This design comes from an exercise in tuning for small area, a short achievable clock period and few clock cycles per item on the open sky130 flow, not from production work.
RTL that was checked went through simulation tests only; none was proved equivalent to the original.
The series may have gaps, and a smaller design here may also do less where the tests do not look.
For runs 2 to 6, only the layout was checked, not whether the RTL still works.
Power figures rest on the tool's default switching activity, not on a simulated workload.

--- run.sh ---
#!/bin/bash
# synth_recipe.tcl (not shown) runs the flow's synth.tcl, then flattens the netlist and writes it again
# the make line also repeats each setting of config.mk as NAME=value (left out here)
make -C /OpenROAD-flow-scripts/flow DESIGN_CONFIG=/design/flow/config.mk WORK_HOME=/design/flow/orfs CLKGATE_MAP_FILE= SYNTH_SCRIPT=/design/flow/synth_recipe.tcl finish
--- config.mk ---
export PLATFORM = sky130hd
export DESIGN_NAME = ALU_top
export DESIGN_NICKNAME = ALU_top
export VERILOG_FILES = /design/flow/design.v
export SDC_FILE = /design/flow/constraint.sdc
export NUM_CORES = 4
export LEC_CHECK = 0
export CAP_MARGIN = 20
export CORE_MARGIN = 2
export CORE_UTILIZATION = 40
export SLEW_MARGIN = 20
--- constraint.sdc ---
create_clock -name core_clock -period 14.0 [get_ports {soc_clk}]
set_input_delay 2.8000 -clock core_clock [delete_from_list [all_inputs] [get_ports {soc_clk}]]
set_output_delay 2.8000 -clock core_clock [all_outputs]
set_load 0.01 [all_outputs]
--- design.v ---
module fulladder (
    input  wire a,
    input  wire b,
    input  wire cin, 
    output wire sum,
    output wire cout
);
    wire axb;
    wire axbcin;
    wire ab;
    xor (axb, a, b);
    xor (sum, axb, cin);
    and (ab,   a, b);
    and (axbcin, axb, cin);
    or  (cout, ab, axbcin);
endmodule
module rippleadder (
    input  wire [31:0] A,
    input  wire [31:0] B,
    output wire [32:0] SUM
);
    wire [31:0] c;  
    genvar i;
    generate
        for (i = 0; i < 32; i = i + 1) begin : FA_BITS
            if (i == 0) begin
                fulladder FA (
                    .a    (A[i]),
                    .b    (B[i]),
                    .cin  (1'b0),
                    .sum  (SUM[i]),
                    .cout (c[i])
                );
            end else begin
                fulladder FA (
                    .a    (A[i]),
                    .b    (B[i]),
                    .cin  (c[i-1]),
                    .sum  (SUM[i]),
                    .cout (c[i])
                );
            end
        end
    endgenerate
    assign SUM[32] = c[31];
endmodule
module twoscomp (
    input [31:0] in,
    output [31:0] out
);
    assign out = ~in + 1;
endmodule
module AddSub(
    input soc_clk,
    input reset,
    input [31:0] ALU_dat1,
    input [31:0] ALU_dat2,
    input [4:0] Instruction_to_ALU,
    output [31:0] AddSub_out,
    output AddSub_overflow
);
wire [31:0] RA_dat1;
wire [31:0] RA_dat2;
wire [31:0] TC_dat2;
wire [32:0] AddSub_int;
assign RA_dat1 = ALU_dat1;
assign RA_dat2 =
    (Instruction_to_ALU == 7) ? TC_dat2 :    
    (Instruction_to_ALU == 6) ? ALU_dat2 :   
                                32'b0;
assign AddSub_out = AddSub_int[31:0];
assign AddSub_overflow =
    (Instruction_to_ALU == 6) ?   
        (~ALU_dat1[31] & ~ALU_dat2[31] &  AddSub_int[31]) |
        ( ALU_dat1[31] &  ALU_dat2[31] & ~AddSub_int[31])
    :
    (Instruction_to_ALU == 7) ?   
        ( ALU_dat1[31] & ~ALU_dat2[31] & ~AddSub_int[31]) |
        (~ALU_dat1[31] &  ALU_dat2[31] &  AddSub_int[31])
    :
    1'b0;
rippleadder RA(  
    .A(RA_dat1),
    .B(RA_dat2),
    .SUM(AddSub_int)
);
twoscomp TC(
    .in(ALU_dat2),
    .out(TC_dat2)
);
endmodule
module Comparator(
    input  [31:0] ALU_dat1,
    input  [31:0] ALU_dat2,
    input  [4:0]  Instruction_to_ALU,
    output reg        Comparator_con_met,
    output reg [31:0] Comparator_out
);
always @(*) begin
    Comparator_con_met = 1'b0;
    Comparator_out     = 32'b0;
    case (Instruction_to_ALU)
        5'd0: begin  
            Comparator_con_met = (ALU_dat1 == ALU_dat2);
        end
        5'd1: begin  
            Comparator_con_met = (ALU_dat1 != ALU_dat2);
        end
        5'd2: begin  
            Comparator_con_met = ($signed(ALU_dat1) < $signed(ALU_dat2));
        end
        5'd3: begin  
            Comparator_con_met = ($signed(ALU_dat1) >= $signed(ALU_dat2));
        end
        5'd4: begin  
            Comparator_con_met = (ALU_dat1 < ALU_dat2);
        end
        5'd5: begin  
            Comparator_con_met = (ALU_dat1 >= ALU_dat2);
        end
        5'd9: begin  
            Comparator_out = ($signed(ALU_dat1) < $signed(ALU_dat2)) ? 32'd1 : 32'd0;
        end
        5'd10: begin  
            Comparator_out = (ALU_dat1 < ALU_dat2) ? 32'd1 : 32'd0;
        end
        default: begin
        end
    endcase
end
endmodule
module LogOp(
    input soc_clk,
    input reset,
    input dat_ready,
    input [31:0] ALU_dat1,
    input [31:0] ALU_dat2,
    input [4:0] Instruction_to_ALU,
    output reg [31:0] LogOp_out
);
always @(*) begin
    LogOp_out = 32'b0;
    case (Instruction_to_ALU)
        5'd11: LogOp_out = ALU_dat1 ^ ALU_dat2;  
        5'd14: LogOp_out = ALU_dat1 | ALU_dat2;  
        5'd15: LogOp_out = ALU_dat1 & ALU_dat2;  
        default: LogOp_out = 32'b0;
    endcase
end
endmodule
module Shifter(
    input [31:0] ALU_dat1,
    input [31:0] ALU_dat2,
    input [4:0]  Instruction_to_ALU,
    output reg [31:0] Shifter_out
);
always @(*) begin
    Shifter_out = 32'b0;
    case (Instruction_to_ALU)
        5'd8:  Shifter_out = ALU_dat1 <<  ALU_dat2[4:0];                
        5'd12: Shifter_out = ALU_dat1 >>  ALU_dat2[4:0];                
        5'd13: Shifter_out = $signed(ALU_dat1) >>> ALU_dat2[4:0];       
        default: Shifter_out = 32'b0;
    endcase
end
endmodule
    module ALU_top(
        input soc_clk,
        input reset,
        input [31:0] ALU_dat1,
        input [31:0] ALU_dat2,
        input [5:0] Instruction_from_CU,  
        output reg ALU_overflow,
        output reg ALU_con_met,  
        output reg ALU_zero,
        output reg ALU_err,
        output reg ALU_ready,
        output reg [31:0] ALU_out,
        output ALU_accept
        );
        reg [1:0] ALU_result_counter;
        reg [4:0] Instruction_to_ALU;
        reg [31:0] reg_ALU_dat1;
        reg [31:0] reg_ALU_dat2;
        wire [31:0] AddSub_out;
        wire AddSub_overflow;   
        wire [31:0] Comparator_out;
        wire Comparator_con_met;  
        wire [31:0] LogOp_out;
        wire [31:0] Shifter_out;
        assign ALU_accept = (ALU_result_counter == 2'b00);
        always@(posedge soc_clk) begin
            if (reset) begin
                ALU_result_counter <= 0;
                ALU_ready <= 0;
                ALU_out <= 32'b0;
                ALU_overflow <= 1'b0;
                ALU_zero <= 1'b0;
                ALU_con_met <= 1'b0;
                Instruction_to_ALU <= 5'd16;
                reg_ALU_dat1 <= 32'b0;
                reg_ALU_dat2 <= 32'b0;
                ALU_err <= 1'b0;
            end
            else begin
                case(ALU_result_counter)
                    2'b00: begin
                        ALU_result_counter <= 01;
                        ALU_ready <= 1'b0;
                    end
                    2'b01: begin
                        ALU_ready <= 1'b0;
                            reg_ALU_dat1 <= ALU_dat1;
                            reg_ALU_dat2 <= ALU_dat2;
                            case(Instruction_from_CU)
                            4: Instruction_to_ALU <= 5'd0;  
                            5: Instruction_to_ALU <= 5'd1;  
                            6: Instruction_to_ALU <= 5'd2;  
                            7: Instruction_to_ALU <= 5'd3;  
                            8: Instruction_to_ALU <= 5'd4;  
                            9: Instruction_to_ALU <= 5'd5;  
                            27: Instruction_to_ALU <= 5'd6;  
                            18: Instruction_to_ALU <= 5'd6;  
                            28: Instruction_to_ALU <= 5'd7;  
                            29: Instruction_to_ALU <= 5'd8;  
                            24: Instruction_to_ALU <= 5'd8;  
                            30: Instruction_to_ALU <= 5'd9;  
                            19: Instruction_to_ALU <= 5'd9;  
                            31: Instruction_to_ALU <= 5'd10;  
                            20: Instruction_to_ALU <= 5'd10;  
                            32: Instruction_to_ALU <= 5'd11;  
                            21: Instruction_to_ALU <= 5'd11;  
                            33: Instruction_to_ALU <= 5'd12;  
                            25: Instruction_to_ALU <= 5'd12;  
                            34: Instruction_to_ALU <= 5'd13;  
                            26: Instruction_to_ALU <= 5'd13;  
                            35: Instruction_to_ALU <= 5'd14;  
                            22: Instruction_to_ALU <= 5'd14;  
                            36: Instruction_to_ALU <= 5'd15;  
                            23: Instruction_to_ALU <= 5'd15;  
                            default: Instruction_to_ALU <= 5'd16;  
                            endcase
                            ALU_result_counter <= 2'b10;
                    end
                    2'b10: begin 
                        ALU_result_counter <= 2'b11;
                        case(Instruction_to_ALU)
                            6, 7: begin
                                ALU_out <= AddSub_out;
                                ALU_overflow <= AddSub_overflow;
                                ALU_zero <= ~|AddSub_out;
                                ALU_con_met <= 0;
                            end
                            8, 12, 13: begin ALU_out <= Shifter_out;
                                ALU_overflow <= 0;
                                ALU_zero <= ~|Shifter_out;
                                ALU_con_met <= 0;
                            end
                            11, 14, 15: begin ALU_out <= LogOp_out;
                                ALU_overflow <= 0;
                                ALU_zero <= ~|LogOp_out;
                                ALU_con_met <= 0;
                            end
                            0, 1, 2, 3, 4, 5, 9, 10: begin
                                ALU_out <= Comparator_out;
                                ALU_con_met <= Comparator_con_met;
                                ALU_overflow <= 0;
                                ALU_zero <= (Comparator_out==0);
                            end
                            default: begin ALU_out <= 32'b0;
                            ALU_overflow <= 0;
                            ALU_zero <= 1;
                            ALU_con_met <= 0;
                            end
                        endcase
                        ALU_ready <= 1'b1;
                    end
                    2'b11: begin
                        ALU_ready <= 1'b0;
                        ALU_result_counter <= 2'b00;
                        end    
                endcase
            end 
        end
        AddSub AS(
            .ALU_dat1(reg_ALU_dat1),
            .ALU_dat2(reg_ALU_dat2),
            .Instruction_to_ALU(Instruction_to_ALU),
            .AddSub_out(AddSub_out),
            .AddSub_overflow(AddSub_overflow)
        );
        Comparator C(
            .ALU_dat1(reg_ALU_dat1),
            .ALU_dat2(reg_ALU_dat2),
            .Instruction_to_ALU(Instruction_to_ALU),
            .Comparator_out(Comparator_out),
            .Comparator_con_met(Comparator_con_met)
        );
        LogOp LO(
            .ALU_dat1(reg_ALU_dat1),
            .ALU_dat2(reg_ALU_dat2),
            .Instruction_to_ALU(Instruction_to_ALU),
            .LogOp_out(LogOp_out)
        );
        Shifter S(
            .ALU_dat1(reg_ALU_dat1),
            .ALU_dat2(reg_ALU_dat2),
            .Instruction_to_ALU(Instruction_to_ALU),
            .Shifter_out(Shifter_out)
        );
    endmodule
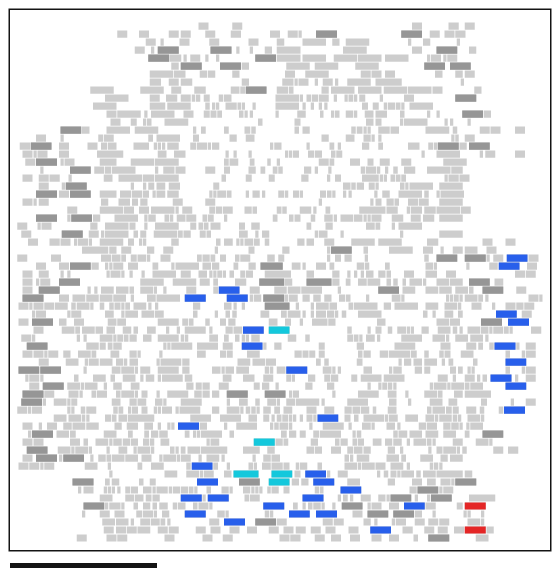
Run 1: sequential cells grouped by signal name
The bar under the picture is 50 µm long. Other sequential cells in the stronger grey, the rest of the logic in the fainter grey.
blue -> `ALU_out`  # flops 32
cyan -> `Instruction_to_ALU`  # flops 5, where south
red -> `ALU_result_counter`  # flops 2
P_seq: 0.000419 W
register area: 0.00216 mm²
fin util: 0.464
sequential share of cell area: 0.147

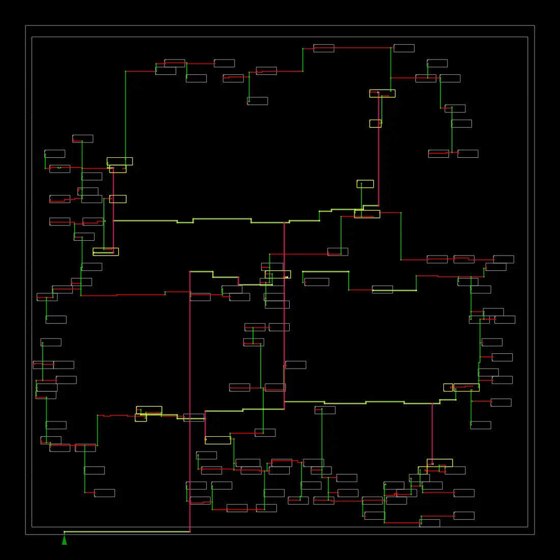
Run 1: clock nets
clock buffers: 9
Power Clock: 0.000290 W
CTS buffer count: 9
Final Skew: 0.0126 ns

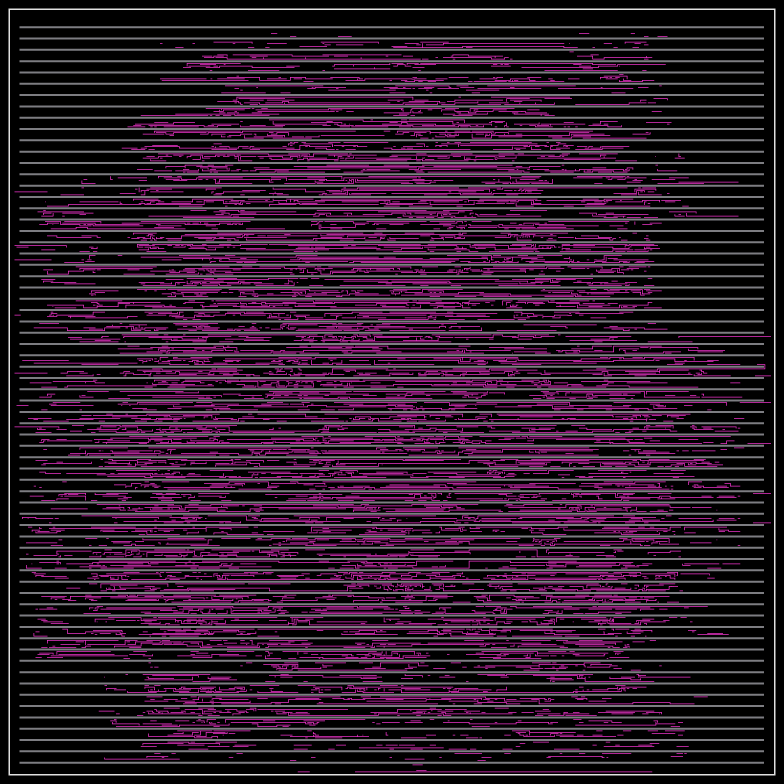
Run 1: the metal 1 layer
Supply wires on this layer in grey.
wire length on this layer = 23.0 mm
longest straight run = 71.3 µm
nets with wire on the layer = 1592
met1 Use GR: 0.444
final wirelength: 53100 µm
Via Count: 12900

-- run 1: flip-flops by register name, indices dropped and copies added (netlist names) --
| register | flops |
|---|---|
| ALU_result_counter | 2 |
| reg_ALU_dat2 | 32 |
| ALU_overflow | 1 |
| reg_ALU_dat1 | 32 |
| ALU_ready | 1 |
| ALU_out | 32 |
| ALU_zero | 1 |
| Instruction_to_ALU | 5 |
| ALU_con_met | 1 |
-- run 1: cell usage in the layout, fill, tap and decap left out, drive strengths merged, types with 12 or more instances in the layout --
cell type,count
fa,30
mux2i,109
nor2b,15
o31ai,12
dfxtp,107
mux4,68
nand2,98
ha,107
inv,91
buf,57
o211ai,23
o21ai,67
o22ai,12
or4,14
a221o,26
a211oi,34
mux2,33
nor3,46
clkdlybuf4s50,107
xnor2,33
a21oi,55
a31oi,17
nor4,21
nor2,197
nand3,26
-- run 1: logic make-up after synthesis --
family	after synthesis	share of synthesized area
muxes	210	0.232
buffers and inverters	237	0.0721
other	1	0.000290
and+or+nand+nor	469	0.167
xor gates and xnor gates	35	0.0237
AOI/OAI and AO/OA	343	0.188
DFF	107	0.166
adders and majority gates	137	0.150
-- run 1: layer usage --
metal	vias up	wire (µm)	part of all wire
met5	-	0	0
met4	0	2450	0.046
met3	112	4960	0.093
met2	769	22700	0.43
met1	6318	23000	0.43
li1	5716	-	-
-- run 1: cell type report --
cell class,instances,area share
flip-flops and latches,107,0.147
multi-input cells,1195,0.673
inverters,87,0.0222
well taps,402,0.0343
diodes,1,0.000170
repair buffers,164,0.102
clock buffers,9,0.0153
clock inverters,7,0.00605
-- run 1: power by group through the flow --
stage / combinational, W / clock, W / sequential (W)
4_1_cts: 0.000989 / 0.000293 / 0.000418
3_5_place_dp: 0.000984 / 0 / 0.000425
5_1_grt: 0.00108 / 0.000302 / 0.000425
3_3_place_gp: 0.000976 / 0 / 0.000424
6_report: 0.00101 / 0.000290 / 0.000419
2_1_floorplan: 0.000683 / 0 / 0.000398
-- run 1: metrics by stage --
stage | hold slack, ns | power [W] | instances | instance area, µm² | setup WS, ns
floorplan | 0.467 | 0.00108 | 1539 | 12900 | 0.00832
global placement | 0.434 | 0.00140 | 1955 | 14400 | 0.350
detailed placement | 0.441 | 0.00141 | 1955 | 14400 | 0.195
CTS | 0.461 | 0.00170 | 1971 | 14700 | 0.143
global route | 0.480 | 0.00181 | 1971 | 14700 | 0.0591
finish | 0.457 | 0.00172 | 1972 | 14700 | 0.471
-- run 1: worst max-delay path, delay by kind of cell, from the launching register on --
family	cells	cell delay (ns)
AOI/OAI and AO/OA	3	0.51
adders and majority gates	31	11.68
buffers and inverters	3	0.20
DFF	1	0.40
and+or+nand+nor	6	0.61
-- run 1: timing repair --
item / 4_1_cts / 5_1_grt
gates resized for setup: 0 / 6
endpoints found under the hold margin: 0 / 0
setup endpoints to repair: 0 / 3
-- run 1: worst min-delay path by stage --
stage	cells past startpoint	slack, ns	start	end
after global placement	2	0.43	ALU_out[11]	ALU_out[11]
after floorplan	2	0.47	ALU_out[28]	ALU_out[28]
after detailed placement	2	0.44	ALU_out[8]	ALU_out[8]
after global routing	2	0.48	ALU_out[4]	ALU_out[4]
after CTS	2	0.46	ALU_out[8]	ALU_out[8]
final	2	0.46	ALU_out[0]	ALU_out[0]
==> flow_summary.ini, run 1 <==
[logic_synthesis]
yosys_warnings = 4
seq_area_frac_synth = 0.166
synth.area.top_cells = dfxtp_1, mux4_2, ha_1
async_flop_share = 0

[worst_setup_path]
reg2reg_to = ALU_zero
cp.required_ns = 14.29
worstSetupEndpointType = register
cp_slowest_stage_delay_ns = 0.46
worstPathMaxFanout = 9
startpoint_type = register
rr_worst_depth = 43
cp-endpoint = ALU_zero

[grt]
top_usage_layer = met2
grt_overflow = 0
grt_use_met3 = 0.0596

[finish]
area_delta_synth_final_pct = 13.7
drive_gt1_frac = 0.115
fill_cells = 3103
multi_input_area_mm2 = 0.00988

[floorplanning]
rows = 65
die_y_um = 184
ios = 110
dieArea_mm2 = 0.0337
core_area_mm2 = 0.0316

[route]
via_per_inst = 6.55
drc = 0

[timing]
final-max-slew-violation-count = 0
max_freq_mhz = 73.9
min_period_over_period = 0.966
max_slew_margin = 0.138

[outcome]
outcome = no timing/DRC/antenna violations

[power]
peakVddDrop_mv = 0.0926
switching_power_w = 0.000848
internal_power_w = 0.000876
p_leak_nw = 5.49

[clock_network]
path_clk_slew_ns = 0.10

[placement]
finalWeightedCongestion = 1.03
Testbench counts for the RTL of run 1, summed over its fixed seeds: cycles 48,000, items 12,000.
Run 1, wires at chosen ports, followed through buffers:
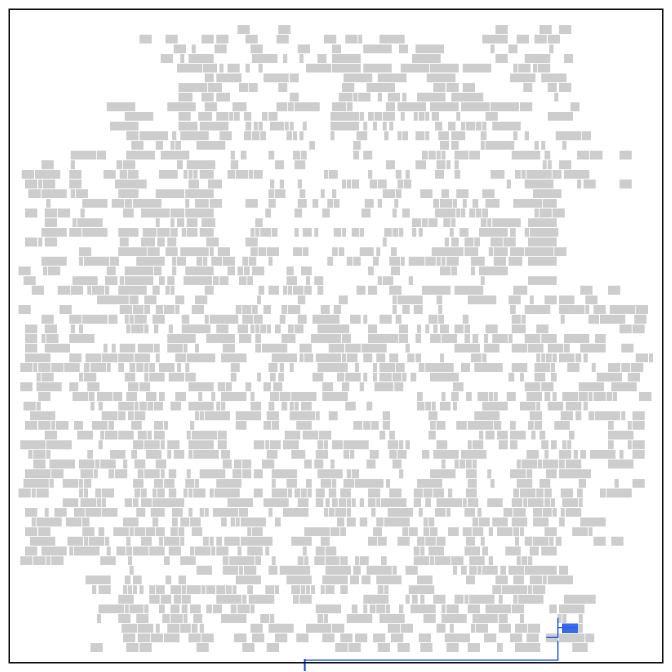

## Run 2: what changed since run 1
==> design.v (replaced) <==
module ALU_top(
    input soc_clk,
    input reset,
    input [31:0] ALU_dat1,
    input [31:0] ALU_dat2,
    input [5:0] Instruction_from_CU,
    output ALU_overflow,
    output ALU_con_met,
    output ALU_zero,
    output ALU_err,
    output ALU_ready,
    output [31:0] ALU_out,
    output ALU_accept
);
    reg busy;
    always @(posedge soc_clk) begin
        if (reset) busy <= 1'b0;
        else       busy <= ~busy;
    end
    assign ALU_accept = ~busy;
    assign ALU_ready  = busy;
    assign ALU_err    = 1'b0;
    wire [31:0] a = ALU_dat1;
    wire [31:0] b = ALU_dat2;
    wire [5:0]  c = Instruction_from_CU;
    wire is_beq  = (c == 6'd4);
    wire is_bne  = (c == 6'd5);
    wire is_blt  = (c == 6'd6);
    wire is_bge  = (c == 6'd7);
    wire is_bltu = (c == 6'd8);
    wire is_bgeu = (c == 6'd9);
    wire is_add  = (c == 6'd18) | (c == 6'd27);
    wire is_sub  = (c == 6'd28);
    wire is_sll  = (c == 6'd24) | (c == 6'd29);
    wire is_srl  = (c == 6'd25) | (c == 6'd33);
    wire is_sra  = (c == 6'd26) | (c == 6'd34);
    wire is_slt  = (c == 6'd19) | (c == 6'd30);
    wire is_sltu = (c == 6'd20) | (c == 6'd31);
    wire is_xor  = (c == 6'd21) | (c == 6'd32);
    wire is_or   = (c == 6'd22) | (c == 6'd35);
    wire is_and  = (c == 6'd23) | (c == 6'd36);
    wire        do_sub = ~is_add;
    wire [31:0] bx  = b ^ {32{do_sub}};
    wire [32:0] sum = {1'b0, a} + {1'b0, bx} + {32'd0, do_sub};
    wire ltu = ~sum[32];
    wire lts = (a[31] ^ b[31]) ? a[31] : sum[31];
    wire eq  = (a == b);
    wire ovf = (a[31] == bx[31]) & (sum[31] != a[31]);
    wire [31:0] sh_l = a << b[4:0];
    wire [31:0] sh_r = a >> b[4:0];
    wire [31:0] sh_a = $signed(a) >>> b[4:0];
    wire [31:0] res =
        ({32{is_add | is_sub}} & sum[31:0]) |
        ({32{is_sll}} & sh_l) |
        ({32{is_srl}} & sh_r) |
        ({32{is_sra}} & sh_a) |
        ({32{is_xor}} & (a ^ b)) |
        ({32{is_or}}  & (a | b)) |
        ({32{is_and}} & (a & b)) |
        {31'd0, (is_slt & lts) | (is_sltu & ltu)};
    wire cm = (is_beq & eq) | (is_bne & ~eq) | (is_blt & lts) | (is_bge & ~lts) |
              (is_bltu & ltu) | (is_bgeu & ~ltu);
    reg [31:0] out_r;
    reg        ovf_r, cm_r;
    always @(posedge soc_clk) begin
        out_r <= res;
        ovf_r <= (is_add | is_sub) & ovf;
        cm_r  <= cm;
    end
    assign ALU_out      = out_r;
    assign ALU_overflow = ovf_r;
    assign ALU_con_met  = cm_r;
    assign ALU_zero     = ~|out_r;
endmodule
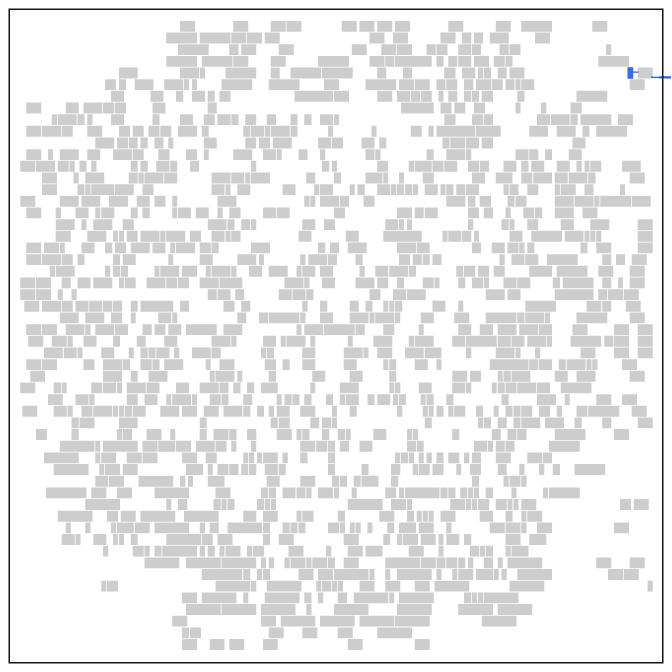
Run 2: wires at chosen ports, followed through buffers
blue -> `ALU_accept`  # bits 1, direction output, edge east, end cells 1, buffers 1, wire 3.40 µm

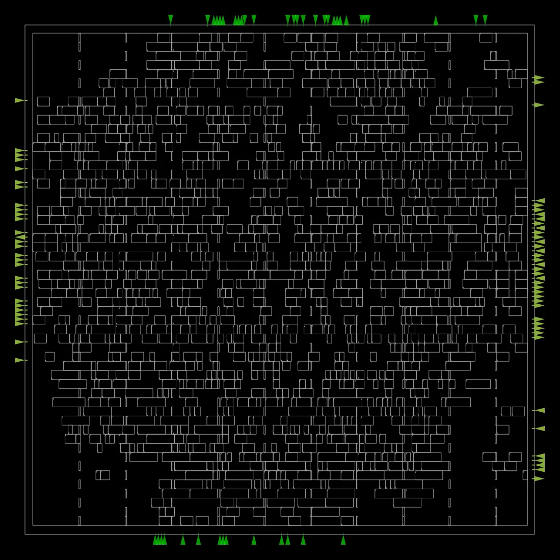
Run 2: cell placement
FFs & Latches: 35
# rows: 54

==> flow_summary.ini, run 2 <==
[power]
peakVddDrop_mv = 0.0391
switching_power_w = 0.000270
internal_power_w = 0.000326

[logic_synthesis]
yosysTopAreaCellShare = 0.148
syn-num-nets = 1274
synth.area.top_cells = ha_1, mux4_2, dfxtp_1
yosys_warnings = 1
synth_area_mm2 = 0.00877
seq_area_frac_synth = 0.0799
async_flop_share = 0

[worst_hold_path]
worstHoldStart = busy
whs_path_depth = 1
holdPathEnd = busy

[timing]
timing.hold.ws_ns = 0.433
max_freq_mhz = 144
layout_setup_ws_ns = 7.04
final-max-slew-violation-count = 0
max_slew_margin = 0.317

[clock_network]
path_clk_slew_ns = 0.06
post_cts_resized = 0

[route]
drc = 0
via_count = 9328
routed_wl_um = 37200
via_per_inst = 6.50

[worst_setup_path]
worstSetupEndpointType = register
reg2reg_to = busy
cp.required_ns = 14.18
rr_worst_depth = 1
cp_slowest_stage_delay_ns = 0.60
crit_family = compound AO/OA/AOI/OAI gates

[finish]
layout_common_cells = clkdlybuf4s50_1, nor2_1, ha_1, inv_1, nand2_1
fill_cells = 2203
drive_gt1_frac = 0.0919
layout_commonest_cell = clkdlybuf4s50_1
fin_util = 0.465
fin_area_mm2 = 0.0101

[floorplanning]
fp.dieW_um = 152
dieArea_mm2 = 0.0231
ios = 110
die_y_um = 152

[placement]
postPlaceCellArea_mm2 = 0.00994
finalWeightedCongestion = 0.980

[outcome]
outcome = no timing/DRC/antenna violations
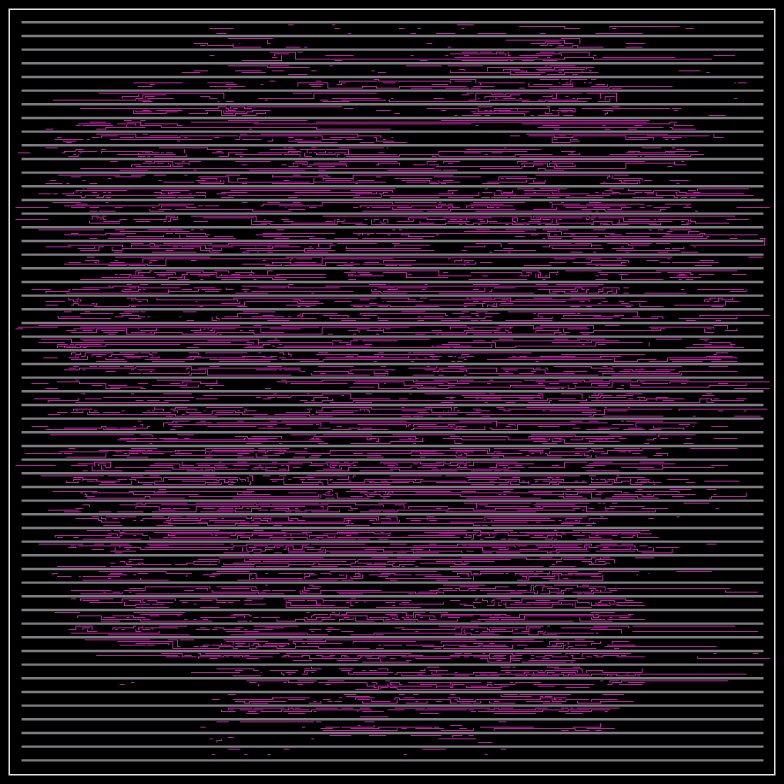
Run 2: the metal 1 layer
Supply wires on this layer in grey.
share of all routed wire = 43%
longest straight run = 70.4 µm
wire length on this layer = 16000 µm
nets with wire on the layer = 1175
main direction = horizontal

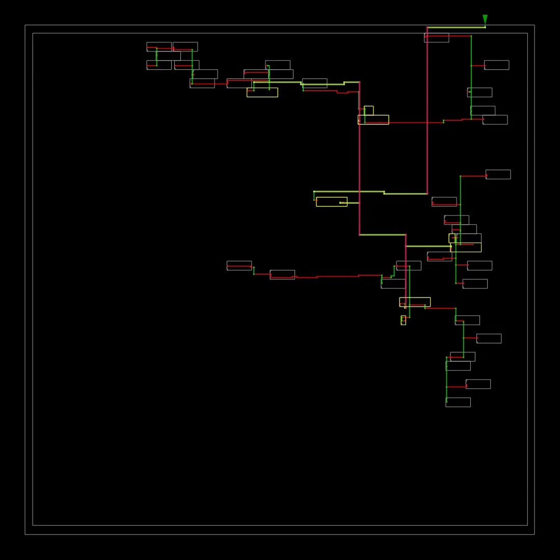
Run 2: clock nets
clock buffers: 6
Clk Latency, worst-skew pair: 0.29 ns
Final Skew: 0 ns
CTS Sinks: 35
CTS buffer count: 5

run 2: changes by cell type after synthesis, sizes merged, moves of 22 or more:
cell and delta:
mux2 -22, clkbuf -72, fa -29, mux2i -51, nand2 -26, nor2 -92
nor3 -23, a221o -22, dfxtp -72
run 2: area by class of cell:
cell class / instances / area, µm² / area share
inverters: 79 / 297 / 0.0294
well taps: 280 / 350 / 0.0347
clock inverters: 2 / 12.5 / 0.00124
repair buffers: 124 / 1190 / 0.118
clock buffers: 6 / 129 / 0.0128
flip-flops and latches: 35 / 701 / 0.0695
multi-input cells: 908 / 7410 / 0.734
run 2: how the worst max path moves through the flow:
stage / slack, ns / to / cells after the start / from
6_report: 7.04 / out_r[20] / 14 / Instruction_from_CU[4]
5_1_grt: 6.76 / out_r[20] / 14 / Instruction_from_CU[4]
4_1_cts: 7.07 / out_r[20] / 14 / Instruction_from_CU[4]
3_5_place_dp: 6.79 / out_r[20] / 14 / Instruction_from_CU[4]
3_3_place_gp: 6.84 / out_r[20] / 14 / Instruction_from_CU[4]
2_1_floorplan: 8.06 / out_r[20] / 13 / Instruction_from_CU[3]
run 2: power by group through the flow:
stage	Clock (W)	Sequential, W	Combinational, W
6_report	0.000114	0.000114	0.000368
5_1_grt	0.000118	0.000115	0.000392
4_1_cts	0.000114	0.000114	0.000360
3_5_place_dp	0	0.000117	0.000358
3_3_place_gp	0	0.000116	0.000359
2_1_floorplan	0	0.000118	0.000225
run 2: cell families (layout without fill, tap and decap cells):
kind of cell,Yosys count,count (layout),share of synthesized area
fa+ha+maj,105,105,0.151
simple gates,298,298,0.167
other cells,1,1,0.000428
flops,35,35,0.0799
buf+inv,154,211,0.0766
xor+xnor,56,56,0.0559
mux,117,117,0.205
compound gates,331,331,0.265
run 2: metal layers:
layer / vias to the layer above / GRT usage / routed length [µm]
met5: - / 0 / 0
met1: 4493 / 0.433 / 16000
met4: 0 / 0.0939 / 1300
met2: 502 / 0.505 / 17000
li1: 4258 / - / -
met3: 75 / 0.0337 / 2790
run 2: stage by stage:
| stage | instances | total power (W) |
|---|---|---|
| after floorplan | 1097 | 0.000343 |
| after global placement | 1426 | 0.000475 |
| after detailed placement | 1426 | 0.000475 |
| after CTS | 1434 | 0.000588 |
| after global routing | 1434 | 0.000625 |
| final | 1434 | 0.000596 |
Run 2, cells coloured by class:
The bar under the picture is 50 µm long.
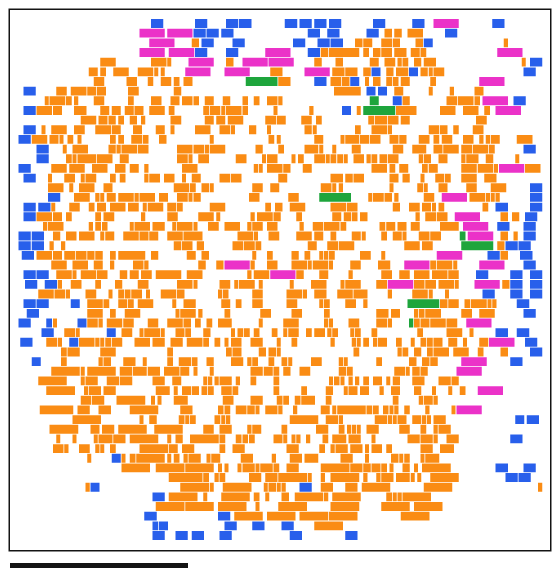

## Run 3: what changed since run 2
--- a/design.v
+++ b/design.v
@@ -42,17 +42,29 @@
     wire        do_sub = ~is_add;
     wire [31:0] bx  = b ^ {32{do_sub}};
-    wire [32:0] sum = {1'b0, a} + {1'b0, bx} + {32'd0, do_sub};
+    wire [33:0] sum1 = {1'b0, a, 1'b1} + {1'b0, bx, do_sub};
+    wire [32:0] sum = sum1[33:1];
     wire ltu = ~sum[32];
     wire lts = (a[31] ^ b[31]) ? a[31] : sum[31];
     wire eq  = (a == b);
     wire ovf = (a[31] == bx[31]) & (sum[31] != a[31]);
-    wire [31:0] sh_l = a << b[4:0];
-    wire [31:0] sh_r = a >> b[4:0];
-    wire [31:0] sh_a = $signed(a) >>> b[4:0];
+    wire [31:0] a_rev, sh_rev;
+    genvar gi;
+    generate
+        for (gi = 0; gi < 32; gi = gi + 1) begin : REV
+            assign a_rev[gi]  = a[31-gi];
+            assign sh_rev[gi] = sh_r[31-gi];
+        end
+    endgenerate
+    wire [31:0] sh_in = is_sll ? a_rev : a;
+    wire        fill  = is_sra & a[31];
+    wire [31:0] r0 = b[0] ? {fill, sh_in[31:1]} : sh_in;
+    wire [31:0] r1 = b[1] ? {{2{fill}}, r0[31:2]} : r0;
+    wire [31:0] r2 = b[2] ? {{4{fill}}, r1[31:4]} : r1;
+    wire [31:0] r3 = b[3] ? {{8{fill}}, r2[31:8]} : r2;
+    wire [31:0] sh_r = b[4] ? {{16{fill}}, r3[31:16]} : r3;
     wire [31:0] res =
         ({32{is_add | is_sub}} & sum[31:0]) |
-        ({32{is_sll}} & sh_l) |
-        ({32{is_srl}} & sh_r) |
-        ({32{is_sra}} & sh_a) |
+        ({32{is_sll}} & sh_rev) |
+        ({32{is_srl | is_sra}} & sh_r) |
         ({32{is_xor}} & (a ^ b)) |
         ({32{is_or}}  & (a | b)) |
==> flow/run.sh (new file) <==
#!/bin/bash
# Standard ORFS layout, with plain buffers on the ports and a setup margin for the repair steps.
set -euo pipefail
bash standard.sh "BUFFER_PORTS_ARGS=-buffer_cell sky130_fd_sc_hd__buf_2" SETUP_SLACK_MARGIN=8.5 finish > standard.log 2>&1
==> standard.sh (new file) <==
#!/bin/bash
# synth_recipe.tcl (not shown) runs the flow's synth.tcl, then flattens the netlist and writes it again
# the make line also repeats each setting of config.mk as NAME=value (left out here)
make -C /OpenROAD-flow-scripts/flow DESIGN_CONFIG=/design/flow/config.mk WORK_HOME=/design/flow/orfs CLKGATE_MAP_FILE= SYNTH_SCRIPT=/design/flow/synth_recipe.tcl "${@:-finish}"
removed: run.sh
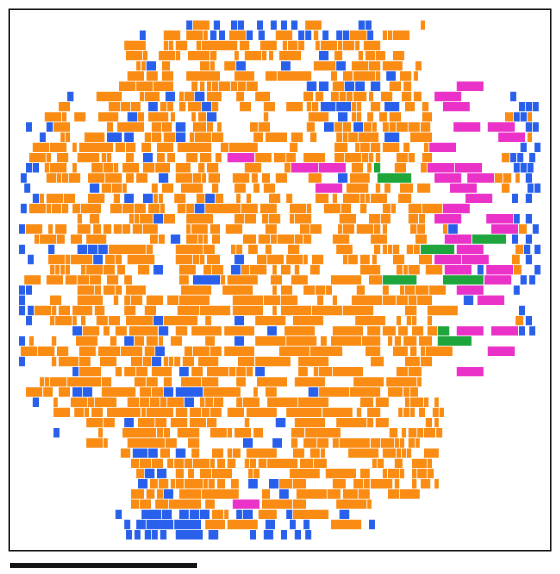
Run 3: cells coloured by class
The bar under the picture is 50 µm long.
magenta -> flip-flops  # cells 35
green -> clock drivers and dummy loads  # cells 8
blue -> other buffers and delay cells  # cells 193
orange -> all other logic  # cells 839
# rows: 51
sequential share of cell area: 0.0682
Finished Cell Area: 0.0103 mm²
fin util: 0.531
Core Box Area: 0.0193 mm²

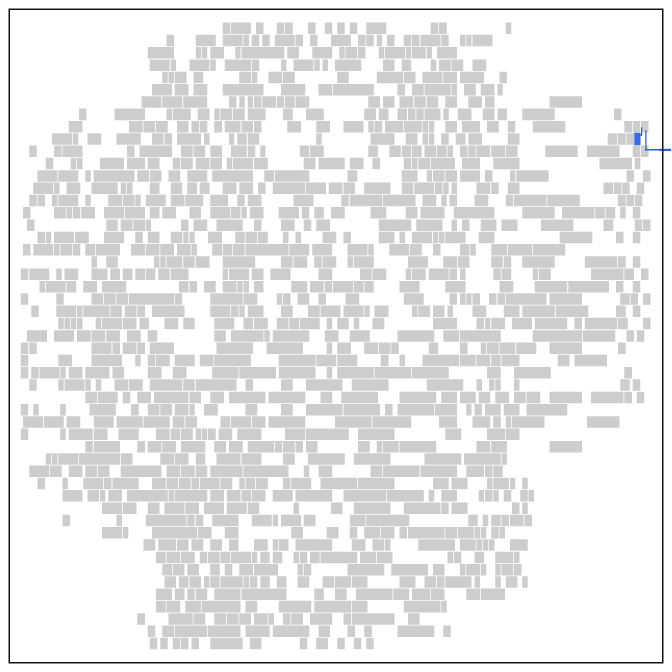
Run 3: wires at chosen ports, followed through buffers
blue -> `ALU_accept`  # bits 1, direction output, edge east, end cells 1, buffers 1, wire 9.80 µm

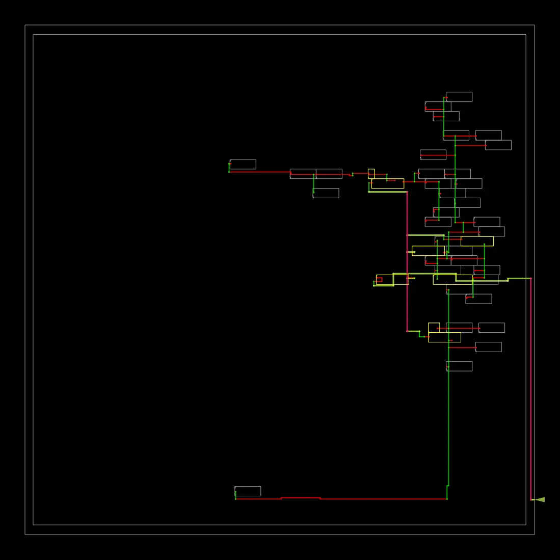
Run 3: clock nets
Power Clock: 0.000129 W
clock buffers: 5
Clk Latency, worst-skew pair: 0.28 ns

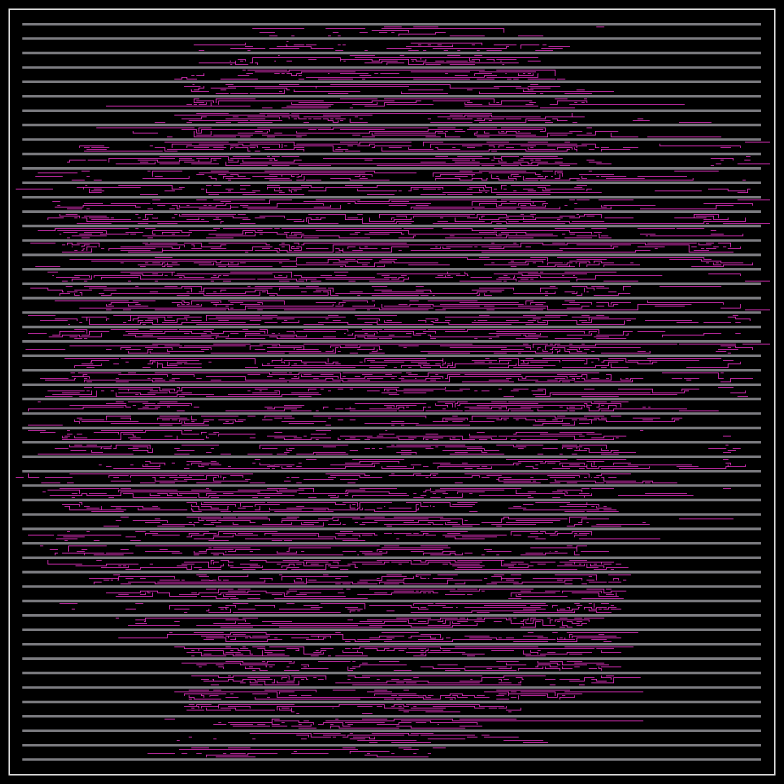
Run 3: the metal 1 layer
Supply wires on this layer in grey.
longest straight run = 52.9 µm
wire length on this layer = 13900 µm
main direction = horizontal
nets with wire on the layer = 1116

==> flow_summary.ini, run 3 <==
[outcome]
outcome = no timing/DRC/antenna violations

[placement]
finalWeightedCongestion = 0.990
place_inst = 1246
pre_cts_slack_ns = 6.83

[finish]
drive_gt1_frac = 0.378
fin_cells = 1341
layout_commonest_cell = buf_2
regMostFlops = out_r
layout_common_cells = buf_2, ha_1, buf_4, inv_1, nor2_1
area_delta_synth_final_pct = 30.8
largest_reg_flops = 32

[timing]
max_slew_margin = 0.317
layout_setup_ws_ns = 8.28
final-max-slew-violation-count = 0
min_period_over_period = 0.408
timing.hold.ws_ns = 0.429
max_freq_mhz = 175

[logic_synthesis]
seq_area_frac_synth = 0.0892
synth.area.top_cells = ha_1, mux4_2, dfxtp_1
yosys_warnings = 1
async_flop_share = 0
syn-num-nets = 1117
synth_area_mm2 = 0.00785
yosysTopAreaCellShare = 0.167

[route]
drc = 0
via_count = 8938
via_per_inst = 6.67
routed_wl_um = 35400

[power]
p_leak_nw = 4.54
peakVddDrop_mv = 0.0482

[worst_setup_path]
reg2reg_to = busy
cp_num_buf_inv = 3
cp.required_ns = 14.17
worstPathMaxFanout = 8
startpoint_type = input port
path_depth = 15
crit_family = simple AND/OR/NAND/NOR gates
cp_slowest_stage_delay_ns = 0.48

[clock_network]
path_clk_slew_ns = 0.06
cts.sinks = 35

[floorplanning]
dieArea_mm2 = 0.0208
die_y_um = 144
ios = 110
fp.dieW_um = 144

[worst_hold_path]
worstHoldStart = busy
whs_path_depth = 1
holdPathEnd = busy
[run 3: cell types whose count changed after synthesis, moves of 9 or more]
cell / before / now
nand4_1: 8 / 23
nand2_1: 71 / 45
clkbuf_1: 38 / 51
a211o_1: 17 / 6
o21ai_0: 59 / 48
buf_2: 20 / 6
mux2i_1: 58 / 24
nor3_1: 23 / 14
nor2_1: 105 / 59
a221o_1: 4 / 13
inv_1: 77 / 67
[run 3: cells by family (layout without fill, tap and decap cells)]
kind of cell,Yosys count,in the layout,synth area share
other,1,2,0.000478
xor gates and xnor gates,63,63,0.0712
AOI/OAI and AO/OA,290,290,0.254
muxes,85,85,0.197
DFF,35,35,0.0892
and+or+nand+nor,218,224,0.146
buffers and inverters,143,272,0.0741
adders and majority gates,105,105,0.167
[run 3: area by class of cell]
class / instances / area, µm²
multi-input combinational: 768 / 7490
clock buffer: 5 / 125
tap: 265 / 332
timing repair buffer: 193 / 1290
timing repair inverter: 1 / 5.00
fill: 1784 / 9060
sequential: 35 / 701
antenna: 1 / 2.50
clock inverter: 3 / 43.8
inverter: 70 / 282
[run 3: routing by layer]
layer,vias to the layer above,part of all wire,track usage
li1,3894,-,-
met2,666,0.44,0.527
met4,2,0.054,0.142
met5,-,0.00031,0
met1,4232,0.39,0.448
met3,144,0.12,0.0709
[run 3: power by group]
part	leakage, nW	total [W]	internal, W	switching, W
Combinational	4.17	0.000419	0.000180	0.000239
Clock	0.0838	0.000129	0.0000840	0.0000455
Sequential	0.287	0.000113	0.000108	0.00000498
[run 3: repair_timing]
item | 4_1_cts | 5_1_grt
setup buffers | 68 | 11
pin swaps | 68 | 25
setup endpoints to repair | 34 | 33
resized for setup | 125 | 54
cloned | 7 | 0
[run 3: worst max path at each step]
stage                                       from   endpoint  slack, ns
after floorplan           Instruction_from_CU[5]       cm_r       8.34
after global placement    Instruction_from_CU[1]       cm_r       6.93
after detailed placement  Instruction_from_CU[1]       cm_r       6.83
after CTS                 Instruction_from_CU[5]  out_r[20]       8.36
after global routing      Instruction_from_CU[5]       cm_r       8.18
final                     Instruction_from_CU[5]       cm_r       8.28
[run 3: through the flow]
step	total power [W]	instance area (µm²)
after CTS	0.000626	9940
final	0.000662	10300
after global routing	0.000688	10300
after global placement	0.000439	8560
after detailed placement	0.000437	8560
after floorplan	0.000339	8070
Run 3, cell placement:
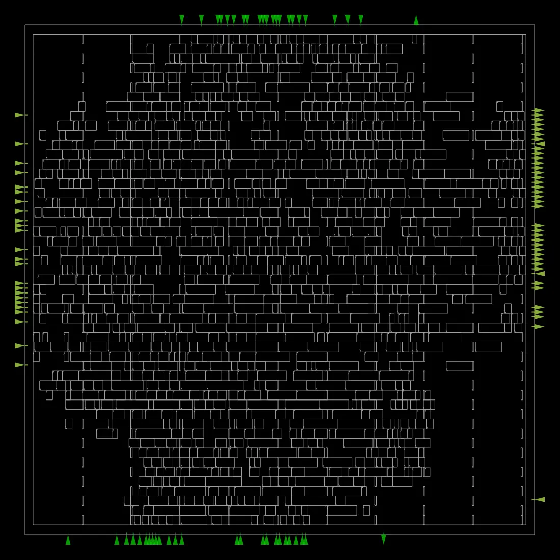

## Run 4: what changed since run 3
==> flow/run.sh (replaced) <==
#!/bin/bash
# Standard ORFS layout, with plain buffers on the ports instead of the default choice.
set -euo pipefail
bash standard.sh "BUFFER_PORTS_ARGS=-buffer_cell sky130_fd_sc_hd__buf_2" finish > standard.log 2>&1
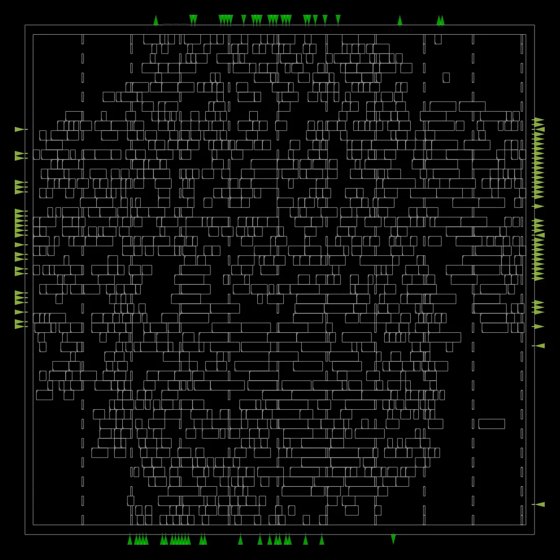
Run 4: cell placement
fin cells: 1257
# fillers: 1944
fin util: 0.448

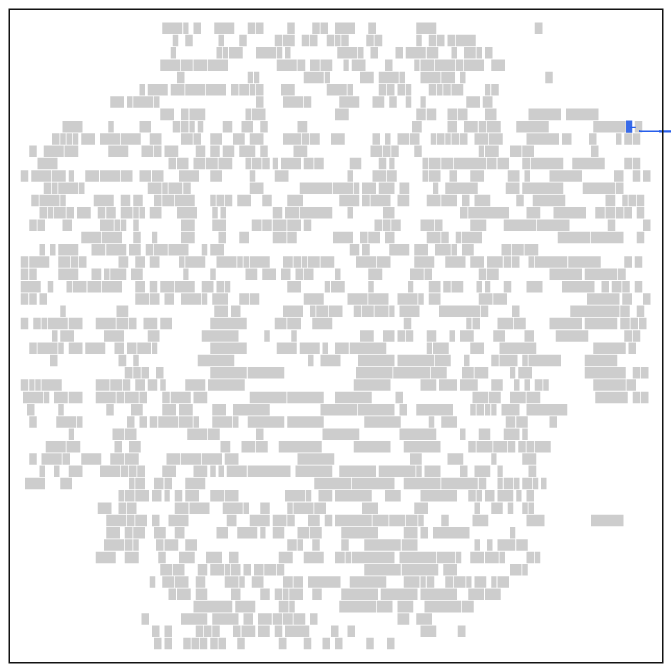
Run 4: wires at chosen ports, followed through buffers
blue -> `ALU_accept`  # bits 1, direction output, edge east, end cells 1, buffers 1, wire 5.90 µm

==> flow_summary.ini, run 4 <==
[floorplanning]
ios = 110
dieArea_mm2 = 0.0208
fp.dieW_um = 144
core_area_mm2 = 0.0193

[worst_setup_path]
worstPathMaxFanout = 32
crit_chain = buf_2 > nor4bb_1 > nand2_2 > xnor2_1 > ha_1 > a211o_1 > a211oi_1 > o21ai_0 > o21ai_0 > o21a_1 > o21ai_0 > xnor2_1 > o21ai_0
cp.required_ns = 14.20
cp_slowest_stage_delay_ns = 0.79
startpoint_type = input port
worstSetupEndpointType = register

[finish]
regMostFlops = out_r
largest_reg_flops = 32
area_delta_synth_final_pct = 10.2
antennaDiodeCount = 0
layout_commonest_cell = buf_2
layout_common_cells = buf_2, ha_1, inv_1, a21oi_1, nor2_1

[logic_synthesis]
synth.area.top_cells = ha_1, mux4_2, dfxtp_1
synth_area_mm2 = 0.00785
yosysTopAreaCellShare = 0.167
yosys_warnings = 1
syn-num-nets = 1117
seq_area_frac_synth = 0.0892

[placement]
pre_cts_slack_ns = 6.26
io_buffers = 108
finalWeightedCongestion = 1.02

[timing]
fin_skew_ns = 0
timing.hold.ws_ns = 0.427
max_slew_margin = 0.290
layout_setup_ws_ns = 6.51
max_freq_mhz = 134
min_period_over_period = 0.535

[grt]
grt_use_met2 = 0.486
grt_overflow = 0
grt_use_met3 = 0.0490
top_usage_layer = met2
grt_max_degree = 39

[clock_network]
cts_setup_buffers = 0
cts.sinks = 35
path_clk_slew_ns = 0.06
post_cts_resized = 0
cts_made_buffers = 5

[power]
peakVddDrop_mv = 0.0435
p_leak_nw = 3.90
p_total_w = 0.000572

[route]
via_per_inst = 6.51
drc = 0

[outcome]
outcome = no timing/DRC/antenna violations
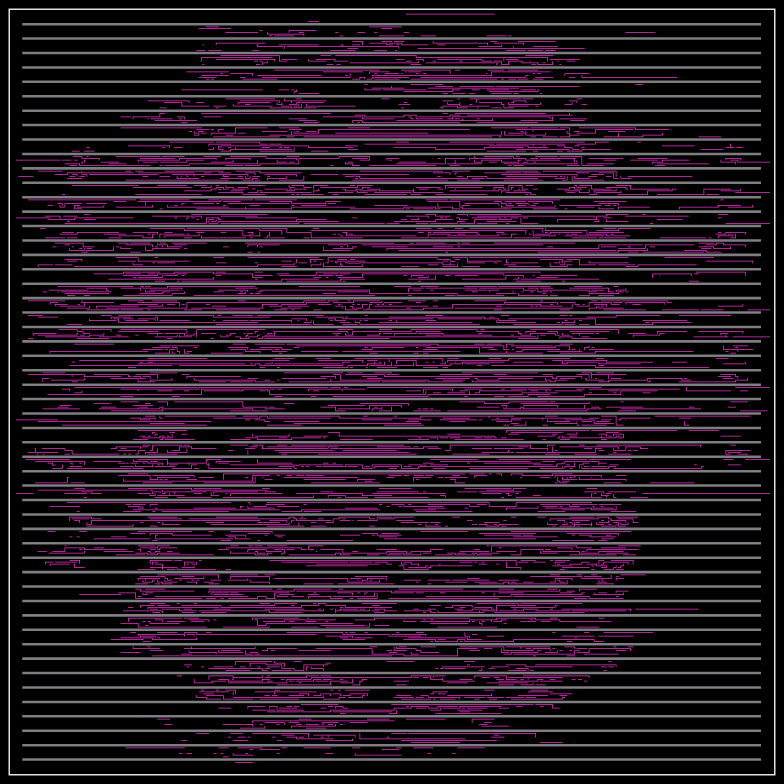
Run 4: the metal 1 layer
Supply wires on this layer in grey.
main direction = horizontal
share of all routed wire = 42%
nets with wire on the layer = 1029
wire length on this layer = 13600 µm
longest straight run = 51.5 µm
final wirelength: 32100 µm
Via Count: 8187
met1 Use GR: 0.440

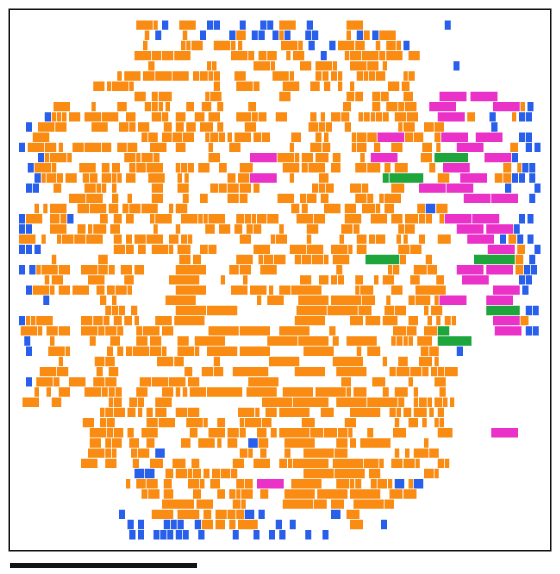
Run 4: cells coloured by class
The bar under the picture is 50 µm long.
blue -> other buffers and delay cells  # cells 117
green -> clock drivers and dummy loads  # cells 8
magenta -> flip-flops  # cells 35
orange -> all other logic  # cells 832
sequential share of cell area: 0.0809
Finished Cell Area: 0.00866 mm²

## run 4: cells by family after synthesis
family                   count (synthesis)  synth area share
multiplexers                            85             0.197
AND/OR/NAND/NOR                        218             0.146
other                                    1          0.000478
XOR/XNOR                                63            0.0712
flip-flops                              35            0.0892
buffers and inverters                  143            0.0741
AO/OA/AOI/OAI                          290             0.254
adder cells (fa/ha/maj)                105             0.167
## run 4: final timing paths
check	start	endpoint	slack [ns]	cells after the start
max	Instruction_from_CU[1]	out_r[31]	6.51	13
min	busy	busy	0.43	1
max reg2reg	busy	busy	13.51	1
min reg2reg	busy	busy	0.43	1
## run 4: layout make-up
cell class / instances / area [µm²]
clock buffer: 5 / 125
clock inverter: 3 / 43.8
fill: 1944 / 10700
inverter: 70 / 263
multi-input combinational: 762 / 6590
sequential: 35 / 701
tap: 265 / 332
timing repair buffer: 117 / 608
## run 4: per-layer routing
metal | share of wire | wire, µm
met4 | 0.038 | 1230
met3 | 0.10 | 3310
met1 | 0.42 | 13600
met2 | 0.43 | 13900
met5 | 0.00041 | 13
## run 4: stage by stage
stage / cells / cell area, µm²
after floorplan: 940 / 7850
after global placement: 1249 / 8490
after detailed placement: 1249 / 8490
after CTS: 1257 / 8660
after global routing: 1257 / 8660
final: 1257 / 8660
## run 4: worst max-delay path, delay by kind of cell
kind                     cells  cell delay [ns]
XOR/XNOR                     2             0.58
buffers and inverters        1             0.25
adder cells (fa/ha/maj)      1             0.36
AND/OR/NAND/NOR              2             1.47
AO/OA/AOI/OAI                7             2.22
## run 4: where the power goes
group	internal, W	total [W]	switching (W)
Combinational	0.000129	0.000327	0.000199
Sequential	0.000108	0.000113	0.00000472
Clock	0.0000841	0.000132	0.0000477
Total	0.000321	0.000572	0.000251
Run 4, clock nets:
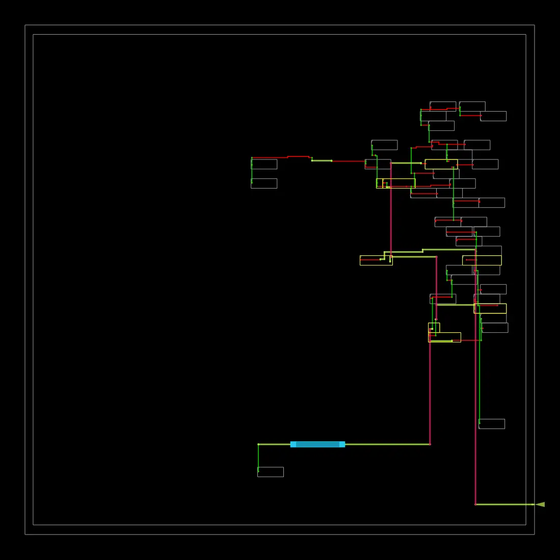

--- run 5 (changed files replaced; the others as in run 4) ---
==> design.v <==
module ALU_top(
    input soc_clk,
    input reset,
    input [31:0] ALU_dat1,
    input [31:0] ALU_dat2,
    input [5:0] Instruction_from_CU,
    output ALU_overflow,
    output ALU_con_met,
    output ALU_zero,
    output ALU_err,
    output ALU_ready,
    output [31:0] ALU_out,
    output ALU_accept
);
    reg busy;
    always @(posedge soc_clk) begin
        if (reset) busy <= 1'b0;
        else       busy <= ~busy;
    end
    assign ALU_accept = ~busy;
    assign ALU_ready  = busy;
    assign ALU_err    = 1'b0;
    wire [31:0] a = ALU_dat1;
    wire [31:0] b = ALU_dat2;
    wire [5:0]  c = Instruction_from_CU;
    wire is_beq  = (c == 6'd4);
    wire is_bne  = (c == 6'd5);
    wire is_blt  = (c == 6'd6);
    wire is_bge  = (c == 6'd7);
    wire is_bltu = (c == 6'd8);
    wire is_bgeu = (c == 6'd9);
    wire is_add  = (c == 6'd18) | (c == 6'd27);
    wire is_sub  = (c == 6'd28);
    wire is_sll  = (c == 6'd24) | (c == 6'd29);
    wire is_srl  = (c == 6'd25) | (c == 6'd33);
    wire is_sra  = (c == 6'd26) | (c == 6'd34);
    wire is_slt  = (c == 6'd19) | (c == 6'd30);
    wire is_sltu = (c == 6'd20) | (c == 6'd31);
    wire is_xor  = (c == 6'd21) | (c == 6'd32);
    wire is_or   = (c == 6'd22) | (c == 6'd35);
    wire is_and  = (c == 6'd23) | (c == 6'd36);
    wire do_sub = ~c[5] & (~c[4] | (c[3] & c[2]) | (~c[3] & ~c[2] & c[1] & c[0]) |
                           (~c[3] & c[2] & ~c[1] & ~c[0]));
    wire [31:0] bx = b ^ {32{do_sub}};
    wire [31:0] p  = a ^ bx;
    wire [31:0] g  = a & bx;
    wire [31:0] G0 = {g[31:1], g[0] | (p[0] & do_sub)};
    wire [31:0] P0 = p;
    wire [31:0] G1, P1;
    assign G1[0] = G0[0];
    assign P1[0] = P0[0];
    assign G1[1] = G0[1] | (P0[1] & G0[0]);
    assign P1[1] = P0[1] & P0[0];
    assign G1[2] = G0[2];
    assign P1[2] = P0[2];
    assign G1[3] = G0[3] | (P0[3] & G0[2]);
    assign P1[3] = P0[3] & P0[2];
    assign G1[4] = G0[4];
    assign P1[4] = P0[4];
    assign G1[5] = G0[5] | (P0[5] & G0[4]);
    assign P1[5] = P0[5] & P0[4];
    assign G1[6] = G0[6];
    assign P1[6] = P0[6];
    assign G1[7] = G0[7] | (P0[7] & G0[6]);
    assign P1[7] = P0[7] & P0[6];
    assign G1[8] = G0[8];
    assign P1[8] = P0[8];
    assign G1[9] = G0[9] | (P0[9] & G0[8]);
    assign P1[9] = P0[9] & P0[8];
    assign G1[10] = G0[10];
    assign P1[10] = P0[10];
    assign G1[11] = G0[11] | (P0[11] & G0[10]);
    assign P1[11] = P0[11] & P0[10];
    assign G1[12] = G0[12];
    assign P1[12] = P0[12];
    assign G1[13] = G0[13] | (P0[13] & G0[12]);
    assign P1[13] = P0[13] & P0[12];
    assign G1[14] = G0[14];
    assign P1[14] = P0[14];
    assign G1[15] = G0[15] | (P0[15] & G0[14]);
    assign P1[15] = P0[15] & P0[14];
    assign G1[16] = G0[16];
    assign P1[16] = P0[16];
    assign G1[17] = G0[17] | (P0[17] & G0[16]);
    assign P1[17] = P0[17] & P0[16];
    assign G1[18] = G0[18];
    assign P1[18] = P0[18];
    assign G1[19] = G0[19] | (P0[19] & G0[18]);
    assign P1[19] = P0[19] & P0[18];
    assign G1[20] = G0[20];
    assign P1[20] = P0[20];
    assign G1[21] = G0[21] | (P0[21] & G0[20]);
    assign P1[21] = P0[21] & P0[20];
    assign G1[22] = G0[22];
    assign P1[22] = P0[22];
    assign G1[23] = G0[23] | (P0[23] & G0[22]);
    assign P1[23] = P0[23] & P0[22];
    assign G1[24] = G0[24];
    assign P1[24] = P0[24];
    assign G1[25] = G0[25] | (P0[25] & G0[24]);
    assign P1[25] = P0[25] & P0[24];
    assign G1[26] = G0[26];
    assign P1[26] = P0[26];
    assign G1[27] = G0[27] | (P0[27] & G0[26]);
    assign P1[27] = P0[27] & P0[26];
    assign G1[28] = G0[28];
    assign P1[28] = P0[28];
    assign G1[29] = G0[29] | (P0[29] & G0[28]);
    assign P1[29] = P0[29] & P0[28];
    assign G1[30] = G0[30];
    assign P1[30] = P0[30];
    assign G1[31] = G0[31] | (P0[31] & G0[30]);
    assign P1[31] = P0[31] & P0[30];
    wire [31:0] G2, P2;
    assign G2[0] = G1[0];
    assign P2[0] = P1[0];
    assign G2[1] = G1[1];
    assign P2[1] = P1[1];
    assign G2[2] = G1[2] | (P1[2] & G1[1]);
    assign P2[2] = P1[2] & P1[1];
    assign G2[3] = G1[3] | (P1[3] & G1[1]);
    assign P2[3] = P1[3] & P1[1];
    assign G2[4] = G1[4];
    assign P2[4] = P1[4];
    assign G2[5] = G1[5];
    assign P2[5] = P1[5];
    assign G2[6] = G1[6] | (P1[6] & G1[5]);
    assign P2[6] = P1[6] & P1[5];
    assign G2[7] = G1[7] | (P1[7] & G1[5]);
    assign P2[7] = P1[7] & P1[5];
    assign G2[8] = G1[8];
    assign P2[8] = P1[8];
    assign G2[9] = G1[9];
    assign P2[9] = P1[9];
    assign G2[10] = G1[10] | (P1[10] & G1[9]);
    assign P2[10] = P1[10] & P1[9];
    assign G2[11] = G1[11] | (P1[11] & G1[9]);
    assign P2[11] = P1[11] & P1[9];
    assign G2[12] = G1[12];
    assign P2[12] = P1[12];
    assign G2[13] = G1[13];
    assign P2[13] = P1[13];
    assign G2[14] = G1[14] | (P1[14] & G1[13]);
    assign P2[14] = P1[14] & P1[13];
    assign G2[15] = G1[15] | (P1[15] & G1[13]);
    assign P2[15] = P1[15] & P1[13];
    assign G2[16] = G1[16];
    assign P2[16] = P1[16];
    assign G2[17] = G1[17];
    assign P2[17] = P1[17];
    assign G2[18] = G1[18] | (P1[18] & G1[17]);
    assign P2[18] = P1[18] & P1[17];
    assign G2[19] = G1[19] | (P1[19] & G1[17]);
    assign P2[19] = P1[19] & P1[17];
    assign G2[20] = G1[20];
    assign P2[20] = P1[20];
    assign G2[21] = G1[21];
    assign P2[21] = P1[21];
    assign G2[22] = G1[22] | (P1[22] & G1[21]);
    assign P2[22] = P1[22] & P1[21];
    assign G2[23] = G1[23] | (P1[23] & G1[21]);
    assign P2[23] = P1[23] & P1[21];
    assign G2[24] = G1[24];
    assign P2[24] = P1[24];
    assign G2[25] = G1[25];
    assign P2[25] = P1[25];
    assign G2[26] = G1[26] | (P1[26] & G1[25]);
    assign P2[26] = P1[26] & P1[25];
    assign G2[27] = G1[27] | (P1[27] & G1[25]);
    assign P2[27] = P1[27] & P1[25];
    assign G2[28] = G1[28];
    assign P2[28] = P1[28];
    assign G2[29] = G1[29];
    assign P2[29] = P1[29];
    assign G2[30] = G1[30] | (P1[30] & G1[29]);
    assign P2[30] = P1[30] & P1[29];
    assign G2[31] = G1[31] | (P1[31] & G1[29]);
    assign P2[31] = P1[31] & P1[29];
    wire [31:0] G3, P3;
    assign G3[0] = G2[0];
    assign P3[0] = P2[0];
    assign G3[1] = G2[1];
    assign P3[1] = P2[1];
    assign G3[2] = G2[2];
    assign P3[2] = P2[2];
    assign G3[3] = G2[3];
    assign P3[3] = P2[3];
    assign G3[4] = G2[4] | (P2[4] & G2[3]);
    assign P3[4] = P2[4] & P2[3];
    assign G3[5] = G2[5] | (P2[5] & G2[3]);
    assign P3[5] = P2[5] & P2[3];
    assign G3[6] = G2[6] | (P2[6] & G2[3]);
    assign P3[6] = P2[6] & P2[3];
    assign G3[7] = G2[7] | (P2[7] & G2[3]);
    assign P3[7] = P2[7] & P2[3];
    assign G3[8] = G2[8];
    assign P3[8] = P2[8];
    assign G3[9] = G2[9];
    assign P3[9] = P2[9];
    assign G3[10] = G2[10];
    assign P3[10] = P2[10];
    assign G3[11] = G2[11];
    assign P3[11] = P2[11];
    assign G3[12] = G2[12] | (P2[12] & G2[11]);
    assign P3[12] = P2[12] & P2[11];
    assign G3[13] = G2[13] | (P2[13] & G2[11]);
    assign P3[13] = P2[13] & P2[11];
    assign G3[14] = G2[14] | (P2[14] & G2[11]);
    assign P3[14] = P2[14] & P2[11];
    assign G3[15] = G2[15] | (P2[15] & G2[11]);
    assign P3[15] = P2[15] & P2[11];
    assign G3[16] = G2[16];
    assign P3[16] = P2[16];
    assign G3[17] = G2[17];
    assign P3[17] = P2[17];
    assign G3[18] = G2[18];
    assign P3[18] = P2[18];
    assign G3[19] = G2[19];
    assign P3[19] = P2[19];
    assign G3[20] = G2[20] | (P2[20] & G2[19]);
    assign P3[20] = P2[20] & P2[19];
    assign G3[21] = G2[21] | (P2[21] & G2[19]);
    assign P3[21] = P2[21] & P2[19];
    assign G3[22] = G2[22] | (P2[22] & G2[19]);
    assign P3[22] = P2[22] & P2[19];
    assign G3[23] = G2[23] | (P2[23] & G2[19]);
    assign P3[23] = P2[23] & P2[19];
    assign G3[24] = G2[24];
    assign P3[24] = P2[24];
    assign G3[25] = G2[25];
    assign P3[25] = P2[25];
    assign G3[26] = G2[26];
    assign P3[26] = P2[26];
    assign G3[27] = G2[27];
    assign P3[27] = P2[27];
    assign G3[28] = G2[28] | (P2[28] & G2[27]);
    assign P3[28] = P2[28] & P2[27];
    assign G3[29] = G2[29] | (P2[29] & G2[27]);
    assign P3[29] = P2[29] & P2[27];
    assign G3[30] = G2[30] | (P2[30] & G2[27]);
    assign P3[30] = P2[30] & P2[27];
    assign G3[31] = G2[31] | (P2[31] & G2[27]);
    assign P3[31] = P2[31] & P2[27];
    wire [31:0] G4, P4;
    assign G4[0] = G3[0];
    assign P4[0] = P3[0];
    assign G4[1] = G3[1];
    assign P4[1] = P3[1];
    assign G4[2] = G3[2];
    assign P4[2] = P3[2];
    assign G4[3] = G3[3];
    assign P4[3] = P3[3];
    assign G4[4] = G3[4];
    assign P4[4] = P3[4];
    assign G4[5] = G3[5];
    assign P4[5] = P3[5];
    assign G4[6] = G3[6];
    assign P4[6] = P3[6];
    assign G4[7] = G3[7];
    assign P4[7] = P3[7];
    assign G4[8] = G3[8] | (P3[8] & G3[7]);
    assign P4[8] = P3[8] & P3[7];
    assign G4[9] = G3[9] | (P3[9] & G3[7]);
    assign P4[9] = P3[9] & P3[7];
    assign G4[10] = G3[10] | (P3[10] & G3[7]);
    assign P4[10] = P3[10] & P3[7];
    assign G4[11] = G3[11] | (P3[11] & G3[7]);
    assign P4[11] = P3[11] & P3[7];
    assign G4[12] = G3[12] | (P3[12] & G3[7]);
    assign P4[12] = P3[12] & P3[7];
    assign G4[13] = G3[13] | (P3[13] & G3[7]);
    assign P4[13] = P3[13] & P3[7];
    assign G4[14] = G3[14] | (P3[14] & G3[7]);
    assign P4[14] = P3[14] & P3[7];
    assign G4[15] = G3[15] | (P3[15] & G3[7]);
    assign P4[15] = P3[15] & P3[7];
    assign G4[16] = G3[16];
    assign P4[16] = P3[16];
    assign G4[17] = G3[17];
    assign P4[17] = P3[17];
    assign G4[18] = G3[18];
    assign P4[18] = P3[18];
    assign G4[19] = G3[19];
    assign P4[19] = P3[19];
    assign G4[20] = G3[20];
    assign P4[20] = P3[20];
    assign G4[21] = G3[21];
    assign P4[21] = P3[21];
    assign G4[22] = G3[22];
    assign P4[22] = P3[22];
    assign G4[23] = G3[23];
    assign P4[23] = P3[23];
    assign G4[24] = G3[24] | (P3[24] & G3[23]);
    assign P4[24] = P3[24] & P3[23];
    assign G4[25] = G3[25] | (P3[25] & G3[23]);
    assign P4[25] = P3[25] & P3[23];
    assign G4[26] = G3[26] | (P3[26] & G3[23]);
    assign P4[26] = P3[26] & P3[23];
    assign G4[27] = G3[27] | (P3[27] & G3[23]);
    assign P4[27] = P3[27] & P3[23];
    assign G4[28] = G3[28] | (P3[28] & G3[23]);
    assign P4[28] = P3[28] & P3[23];
    assign G4[29] = G3[29] | (P3[29] & G3[23]);
    assign P4[29] = P3[29] & P3[23];
    assign G4[30] = G3[30] | (P3[30] & G3[23]);
    assign P4[30] = P3[30] & P3[23];
    assign G4[31] = G3[31] | (P3[31] & G3[23]);
    assign P4[31] = P3[31] & P3[23];
    wire [31:0] G5, P5;
    assign G5[0] = G4[0];
    assign P5[0] = P4[0];
    assign G5[1] = G4[1];
    assign P5[1] = P4[1];
    assign G5[2] = G4[2];
    assign P5[2] = P4[2];
    assign G5[3] = G4[3];
    assign P5[3] = P4[3];
    assign G5[4] = G4[4];
    assign P5[4] = P4[4];
    assign G5[5] = G4[5];
    assign P5[5] = P4[5];
    assign G5[6] = G4[6];
    assign P5[6] = P4[6];
    assign G5[7] = G4[7];
    assign P5[7] = P4[7];
    assign G5[8] = G4[8];
    assign P5[8] = P4[8];
    assign G5[9] = G4[9];
    assign P5[9] = P4[9];
    assign G5[10] = G4[10];
    assign P5[10] = P4[10];
    assign G5[11] = G4[11];
    assign P5[11] = P4[11];
    assign G5[12] = G4[12];
    assign P5[12] = P4[12];
    assign G5[13] = G4[13];
    assign P5[13] = P4[13];
    assign G5[14] = G4[14];
    assign P5[14] = P4[14];
    assign G5[15] = G4[15];
    assign P5[15] = P4[15];
    assign G5[16] = G4[16] | (P4[16] & G4[15]);
    assign P5[16] = P4[16] & P4[15];
    assign G5[17] = G4[17] | (P4[17] & G4[15]);
    assign P5[17] = P4[17] & P4[15];
    assign G5[18] = G4[18] | (P4[18] & G4[15]);
    assign P5[18] = P4[18] & P4[15];
    assign G5[19] = G4[19] | (P4[19] & G4[15]);
    assign P5[19] = P4[19] & P4[15];
    assign G5[20] = G4[20] | (P4[20] & G4[15]);
    assign P5[20] = P4[20] & P4[15];
    assign G5[21] = G4[21] | (P4[21] & G4[15]);
    assign P5[21] = P4[21] & P4[15];
    assign G5[22] = G4[22] | (P4[22] & G4[15]);
    assign P5[22] = P4[22] & P4[15];
    assign G5[23] = G4[23] | (P4[23] & G4[15]);
    assign P5[23] = P4[23] & P4[15];
    assign G5[24] = G4[24] | (P4[24] & G4[15]);
    assign P5[24] = P4[24] & P4[15];
    assign G5[25] = G4[25] | (P4[25] & G4[15]);
    assign P5[25] = P4[25] & P4[15];
    assign G5[26] = G4[26] | (P4[26] & G4[15]);
    assign P5[26] = P4[26] & P4[15];
    assign G5[27] = G4[27] | (P4[27] & G4[15]);
    assign P5[27] = P4[27] & P4[15];
    assign G5[28] = G4[28] | (P4[28] & G4[15]);
    assign P5[28] = P4[28] & P4[15];
    assign G5[29] = G4[29] | (P4[29] & G4[15]);
    assign P5[29] = P4[29] & P4[15];
    assign G5[30] = G4[30] | (P4[30] & G4[15]);
    assign P5[30] = P4[30] & P4[15];
    assign G5[31] = G4[31] | (P4[31] & G4[15]);
    assign P5[31] = P4[31] & P4[15];
    wire [31:0] cg = G5;    
    wire        pall = P5[31];    
    wire [31:0] sum = p ^ {cg[30:0], do_sub};
    wire ltu = ~cg[31];                            
    wire lts = (a[31] ^ b[31]) ? a[31] : sum[31];  
    wire eq  = pall;                               
    wire ovf = (a[31] == bx[31]) & (sum[31] != a[31]);
    wire [31:0] a_rev;
    wire [31:0] sh_r, sh_rev;
    genvar gi;
    generate
        for (gi = 0; gi < 32; gi = gi + 1) begin : REV
            assign a_rev[gi]  = a[31-gi];
            assign sh_rev[gi] = sh_r[31-gi];
        end
    endgenerate
    wire [31:0] sh_in = is_sll ? a_rev : a;
    wire        fill  = is_sra & a[31];
    wire [31:0] r0 = b[0] ? {fill, sh_in[31:1]} : sh_in;
    wire [31:0] r1 = b[1] ? {{2{fill}}, r0[31:2]} : r0;
    wire [31:0] r2 = b[2] ? {{4{fill}}, r1[31:4]} : r1;
    wire [31:0] r3 = b[3] ? {{8{fill}}, r2[31:8]} : r2;
    assign sh_r = b[4] ? {{16{fill}}, r3[31:16]} : r3;
    wire [31:0] res =
        ({32{is_add | is_sub}} & sum) |
        ({32{is_sll}} & sh_rev) |
        ({32{is_srl | is_sra}} & sh_r) |
        ({32{is_xor | is_or}} & p) |
        ({32{is_and | is_or}} & g) |
        {31'd0, (is_slt & lts) | (is_sltu & ltu)};
    wire cm = (is_beq & eq) | (is_bne & ~eq) | (is_blt & lts) | (is_bge & ~lts) |
              (is_bltu & ltu) | (is_bgeu & ~ltu);
    reg [31:0] out_r;
    reg        ovf_r, cm_r;
    always @(posedge soc_clk) begin
        out_r <= res;
        ovf_r <= (is_add | is_sub) & ovf;
        cm_r  <= cm;
    end
    assign ALU_out      = out_r;
    assign ALU_overflow = ovf_r;
    assign ALU_con_met  = cm_r;
    assign ALU_zero     = ~|out_r;
endmodule
==> flow/run.sh <==
#!/bin/bash
# Standard ORFS layout (standard.sh), with plain buf_2 port buffers and a
# setup margin so that the repair steps size the logic for a shorter period.
set -euo pipefail
bash standard.sh "BUFFER_PORTS_ARGS=-buffer_cell sky130_fd_sc_hd__buf_2" SETUP_SLACK_MARGIN=8.5 finish > standard.log 2>&1
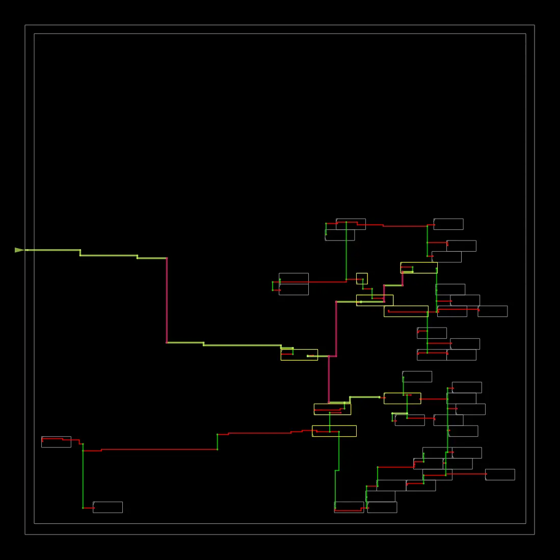
Run 5: clock nets
Power Clock: 0.000150 W

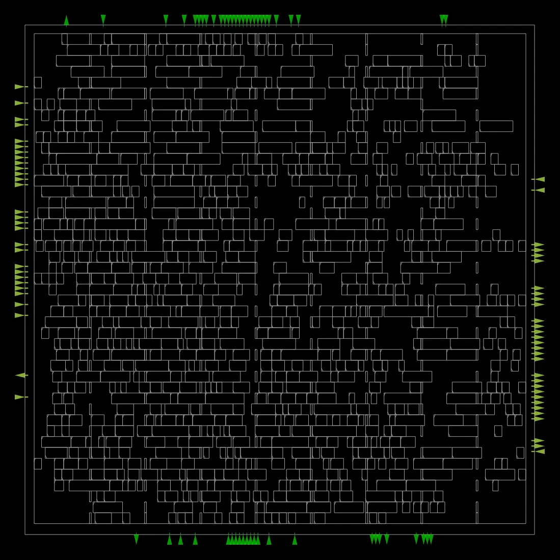
Run 5: cell placement
sequential share of cell area: 0.0837
# fillers: 1357
fin cells: 1059
# rows: 45

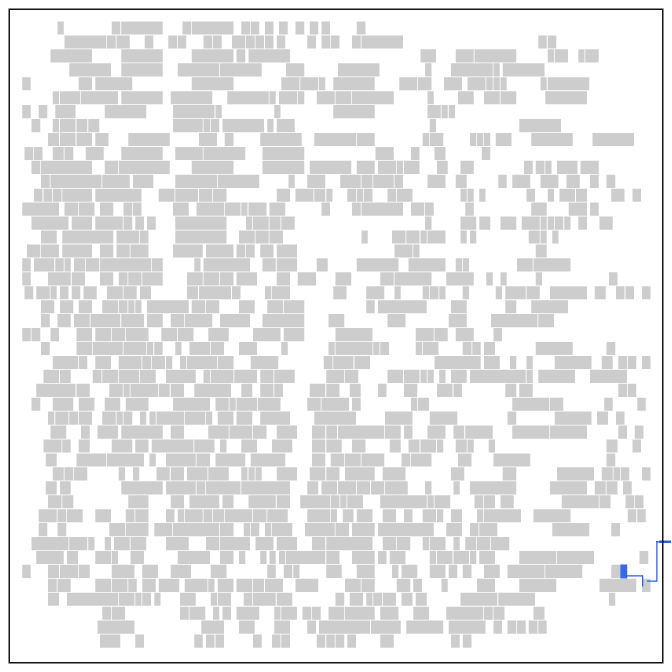
Run 5: wires at chosen ports, followed through buffers
blue -> `ALU_accept`  # bits 1, direction output, edge east, end cells 1, buffers 1, wire 15.2 µm
I/O pin total: 110
PortBufs: 108

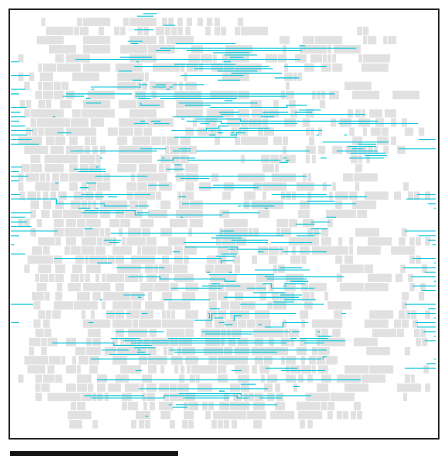
Run 5: M3 wires
The bar under the picture is 50 µm long. Cells faint in the background.
wire length on this layer = 3200 µm
share of all routed wire = 11%
nets with wire on the layer = 211
final wirelength: 28900 µm
met3 GRT Util: 0.0871

==> flow_summary.ini, run 5 <==
[route]
drc = 0
via_per_inst = 6.86
via_count = 7263

[worst_hold_path]
holdPathEnd = busy
whs_path_depth = 1
worstHoldStart = busy

[finish]
multi_input_area_mm2 = 0.00587
regMostFlops = out_r
seq_area_um2 = 701
layout_common_cells = buf_2, nand2_1, buf_4, nor2_1, mux4_2
antennaDiodeCount = 0
area_delta_synth_final_pct = 37.7
drive_gt1_frac = 0.414
largest_reg_flops = 32

[clock_network]
clk_latency_ns = 0.28
cts_made_buffers = 5
path_clk_slew_ns = 0.06
cts.sinks = 35

[worst_setup_path]
crit_start = Instruction_from_CU[2]
r2r_start = busy
reg2reg_slack_ns = 13.50
cp.required_ns = 14.12
startpoint_type = input port
rr_worst_depth = 1

[placement]
finalWeightedCongestion = 1.04

[timing]
timing.hold.ws_ns = 0.433
max_freq_mhz = 164
fin_skew_ns = 0
max_slew_margin = 0.223
min_period_over_period = 0.436

[floorplanning]
die_y_um = 127
core_area_mm2 = 0.0150
fp.dieW_um = 127

[logic_synthesis]
synth_area_mm2 = 0.00608
yosysTopAreaCellShare = 0.159
seq_area_frac_synth = 0.115
async_flop_share = 0
synth.area.top_cells = mux4_2, dfxtp_1, ha_1

[power]
p_leak_nw = 3.39
p_total_w = 0.000676

[outcome]
outcome = no timing/DRC/antenna violations

[grt]
grt_overflow = 0
grt_max_degree = 47
[run 5: worst max-delay path, stage by stage]
cell and delay (ns):
buf_12 0.10, nand2b_4 0.13, or3b_4 0.38, a31oi_4 0.25, buf_6 0.14, buf_12 0.12, xor2_1 0.19, ha_2 0.33
and4_1 0.23, a221o_2 0.47, buf_6 0.15, nor2_4 0.16, fa_2 0.22, nor2_1 0.05, a221oi_2 0.31, o2111ai_2 0.19
[run 5: worst max path at each step]
stage	depth (start not counted)	to	slack, ns
after floorplan	17	cm_r	7.90
after global placement	15	out_r[16]	6.93
after detailed placement	15	out_r[16]	6.80
after CTS	18	cm_r	8.04
after global routing	15	cm_r	7.80
final	16	out_r[16]	7.90
[run 5: per-layer routing]
layer  GRT usage  up-vias  part of all wire
met4       0.134        0             0.054
met2       0.518      487              0.43
met3      0.0871       84              0.11
met1       0.459     3532              0.40
met5           0        -                 0
li1            -     3160                 -
[run 5: kinds of logic after synthesis]
logic type	synth area share
AOI/OAI and AO/OA	0.277
xor gates and xnor gates	0.0689
adders and majority gates	0.0823
buffers and inverters	0.0541
DFF	0.115
muxes	0.213
other	0.000617
and+or+nand+nor	0.189
[run 5: layout make-up]
class	count	share of cell area
Multi-Input combinational cell	628	0.701
Timing Repair Buffer	184	0.157
Sequential cell	35	0.0837
Tap cell	188	0.0281
Clock buffer	5	0.0149
Clock inverter	3	0.00807
Inverter	16	0.00762
[run 5: what timing repair did]
action / CTS / global route
resized for setup: 95 / 83
buffers inserted: 43 / 23
setup endpoints to repair: 34 / 34
cloned: 2 / 1
pin swaps: 60 / 66
[run 5: report_power, final]
part,internal [W],switching (W)
registers,0.000111,0.00000603
clock network,0.000102,0.0000475
logic,0.000179,0.000230
[run 5: stage by stage]
step           cell area [µm²]  std cells  setup WS (ns)  utilization
6_report                  8370       1059           7.90        0.557
5_1_grt                   8370       1059           7.80        0.557
4_1_cts                   7780       1035           8.04        0.517
3_5_place_dp              6770        982           6.80        0.450
3_3_place_gp              6770        982           6.93        0.450
2_1_floorplan             6250        736           7.90            -
Run 5, cells coloured by class:
The bar under the picture is 50 µm long.
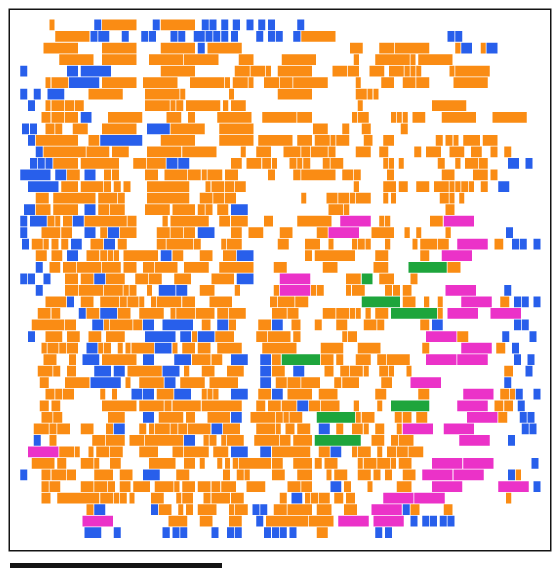

## Run 6: what changed since run 5
--- a/config.mk
+++ b/config.mk
@@ -6,4 +6,5 @@
 export NUM_CORES = 4
 export LEC_CHECK = 0
+export ABC_AREA = 1
 export CAP_MARGIN = 20
 export CORE_MARGIN = 2
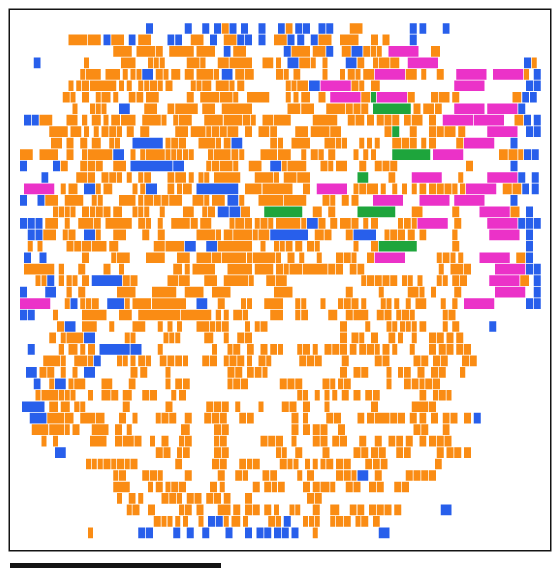
Run 6: cells coloured by class
The bar under the picture is 50 µm long.
orange -> all other logic  # cells 985
green -> clock drivers and dummy loads  # cells 8
magenta -> flip-flops  # cells 35
blue -> other buffers and delay cells  # cells 145

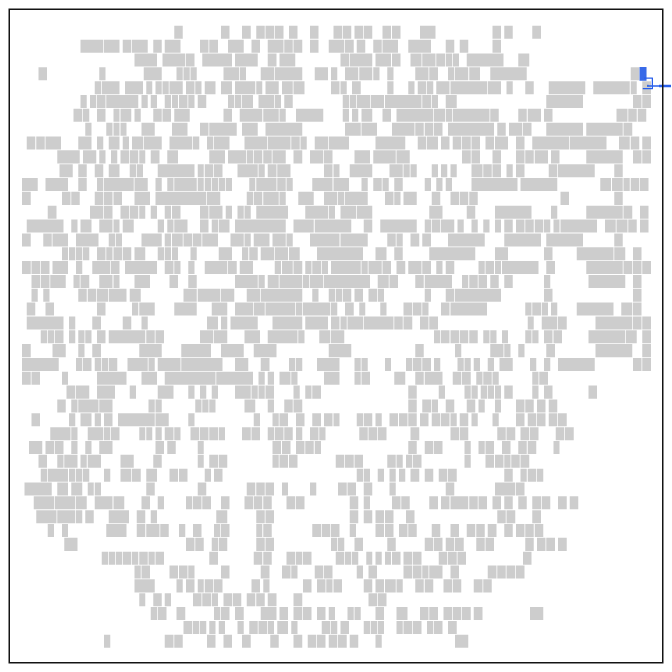
Run 6: wires at chosen ports, followed through buffers
blue -> `ALU_accept`  # bits 1, direction output, edge east, end cells 1, buffers 1, wire 7.70 µm

==> flow_summary.ini, run 6 <==
[logic_synthesis]
yosys_warnings = 1
synth.area.top_cells = nand3_1, nand2_1, dfxtp_1
seq_area_frac_synth = 0.114
ys_ff_latch = 35
yosysTopAreaCellShare = 0.305
async_flop_share = 0
synth_area_mm2 = 0.00616
syn-num-nets = 1188

[floorplanning]
dieArea_mm2 = 0.0164
rows = 45
ios = 110
die_y_um = 128
fp.dieW_um = 128
core_area_mm2 = 0.0151

[worst_setup_path]
cp.required_ns = 14.15
worstSetupEndpointType = register
worstPathMaxFanout = 8
startpoint_type = input port

[timing]
max_slew_margin = 0.444
timing.hold.ws_ns = 0.429
hold_viol_final = 0
min_period_over_period = 0.398
fin_skew_ns = 0
final-max-slew-violation-count = 0
worst_pin_slew_ns = 0.833
max_freq_mhz = 179

[placement]
io_buffers = 108
finalWeightedCongestion = 1.02

[clock_network]
cts_tree = done
clk_latency_ns = 0.28
cts_made_buffers = 5
cts.sinks = 35
htree_num_levels = 2

[finish]
antennaDiodeCount = 0
drive_gt1_frac = 0.221
regMostFlops = out_r
layout_common_cells = nand3_1, nand2_1, buf_2, inv_1, dfxtp_1
fill_cells = 1554
largest_reg_flops = 32
area_delta_synth_final_pct = 23.4
multi_input_area_mm2 = 0.00524
seq_area_um2 = 701

[power]
p_leak_nw = 3.69
peakVddDrop_mv = 0.0449
power.density_mw_per_mm2 = 74.4

[grt]
grt_max_degree = 63
grt_overflow = 0
grt_pass1_wl_um = 39500

[route]
via_per_inst = 5.97
drc = 0
drt_iter0_drc = 995

[outcome]
outcome = no timing/DRC/antenna violations
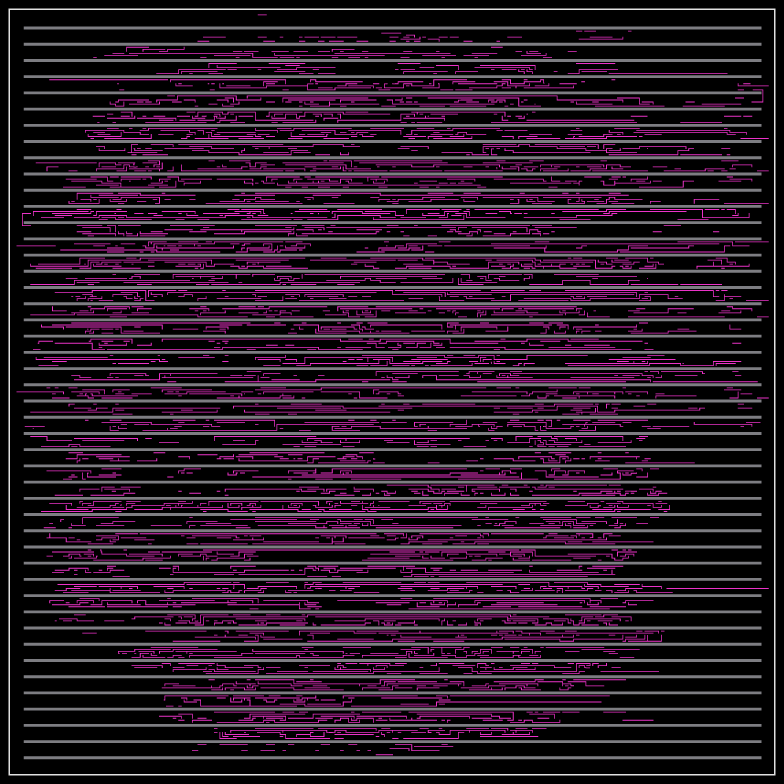
Run 6: the metal 1 layer
Supply wires on this layer in grey.
nets with wire on the layer = 1165
main direction = horizontal
share of all routed wire = 42%
longest straight run = 52.9 µm
final wirelength: 26700 µm
met1 Use GR: 0.431
Via Count: 8126

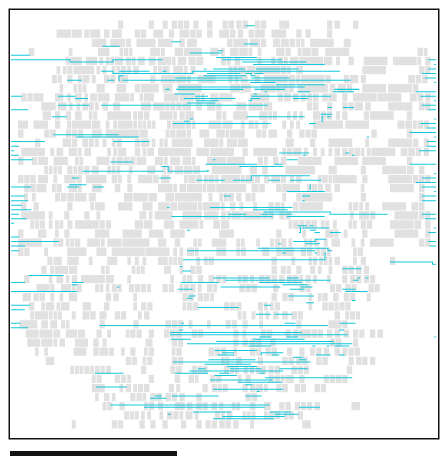
Run 6: M3 wires
The bar under the picture is 50 µm long. Cells faint in the background.
share of all routed wire = 8.8%
longest straight run = 68.1 µm

==> run 6: cell count changes after synthesis, moves of 19 or more <==
cell and delta:
buf_2 +19, clkbuf_1 -24, inv_1 +60, mux2i_1 -27, mux4_2 -43, nand2_1 +168
nand3_1 +364, xnor2_1 +21, xor2_1 -31
==> run 6: worst max-delay path, cell delays in order <==
cell,delay [ns]
buf_8,0.11
nor2_4,0.14
inv_2,0.07
nor2_4,0.12
o21ai_4,0.08
buf_12,0.14
buf_12,0.12
buf_16,0.15
xor2_2,0.14
ha_1,0.36
nand3_2,0.09
nand2_2,0.10
nand2_2,0.07
nand2_4,0.10
nand3_4,0.07
nand2_4,0.12
inv_2,0.05
fa_1,0.50
nor2_2,0.04
a221oi_2,0.23
nand3_1,0.12
==> run 6: through the flow <==
step | setup WS [ns] | cell area, µm² | total power [W] | cells | utilization
floorplan | 8.51 | 6230 | 0.000311 | 1079 | -
detailed placement | 7.18 | 6750 | 0.000393 | 1322 | 0.445
global route | 8.34 | 7610 | 0.000599 | 1361 | 0.502
finish | 8.42 | 7610 | 0.000566 | 1361 | 0.502
global placement | 7.29 | 6730 | 0.000392 | 1321 | 0.444
CTS | 8.44 | 7140 | 0.000521 | 1342 | 0.471
==> run 6: kinds of logic after synthesis <==
kind of cell,synth area share
flops,0.114
other cells,0.000608
buf+inv,0.100
xor+xnor,0.0511
compound gates,0.113
simple gates,0.540
fa+ha+maj,0.0812
==> run 6: worst paths after layout <==
check                               from        end  slack [ns]  depth (start not counted)
setup / recovery  Instruction_from_CU[1]  out_r[16]        8.42                         21
hold / removal                      busy       busy        0.43                          1
setup reg to reg                    busy       busy       13.51                          1
hold reg to reg                     busy       busy        0.43                          1
==> run 6: timing repair <==
action                     4_1_cts  5_1_grt
cloned                           2        1
setup buffers                   10       18
pin swaps                        7       36
setup endpoints to repair       34       28
resized for setup               29       80
==> run 6: area by class of cell <==
type	count	share of cell area
Multi-Input combinational cell	898	0.689
Timing Repair Buffer	145	0.125
Sequential cell	35	0.0921
Inverter	87	0.0449
Tap cell	188	0.0309
Clock buffer	6	0.0169
Clock inverter	2	0.00164
==> run 6: routing by layer <==
metal  GRT usage  vias to the layer above  routed length (µm)
met4       0.136                        0                1210
met1       0.431                     3682               11300
met2       0.481                      453               11900
met3      0.0509                       59                2340
met5           0                        -                   0
li1            -                     3932                   -
==> run 6: power breakdown <==
group          internal, W  switching (W)
clock            0.0000659      0.0000489
combinational     0.000125       0.000211
sequential        0.000109     0.00000525
total             0.000301       0.000265
Run 6, cell placement:
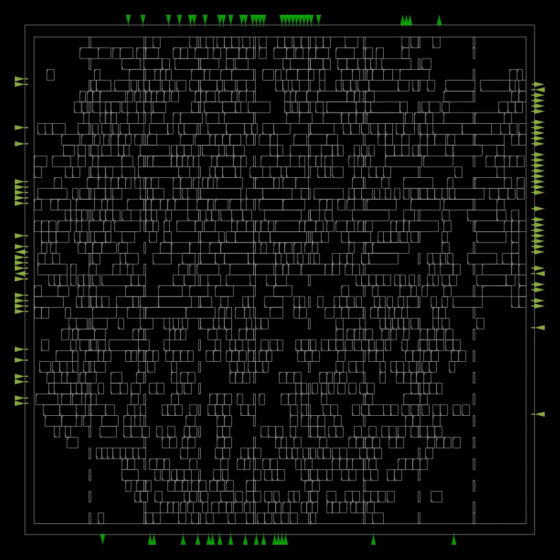

## Run 7: what changed since run 6
--- a/design.v
+++ b/design.v
@@ -40,6 +40,6 @@
     wire is_or   = (c == 6'd22) | (c == 6'd35);
     wire is_and  = (c == 6'd23) | (c == 6'd36);
-    wire do_sub = ~c[5] & (~c[4] | (c[3] & c[2]) | (~c[3] & ~c[2] & c[1] & c[0]) |
-                           (~c[3] & c[2] & ~c[1] & ~c[0]));
+    wire do_sub = is_sub | is_beq | is_bne | is_blt | is_bge | is_bltu | is_bgeu |
+                  is_slt | is_sltu;
     wire [31:0] bx = b ^ {32{do_sub}};
     wire [31:0] p  = a ^ bx;
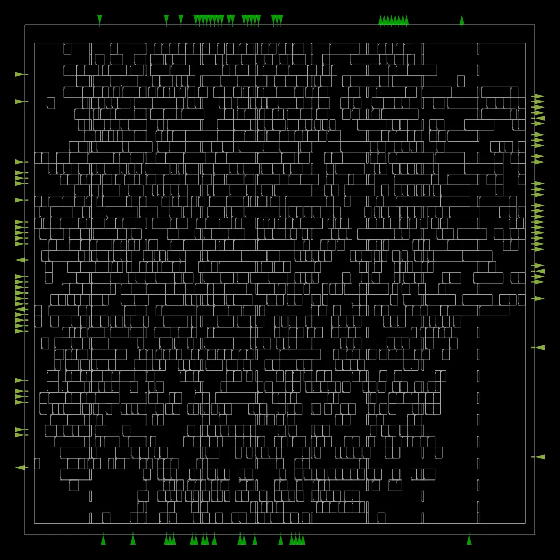
Run 7: cell placement
fin cells: 1355
sequential share of cell area: 0.0893
fin util: 0.536
Well Taps: 184

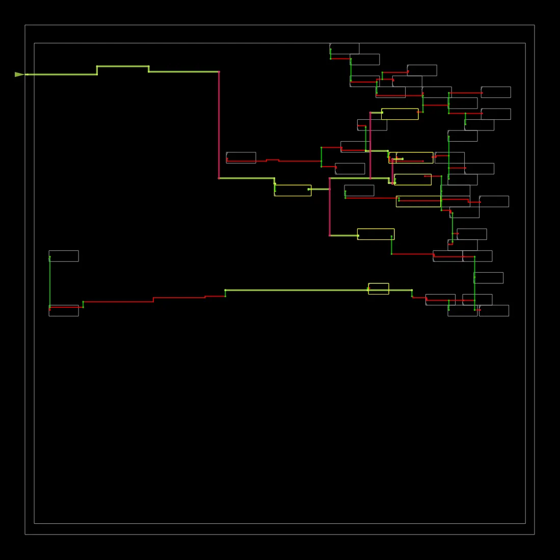
Run 7: clock nets
Power Clock: 0.000135 W
clock buffers: 6

==> flow_summary.ini, run 7 <==
[outcome]
outcome = no timing/DRC/antenna violations

[route]
drt_iter0_drc = 936
routed_wl_um = 26300
drc = 0
via_count = 8069

[clock_network]
cts_made_buffers = 5
cts.sinks = 35

[logic_synthesis]
synth_area_mm2 = 0.00604
synth_top_family_by_area = simple AND/OR/NAND/NOR gates
synth_fa_ha_area_frac = 0.0828
yosysTopAreaCellShare = 0.287
synth.area.top_cells = nand3_1, nand2_1, dfxtp_1
seq_area_frac_synth = 0.116
syn-num-nets = 1168

[grt]
use_met1 = 0.423

[worst_setup_path]
worstPathMaxFanout = 8
startpoint_type = input port
cp.required_ns = 14.16
crit_chain = buf_12 > inv_16 > nor2_8 > inv_4 > nor2_2 > a32oi_1 > nand3b_1 > buf_6 > or3_4 > xor2_1 > ha_1 > nand2_2 > nor2_4 > nand2_4 > nand3_4 > nand2_4 > nand2_4 > inv_4 > fa_2 > nor2_2 > a221oi_2 > nand3_1
cpMaxStageDelayCell = or3_4

[timing]
worst_pin_slew_ns = 1.07
hold_viol_final = 0
min_period_over_period = 0.429

[finish]
fill_cells = 1498
antennaDiodeCount = 0
regMostFlops = out_r

[placement]
finalWeightedCongestion = 0.937

[floorplanning]
die_y_um = 127
dieArea_mm2 = 0.0161
Testbench counts for the RTL of run 7, summed over its fixed seeds: cycles 24,000, items 12,000.
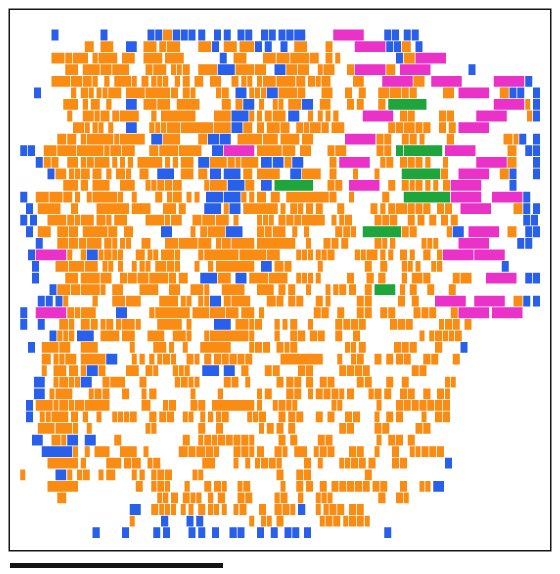
Run 7: cells coloured by class
The bar under the picture is 50 µm long.
orange -> all other logic  # cells 968
blue -> other buffers and delay cells  # cells 160
green -> clock drivers and dummy loads  # cells 8
magenta -> flip-flops  # cells 35
Finished Cell Area: 0.00785 mm²
# rows: 44
Core Box Area: 0.0146 mm²

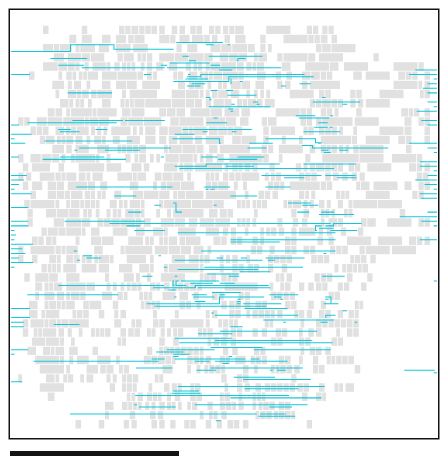
Run 7: M3 wires
The bar under the picture is 50 µm long. Cells faint in the background.
wire length on this layer = 2500 µm
longest straight run = 65.3 µm

[run 7: routing by layer]
| metal | vias to the layer above | wire length (µm) |
|---|---|---|
| met5 | - | 0 |
| met4 | 0 | 1350 |
| met3 | 79 | 2500 |
| met2 | 430 | 11600 |
| met1 | 3681 | 10900 |
| li1 | 3879 | - |
[run 7: final cells by class]
class | count | area [µm²] | share of cell area
Inverter | 79 | 318 | 0.0405
Clock buffer | 6 | 139 | 0.0177
Clock inverter | 2 | 35.0 | 0.00446
Timing Repair Buffer | 160 | 1000 | 0.128
Sequential cell | 35 | 701 | 0.0893
Tap cell | 184 | 230 | 0.0293
Multi-Input combinational cell | 889 | 5420 | 0.691
[run 7: worst paths after layout]
| kind | from | cells after the start | slack [ns] | endpoint |
|---|---|---|---|---|
| setup / recovery | Instruction_from_CU[4] | 22 | 8.00 | out_r[16] |
| setup reg to reg | busy | 1 | 13.51 | busy |
| hold reg to reg | busy | 1 | 0.43 | busy |
| hold / removal | busy | 1 | 0.43 | busy |
[run 7: cells by family (layout without fill, tap and decap cells)]
family / count (synthesis) / after routing
AND/OR/NAND/NOR: 705 / 709
buffers and inverters: 139 / 247
XOR/XNOR: 37 / 37
flip-flops: 35 / 35
AO/OA/AOI/OAI: 105 / 105
adder cells (fa/ha/maj): 37 / 37
other: 1 / 1
[run 7: stage by stage]
step | instances | setup slack [ns] | instance area, µm² | power (W)
6_report | 1355 | 8.00 | 7850 | 0.000612
5_1_grt | 1355 | 7.90 | 7850 | 0.000647
4_1_cts | 1345 | 8.17 | 7510 | 0.000569
3_5_place_dp | 1296 | 7.14 | 6600 | 0.000390
3_3_place_gp | 1296 | 7.25 | 6600 | 0.000389
2_1_floorplan | 1059 | 8.14 | 6120 | 0.000313
[run 7: power by group]
group	leakage [nW]	internal, W	switching [W]	total (W)
registers	0.287	0.000110	0.00000524	0.000115
logic	3.49	0.000137	0.000225	0.000362
clock network	0.0868	0.0000886	0.0000459	0.000135
[run 7: repair_timing]
action                                  4_1_cts  5_1_grt
hold buffers                                  0        0
setup buffers                                37       10
endpoints found under the setup margin       34       33
hold endpoints to repair                      0        0
pin swaps                                    49       45
gates cloned                                  4        0
gates resized for setup                     114       62
Run 7, wires at chosen ports, followed through buffers:
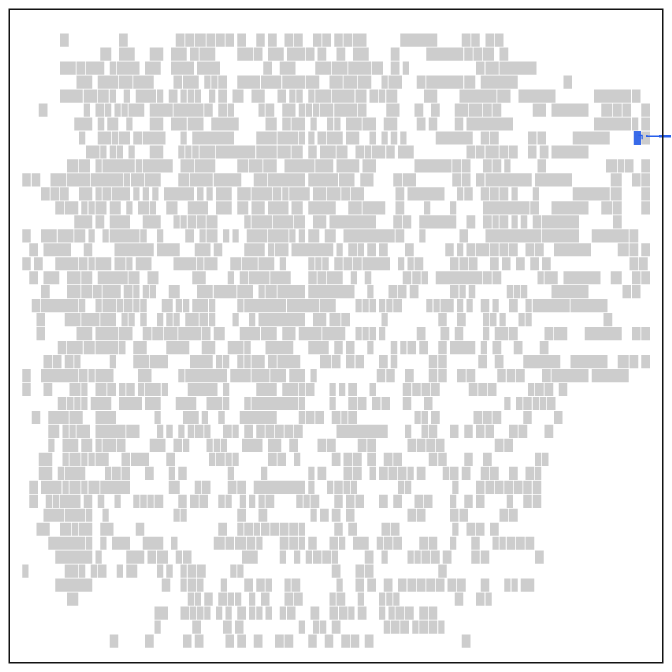

## Run 8: what changed since run 7
--- a/config.mk
+++ b/config.mk
@@ -6,5 +6,4 @@
 export NUM_CORES = 4
 export LEC_CHECK = 0
-export ABC_AREA = 1
 export CAP_MARGIN = 20
 export CORE_MARGIN = 2
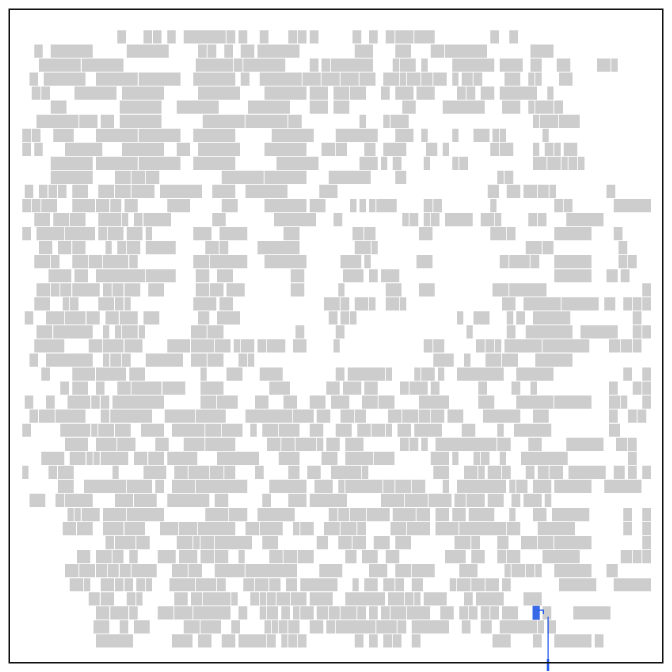
Run 8: wires at chosen ports, followed through buffers
blue -> `ALU_accept`  # bits 1, direction output, edge south, end cells 1, buffers 1, wire 10.2 µm

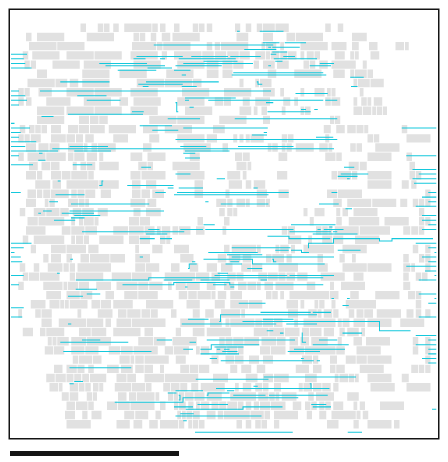
Run 8: M3 wires
The bar under the picture is 50 µm long. Cells faint in the background.
share of all routed wire = 9.1%
nets with wire on the layer = 208
longest straight run = 82.8 µm

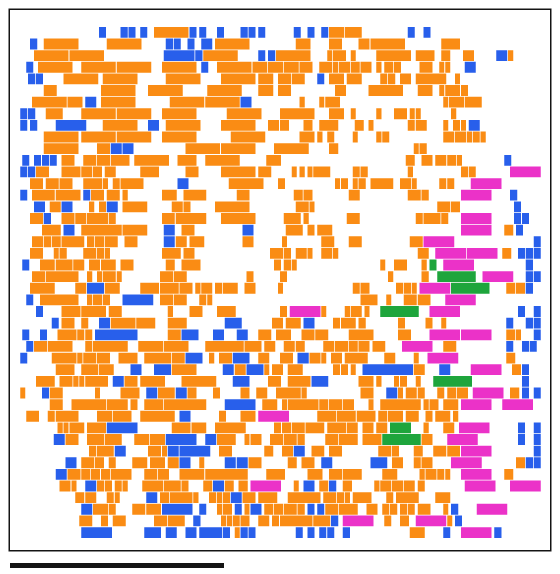
Run 8: cells coloured by class
The bar under the picture is 50 µm long.
magenta -> flip-flops  # cells 35
orange -> all other logic  # cells 623
green -> clock drivers and dummy loads  # cells 7
blue -> other buffers and delay cells  # cells 175

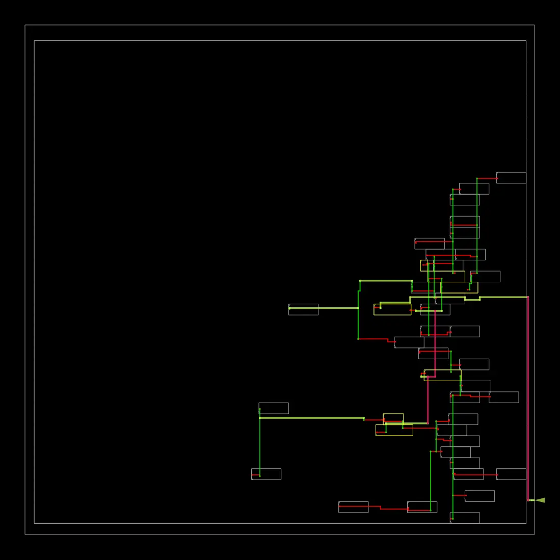
Run 8: clock nets
Power Clock: 0.000112 W

==> flow_summary.ini, run 8 <==
[floorplanning]
rows = 44
ios = 110
die_y_um = 126
dieArea_mm2 = 0.0159

[logic_synthesis]
synth_xor_area_frac = 0.0659
ys_ff_latch = 35
async_flop_share = 0
synth.area.top_cells = mux4_2, dfxtp_1, ha_1
synth_area_mm2 = 0.00598
synth-simple-area-share = 0.191
synth_top_family_by_area = compound AO/OA/AOI/OAI gates
yosysTopAreaCellShare = 0.185

[finish]
fill_cells = 1296
layout_common_cells = buf_2, nand2_1, mux4_2, buf_4, nor2_1
fin_util = 0.556
largest_reg_flops = 32
area_delta_synth_final_pct = 35.6
antennaDiodeCount = 0

[clock_network]
postCtsHoldBufs = 0
clk_latency_ns = 0.28
htree_num_levels = 2
cts_made_buffers = 5
path_clk_slew_ns = 0.06

[route]
routed_wl_um = 28100
via_per_inst = 6.98
via_count = 7152

[worst_setup_path]
cp_slowest_stage_delay_ns = 0.52
startpoint_type = input port
worstSetupEndpointType = register
r2r_start = busy
cpMaxStageDelayCell = fa_2
cp.required_ns = 14.16

[outcome]
outcome = no timing/DRC/antenna violations

[timing]
max_freq_mhz = 165
worst_pin_slew_ns = 0.937
fin_skew_ns = 0

[placement]
postPlaceCellArea_mm2 = 0.00673
place_inst = 959
io_buffers = 108

[power]
peakVddDrop_mv = 0.0448
switching_power_w = 0.000269
switching_share = 0.432
p_seq_frac = 0.187
p_comb_frac = 0.633
internal_power_w = 0.000353

[grt]
grt_pass1_wl_um = 41100
==> run 8: cell count changes after synthesis, moves of 13 or more <==
cell      change
mux4_2       +49
nor3_1       +14
o21ai_0      +25
nand3b_1     -13
a21o_1       +15
mux2i_1      +19
nand3_1     -334
nand2_1     -208
clkbuf_1     +21
a21oi_1      +15
a211oi_1     +13
inv_1        -66
==> run 8: worst max-delay path, delay by kind of cell <==
| family | cells | cell delay [ns] |
|---|---|---|
| simple gates | 10 | 1.52 |
| xor+xnor | 1 | 0.08 |
| fa+ha+maj | 2 | 0.92 |
| buf+inv | 3 | 0.35 |
| compound gates | 4 | 0.54 |
==> run 8: kinds of logic (layout without fill, tap and decap cells) <==
group	Yosys count	after routing
xor gates and xnor gates	45	45
AOI/OAI and AO/OA	236	236
buffers and inverters	61	192
muxes	72	72
and+or+nand+nor	221	222
DFF	35	35
other	1	1
adders and majority gates	37	37
==> run 8: area by class of cell <==
class	count	area, µm²	share of cell area
Timing Repair Buffer	175	1260	0.156
Multi-Input combinational cell	613	5720	0.706
Inverter	10	45.0	0.00556
Clock buffer	6	139	0.0171
Clock inverter	1	5.00	0.000617
Sequential cell	35	701	0.0864
Tap cell	184	230	0.0284
==> run 8: repair_timing <==
action | CTS | global route
pin swaps | 57 | 39
resized for setup | 106 | 54
buffers inserted | 45 | 10
setup endpoints to repair | 34 | 34
gates cloned | 3 | 0
==> run 8: stage by stage <==
| stage | hold WS [ns] | setup slack [ns] |
|---|---|---|
| 2_1_floorplan | 0.454 | 7.84 |
| 3_3_place_gp | 0.413 | 7.04 |
| 3_5_place_dp | 0.418 | 6.86 |
| 4_1_cts | 0.427 | 7.98 |
| 5_1_grt | 0.492 | 7.81 |
| 6_report | 0.423 | 7.93 |
==> run 8: path summary, 6_finish.rpt <==
path	to	slack (ns)	depth (start not counted)
max	out_r[16]	7.93	20
min	busy	0.42	1
max reg2reg	busy	13.52	1
min reg2reg	busy	0.42	1
==> run 8: power groups by stage <==
stage / Sequential [W] / Clock [W] / Combinational (W)
after floorplan: 0.000123 / 0 / 0.000201
after global placement: 0.000118 / 0 / 0.000298
after detailed placement: 0.000119 / 0 / 0.000299
after CTS: 0.000117 / 0.000112 / 0.000353
after global routing: 0.000118 / 0.000117 / 0.000416
final: 0.000117 / 0.000112 / 0.000394
==> run 8: per-layer routing <==
layer | track usage | part of all wire
met5 | 0 | 0.00057
met4 | 0.132 | 0.042
met3 | 0.0433 | 0.091
met2 | 0.522 | 0.45
met1 | 0.482 | 0.41
Run 8, the metal 1 layer:
Supply wires on this layer in grey.
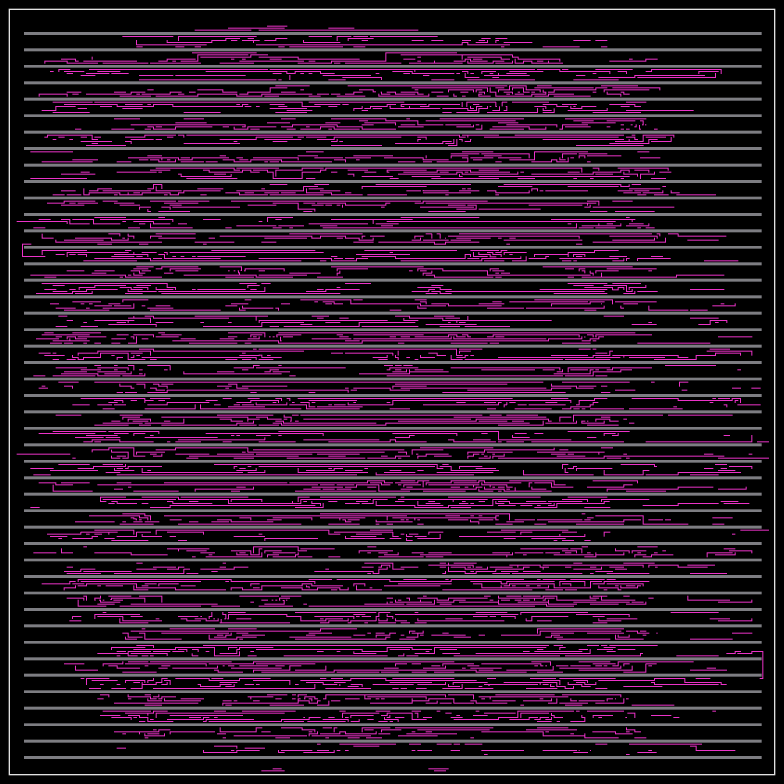

## Run 9: what changed since run 8
==> flow/run.sh (replaced) <==
#!/bin/bash
# Standard ORFS layout (standard.sh), with plain buf_2 port buffers and a
# setup margin so that the repair steps size the logic for a shorter period.
set -euo pipefail
bash standard.sh "BUFFER_PORTS_ARGS=-buffer_cell sky130_fd_sc_hd__buf_2" SETUP_SLACK_MARGIN=9.0 finish > standard.log 2>&1
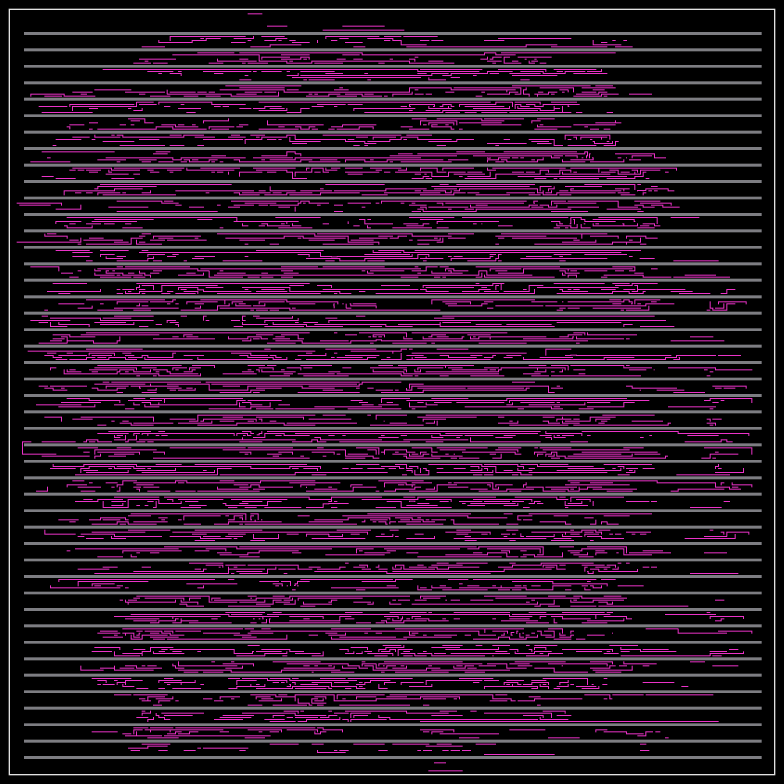
Run 9: the metal 1 layer
Supply wires on this layer in grey.
wire length on this layer = 11400 µm
nets with wire on the layer = 903
longest straight run = 55.7 µm
final wirelength: 29100 µm
met1 Use GR: 0.475
Via Count: 7482

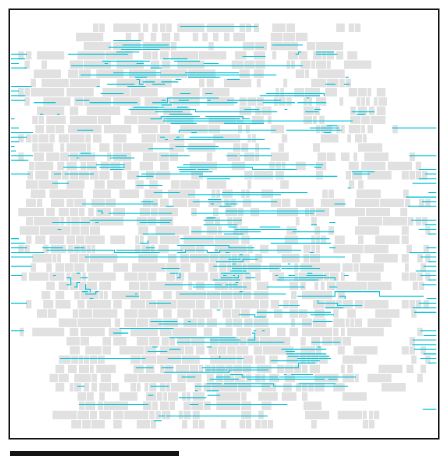
Run 9: M3 wires
The bar under the picture is 50 µm long. Cells faint in the background.
main direction = horizontal
share of all routed wire = 11%
longest straight run = 76.4 µm
nets with wire on the layer = 237
met3 GRT Util: 0.0569

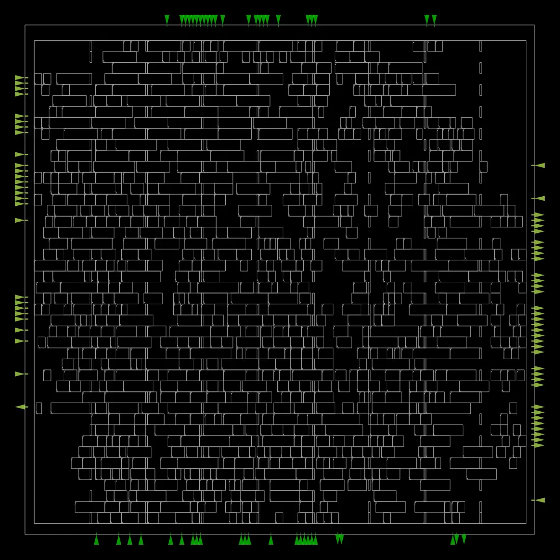
Run 9: cell placement
# fillers: 1203
fin cells: 1074
sequential share of cell area: 0.0788
Core Box Area: 0.0146 mm²
fin util: 0.610

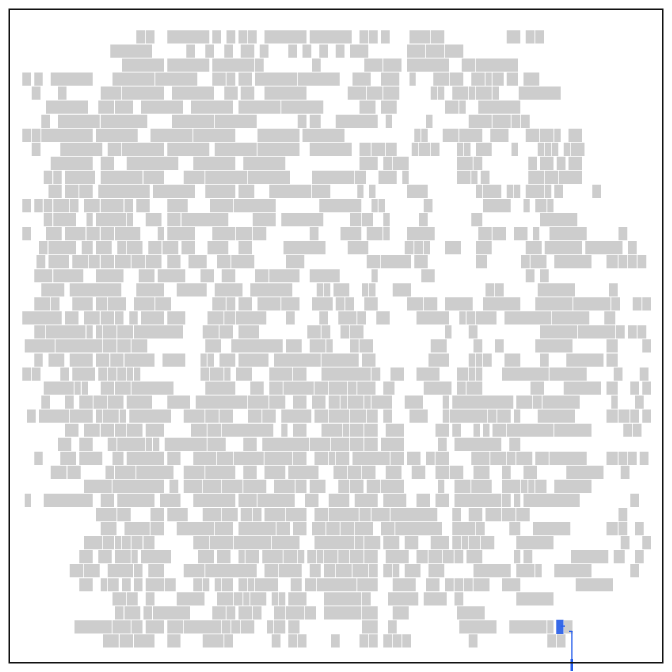
Run 9: wires at chosen ports, followed through buffers
blue -> `ALU_accept`  # bits 1, direction output, edge south, end cells 1, buffers 1, wire 6.80 µm

==> flow_summary.ini, run 9 <==
[worst_setup_path]
startpoint_type = input port
path_depth = 22
cp_num_buf_inv = 7
crit_chain = buf_12 > nor2b_4 > o21ai_1 > nand2_1 > o21ai_2 > nor2_4 > buf_12 > buf_12 > buf_16 > buf_4 > buf_12 > xor2_2 > ha_1 > buf_4 > nand4_1 > and3b_2 > nand2_2 > a21o_1 > a31oi_4 > or3_1 > o211ai_1 > a311o_1
rr_worst_depth = 1
crit_family = compound AO/OA/AOI/OAI gates
r2r_start = busy
crit_start = Instruction_from_CU[2]
cp-endpoint = out_r[0]
cp_slowest_stage_delay_ns = 0.34
reg2reg_slack_ns = 13.51
worstSetupEndpointType = register
cpMaxStageDelayCell = a311o_1

[floorplanning]
rows = 44
die_y_um = 126
dieArea_mm2 = 0.0159
ios = 110

[outcome]
outcome = no timing/DRC/antenna violations

[finish]
fin_area_mm2 = 0.00890
drive_gt1_frac = 0.490
antennaDiodeCount = 0
regMostFlops = out_r
largest_reg_flops = 32

[placement]
postPlaceCellArea_mm2 = 0.00678

[logic_synthesis]
ys_ff_latch = 35
syn-num-nets = 817
synth_area_mm2 = 0.00598
async_flop_share = 0
yosys_warnings = 1
yosysTopAreaCellShare = 0.185

[timing]
min_period_over_period = 0.439
hold_viol_final = 0
final-max-slew-violation-count = 0

[grt]
grt_overflow = 0
grt_pass1_wl_um = 42700
grt_max_degree = 42

[route]
drt_iter0_drc = 997
via_per_inst = 6.97

[clock_network]
clk_latency_ns = 0.27
cts_tree = done

[power]
power.density_mw_per_mm2 = 78.5
p_total_w = 0.000699

[worst_hold_path]
worstHoldStart = busy
[run 9: per-layer routing]
metal / wire, µm / global-route usage / part of all wire / vias to the layer above
met4: 1800 / 0.167 / 0.062 / 0
met3: 3060 / 0.0569 / 0.11 / 106
met2: 12900 / 0.538 / 0.44 / 559
met1: 11400 / 0.475 / 0.39 / 3637
li1: - / - / - / 3180
met5: 0 / 0 / 0 / -
[run 9: final cells by class]
class | count | area, µm² | share of cell area
Multi-Input combinational cell | 613 | 6030 | 0.678
Tap cell | 184 | 230 | 0.0259
Sequential cell | 35 | 701 | 0.0788
Timing Repair Buffer | 224 | 1710 | 0.193
Inverter | 10 | 48.8 | 0.00549
Clock buffer | 5 | 125 | 0.0141
Clock inverter | 3 | 43.8 | 0.00492
[run 9: where the power goes]
part,switching [W],total [W],internal [W]
combinational,0.000243,0.000456,0.000212
sequential,0.00000582,0.000116,0.000111
clock,0.0000429,0.000127,0.0000839
[run 9: what timing repair did]
item | CTS | global route
resized for setup | 169 | 42
buffers inserted | 85 | 18
endpoints found under the setup margin | 34 | 34
pin swaps | 92 | 46
endpoints found under the hold margin | 0 | 0
gates cloned | 4 | 0
[run 9: through the flow]
step	setup WS (ns)	util	hold WS, ns
after global routing	7.75	0.610	0.473
after floorplan	7.84	-	0.454
after global placement	6.81	0.463	0.411
after CTS	7.94	0.582	0.427
after detailed placement	7.04	0.464	0.420
final	7.85	0.610	0.423
[run 9: worst min-delay path by stage]
stage / endpoint / slack [ns]
3_5_place_dp: busy / 0.42
4_1_cts: busy / 0.43
3_3_place_gp: busy / 0.41
5_1_grt: busy / 0.47
2_1_floorplan: busy / 0.45
6_report: busy / 0.42
[run 9: cells by family (layout without fill, tap and decap cells)]
logic type / Yosys count / count (layout) / share of synthesized area
AOI/OAI and AO/OA: 236 / 236 / 0.277
and+or+nand+nor: 221 / 222 / 0.191
muxes: 72 / 72 / 0.224
buffers and inverters: 61 / 242 / 0.0404
xor gates and xnor gates: 45 / 45 / 0.0659
adders and majority gates: 37 / 37 / 0.0837
DFF: 35 / 35 / 0.117
other: 1 / 1 / 0.000627

==> gallery <==
M3 wires.
The bar under the picture is 50 µm long. Cells faint in the background.
shot_01.png
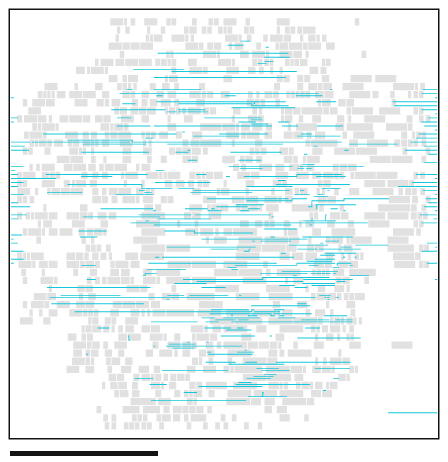
shot_02.png
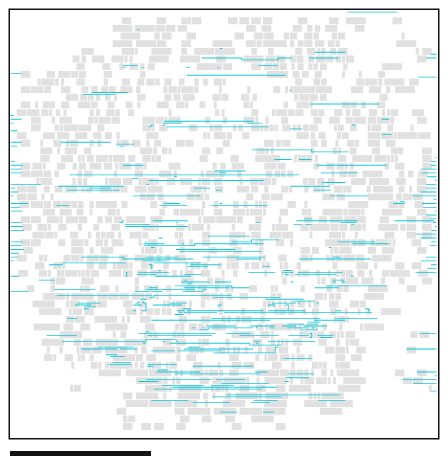
- run 4 = shot_01.png
- run 2 = shot_02.png

Key to shot_02.png:
longest straight run = 81.2 µm
nets with wire on the layer = 224
main direction = horizontal

## what the ideal ports hide
How much do the figures lean on ideal ports? The routed layouts below were timed once more, with nothing changed but the port constraints. Step 1 (the two cells are an assumption about what drives the block):
set clk [get_ports {soc_clk}]
set_driving_cell -lib_cell sky130_fd_sc_hd__clkbuf_16 $clk
set_driving_cell -lib_cell sky130_fd_sc_hd__buf_2 [delete_from_list [all_inputs] $clk]
Step 2 moves the port delays by t, midway between the first and last clock arrival at a register: inputs arrive t later, outputs are due t later. That takes back most of the time a late clock gives input paths. Slacks: ideal ports / drivers / drivers and shift; pairs: ideal ports / drivers.
run | t (ns) | setup WS [ns] | clock arrival spread, ns | worst register clock-pin slew, ns | pins driven straight from the clock port
run 1 | 0.458 | 0.471 / 0.471 / 0.471 | 0.013 / 0.013 | 0.10 / 0.10 | 1
run 2 | 0.333 | 7.037 / 7.055 / 6.722 | 0.013 / 0.012 | 0.07 / 0.07 | 1
run 3 | 0.323 | 8.284 / 8.278 / 7.955 | 0.011 / 0.012 | 0.06 / 0.06 | 1
run 4 | 0.326 | 6.513 / 6.531 / 6.205 | 0.010 / 0.010 | 0.06 / 0.06 | 1
run 5 | 0.327 | 7.902 / 7.893 / 7.567 | 0.014 / 0.015 | 0.07 / 0.07 | 1
run 6 | 0.323 | 8.423 / 8.427 / 8.104 | 0.015 / 0.016 | 0.07 / 0.07 | 1
run 7 | 0.324 | 7.996 / 7.989 / 7.665 | 0.017 / 0.017 | 0.07 / 0.07 | 1
run 8 | 0.312 | 7.930 / 7.919 / 7.607 | 0.010 / 0.011 | 0.06 / 0.06 | 1
run 9 | 0.306 | 7.849 / 7.821 / 7.514 | 0.011 / 0.011 | 0.06 / 0.06 | 1
After both steps setup and hold are still met in every run listed.
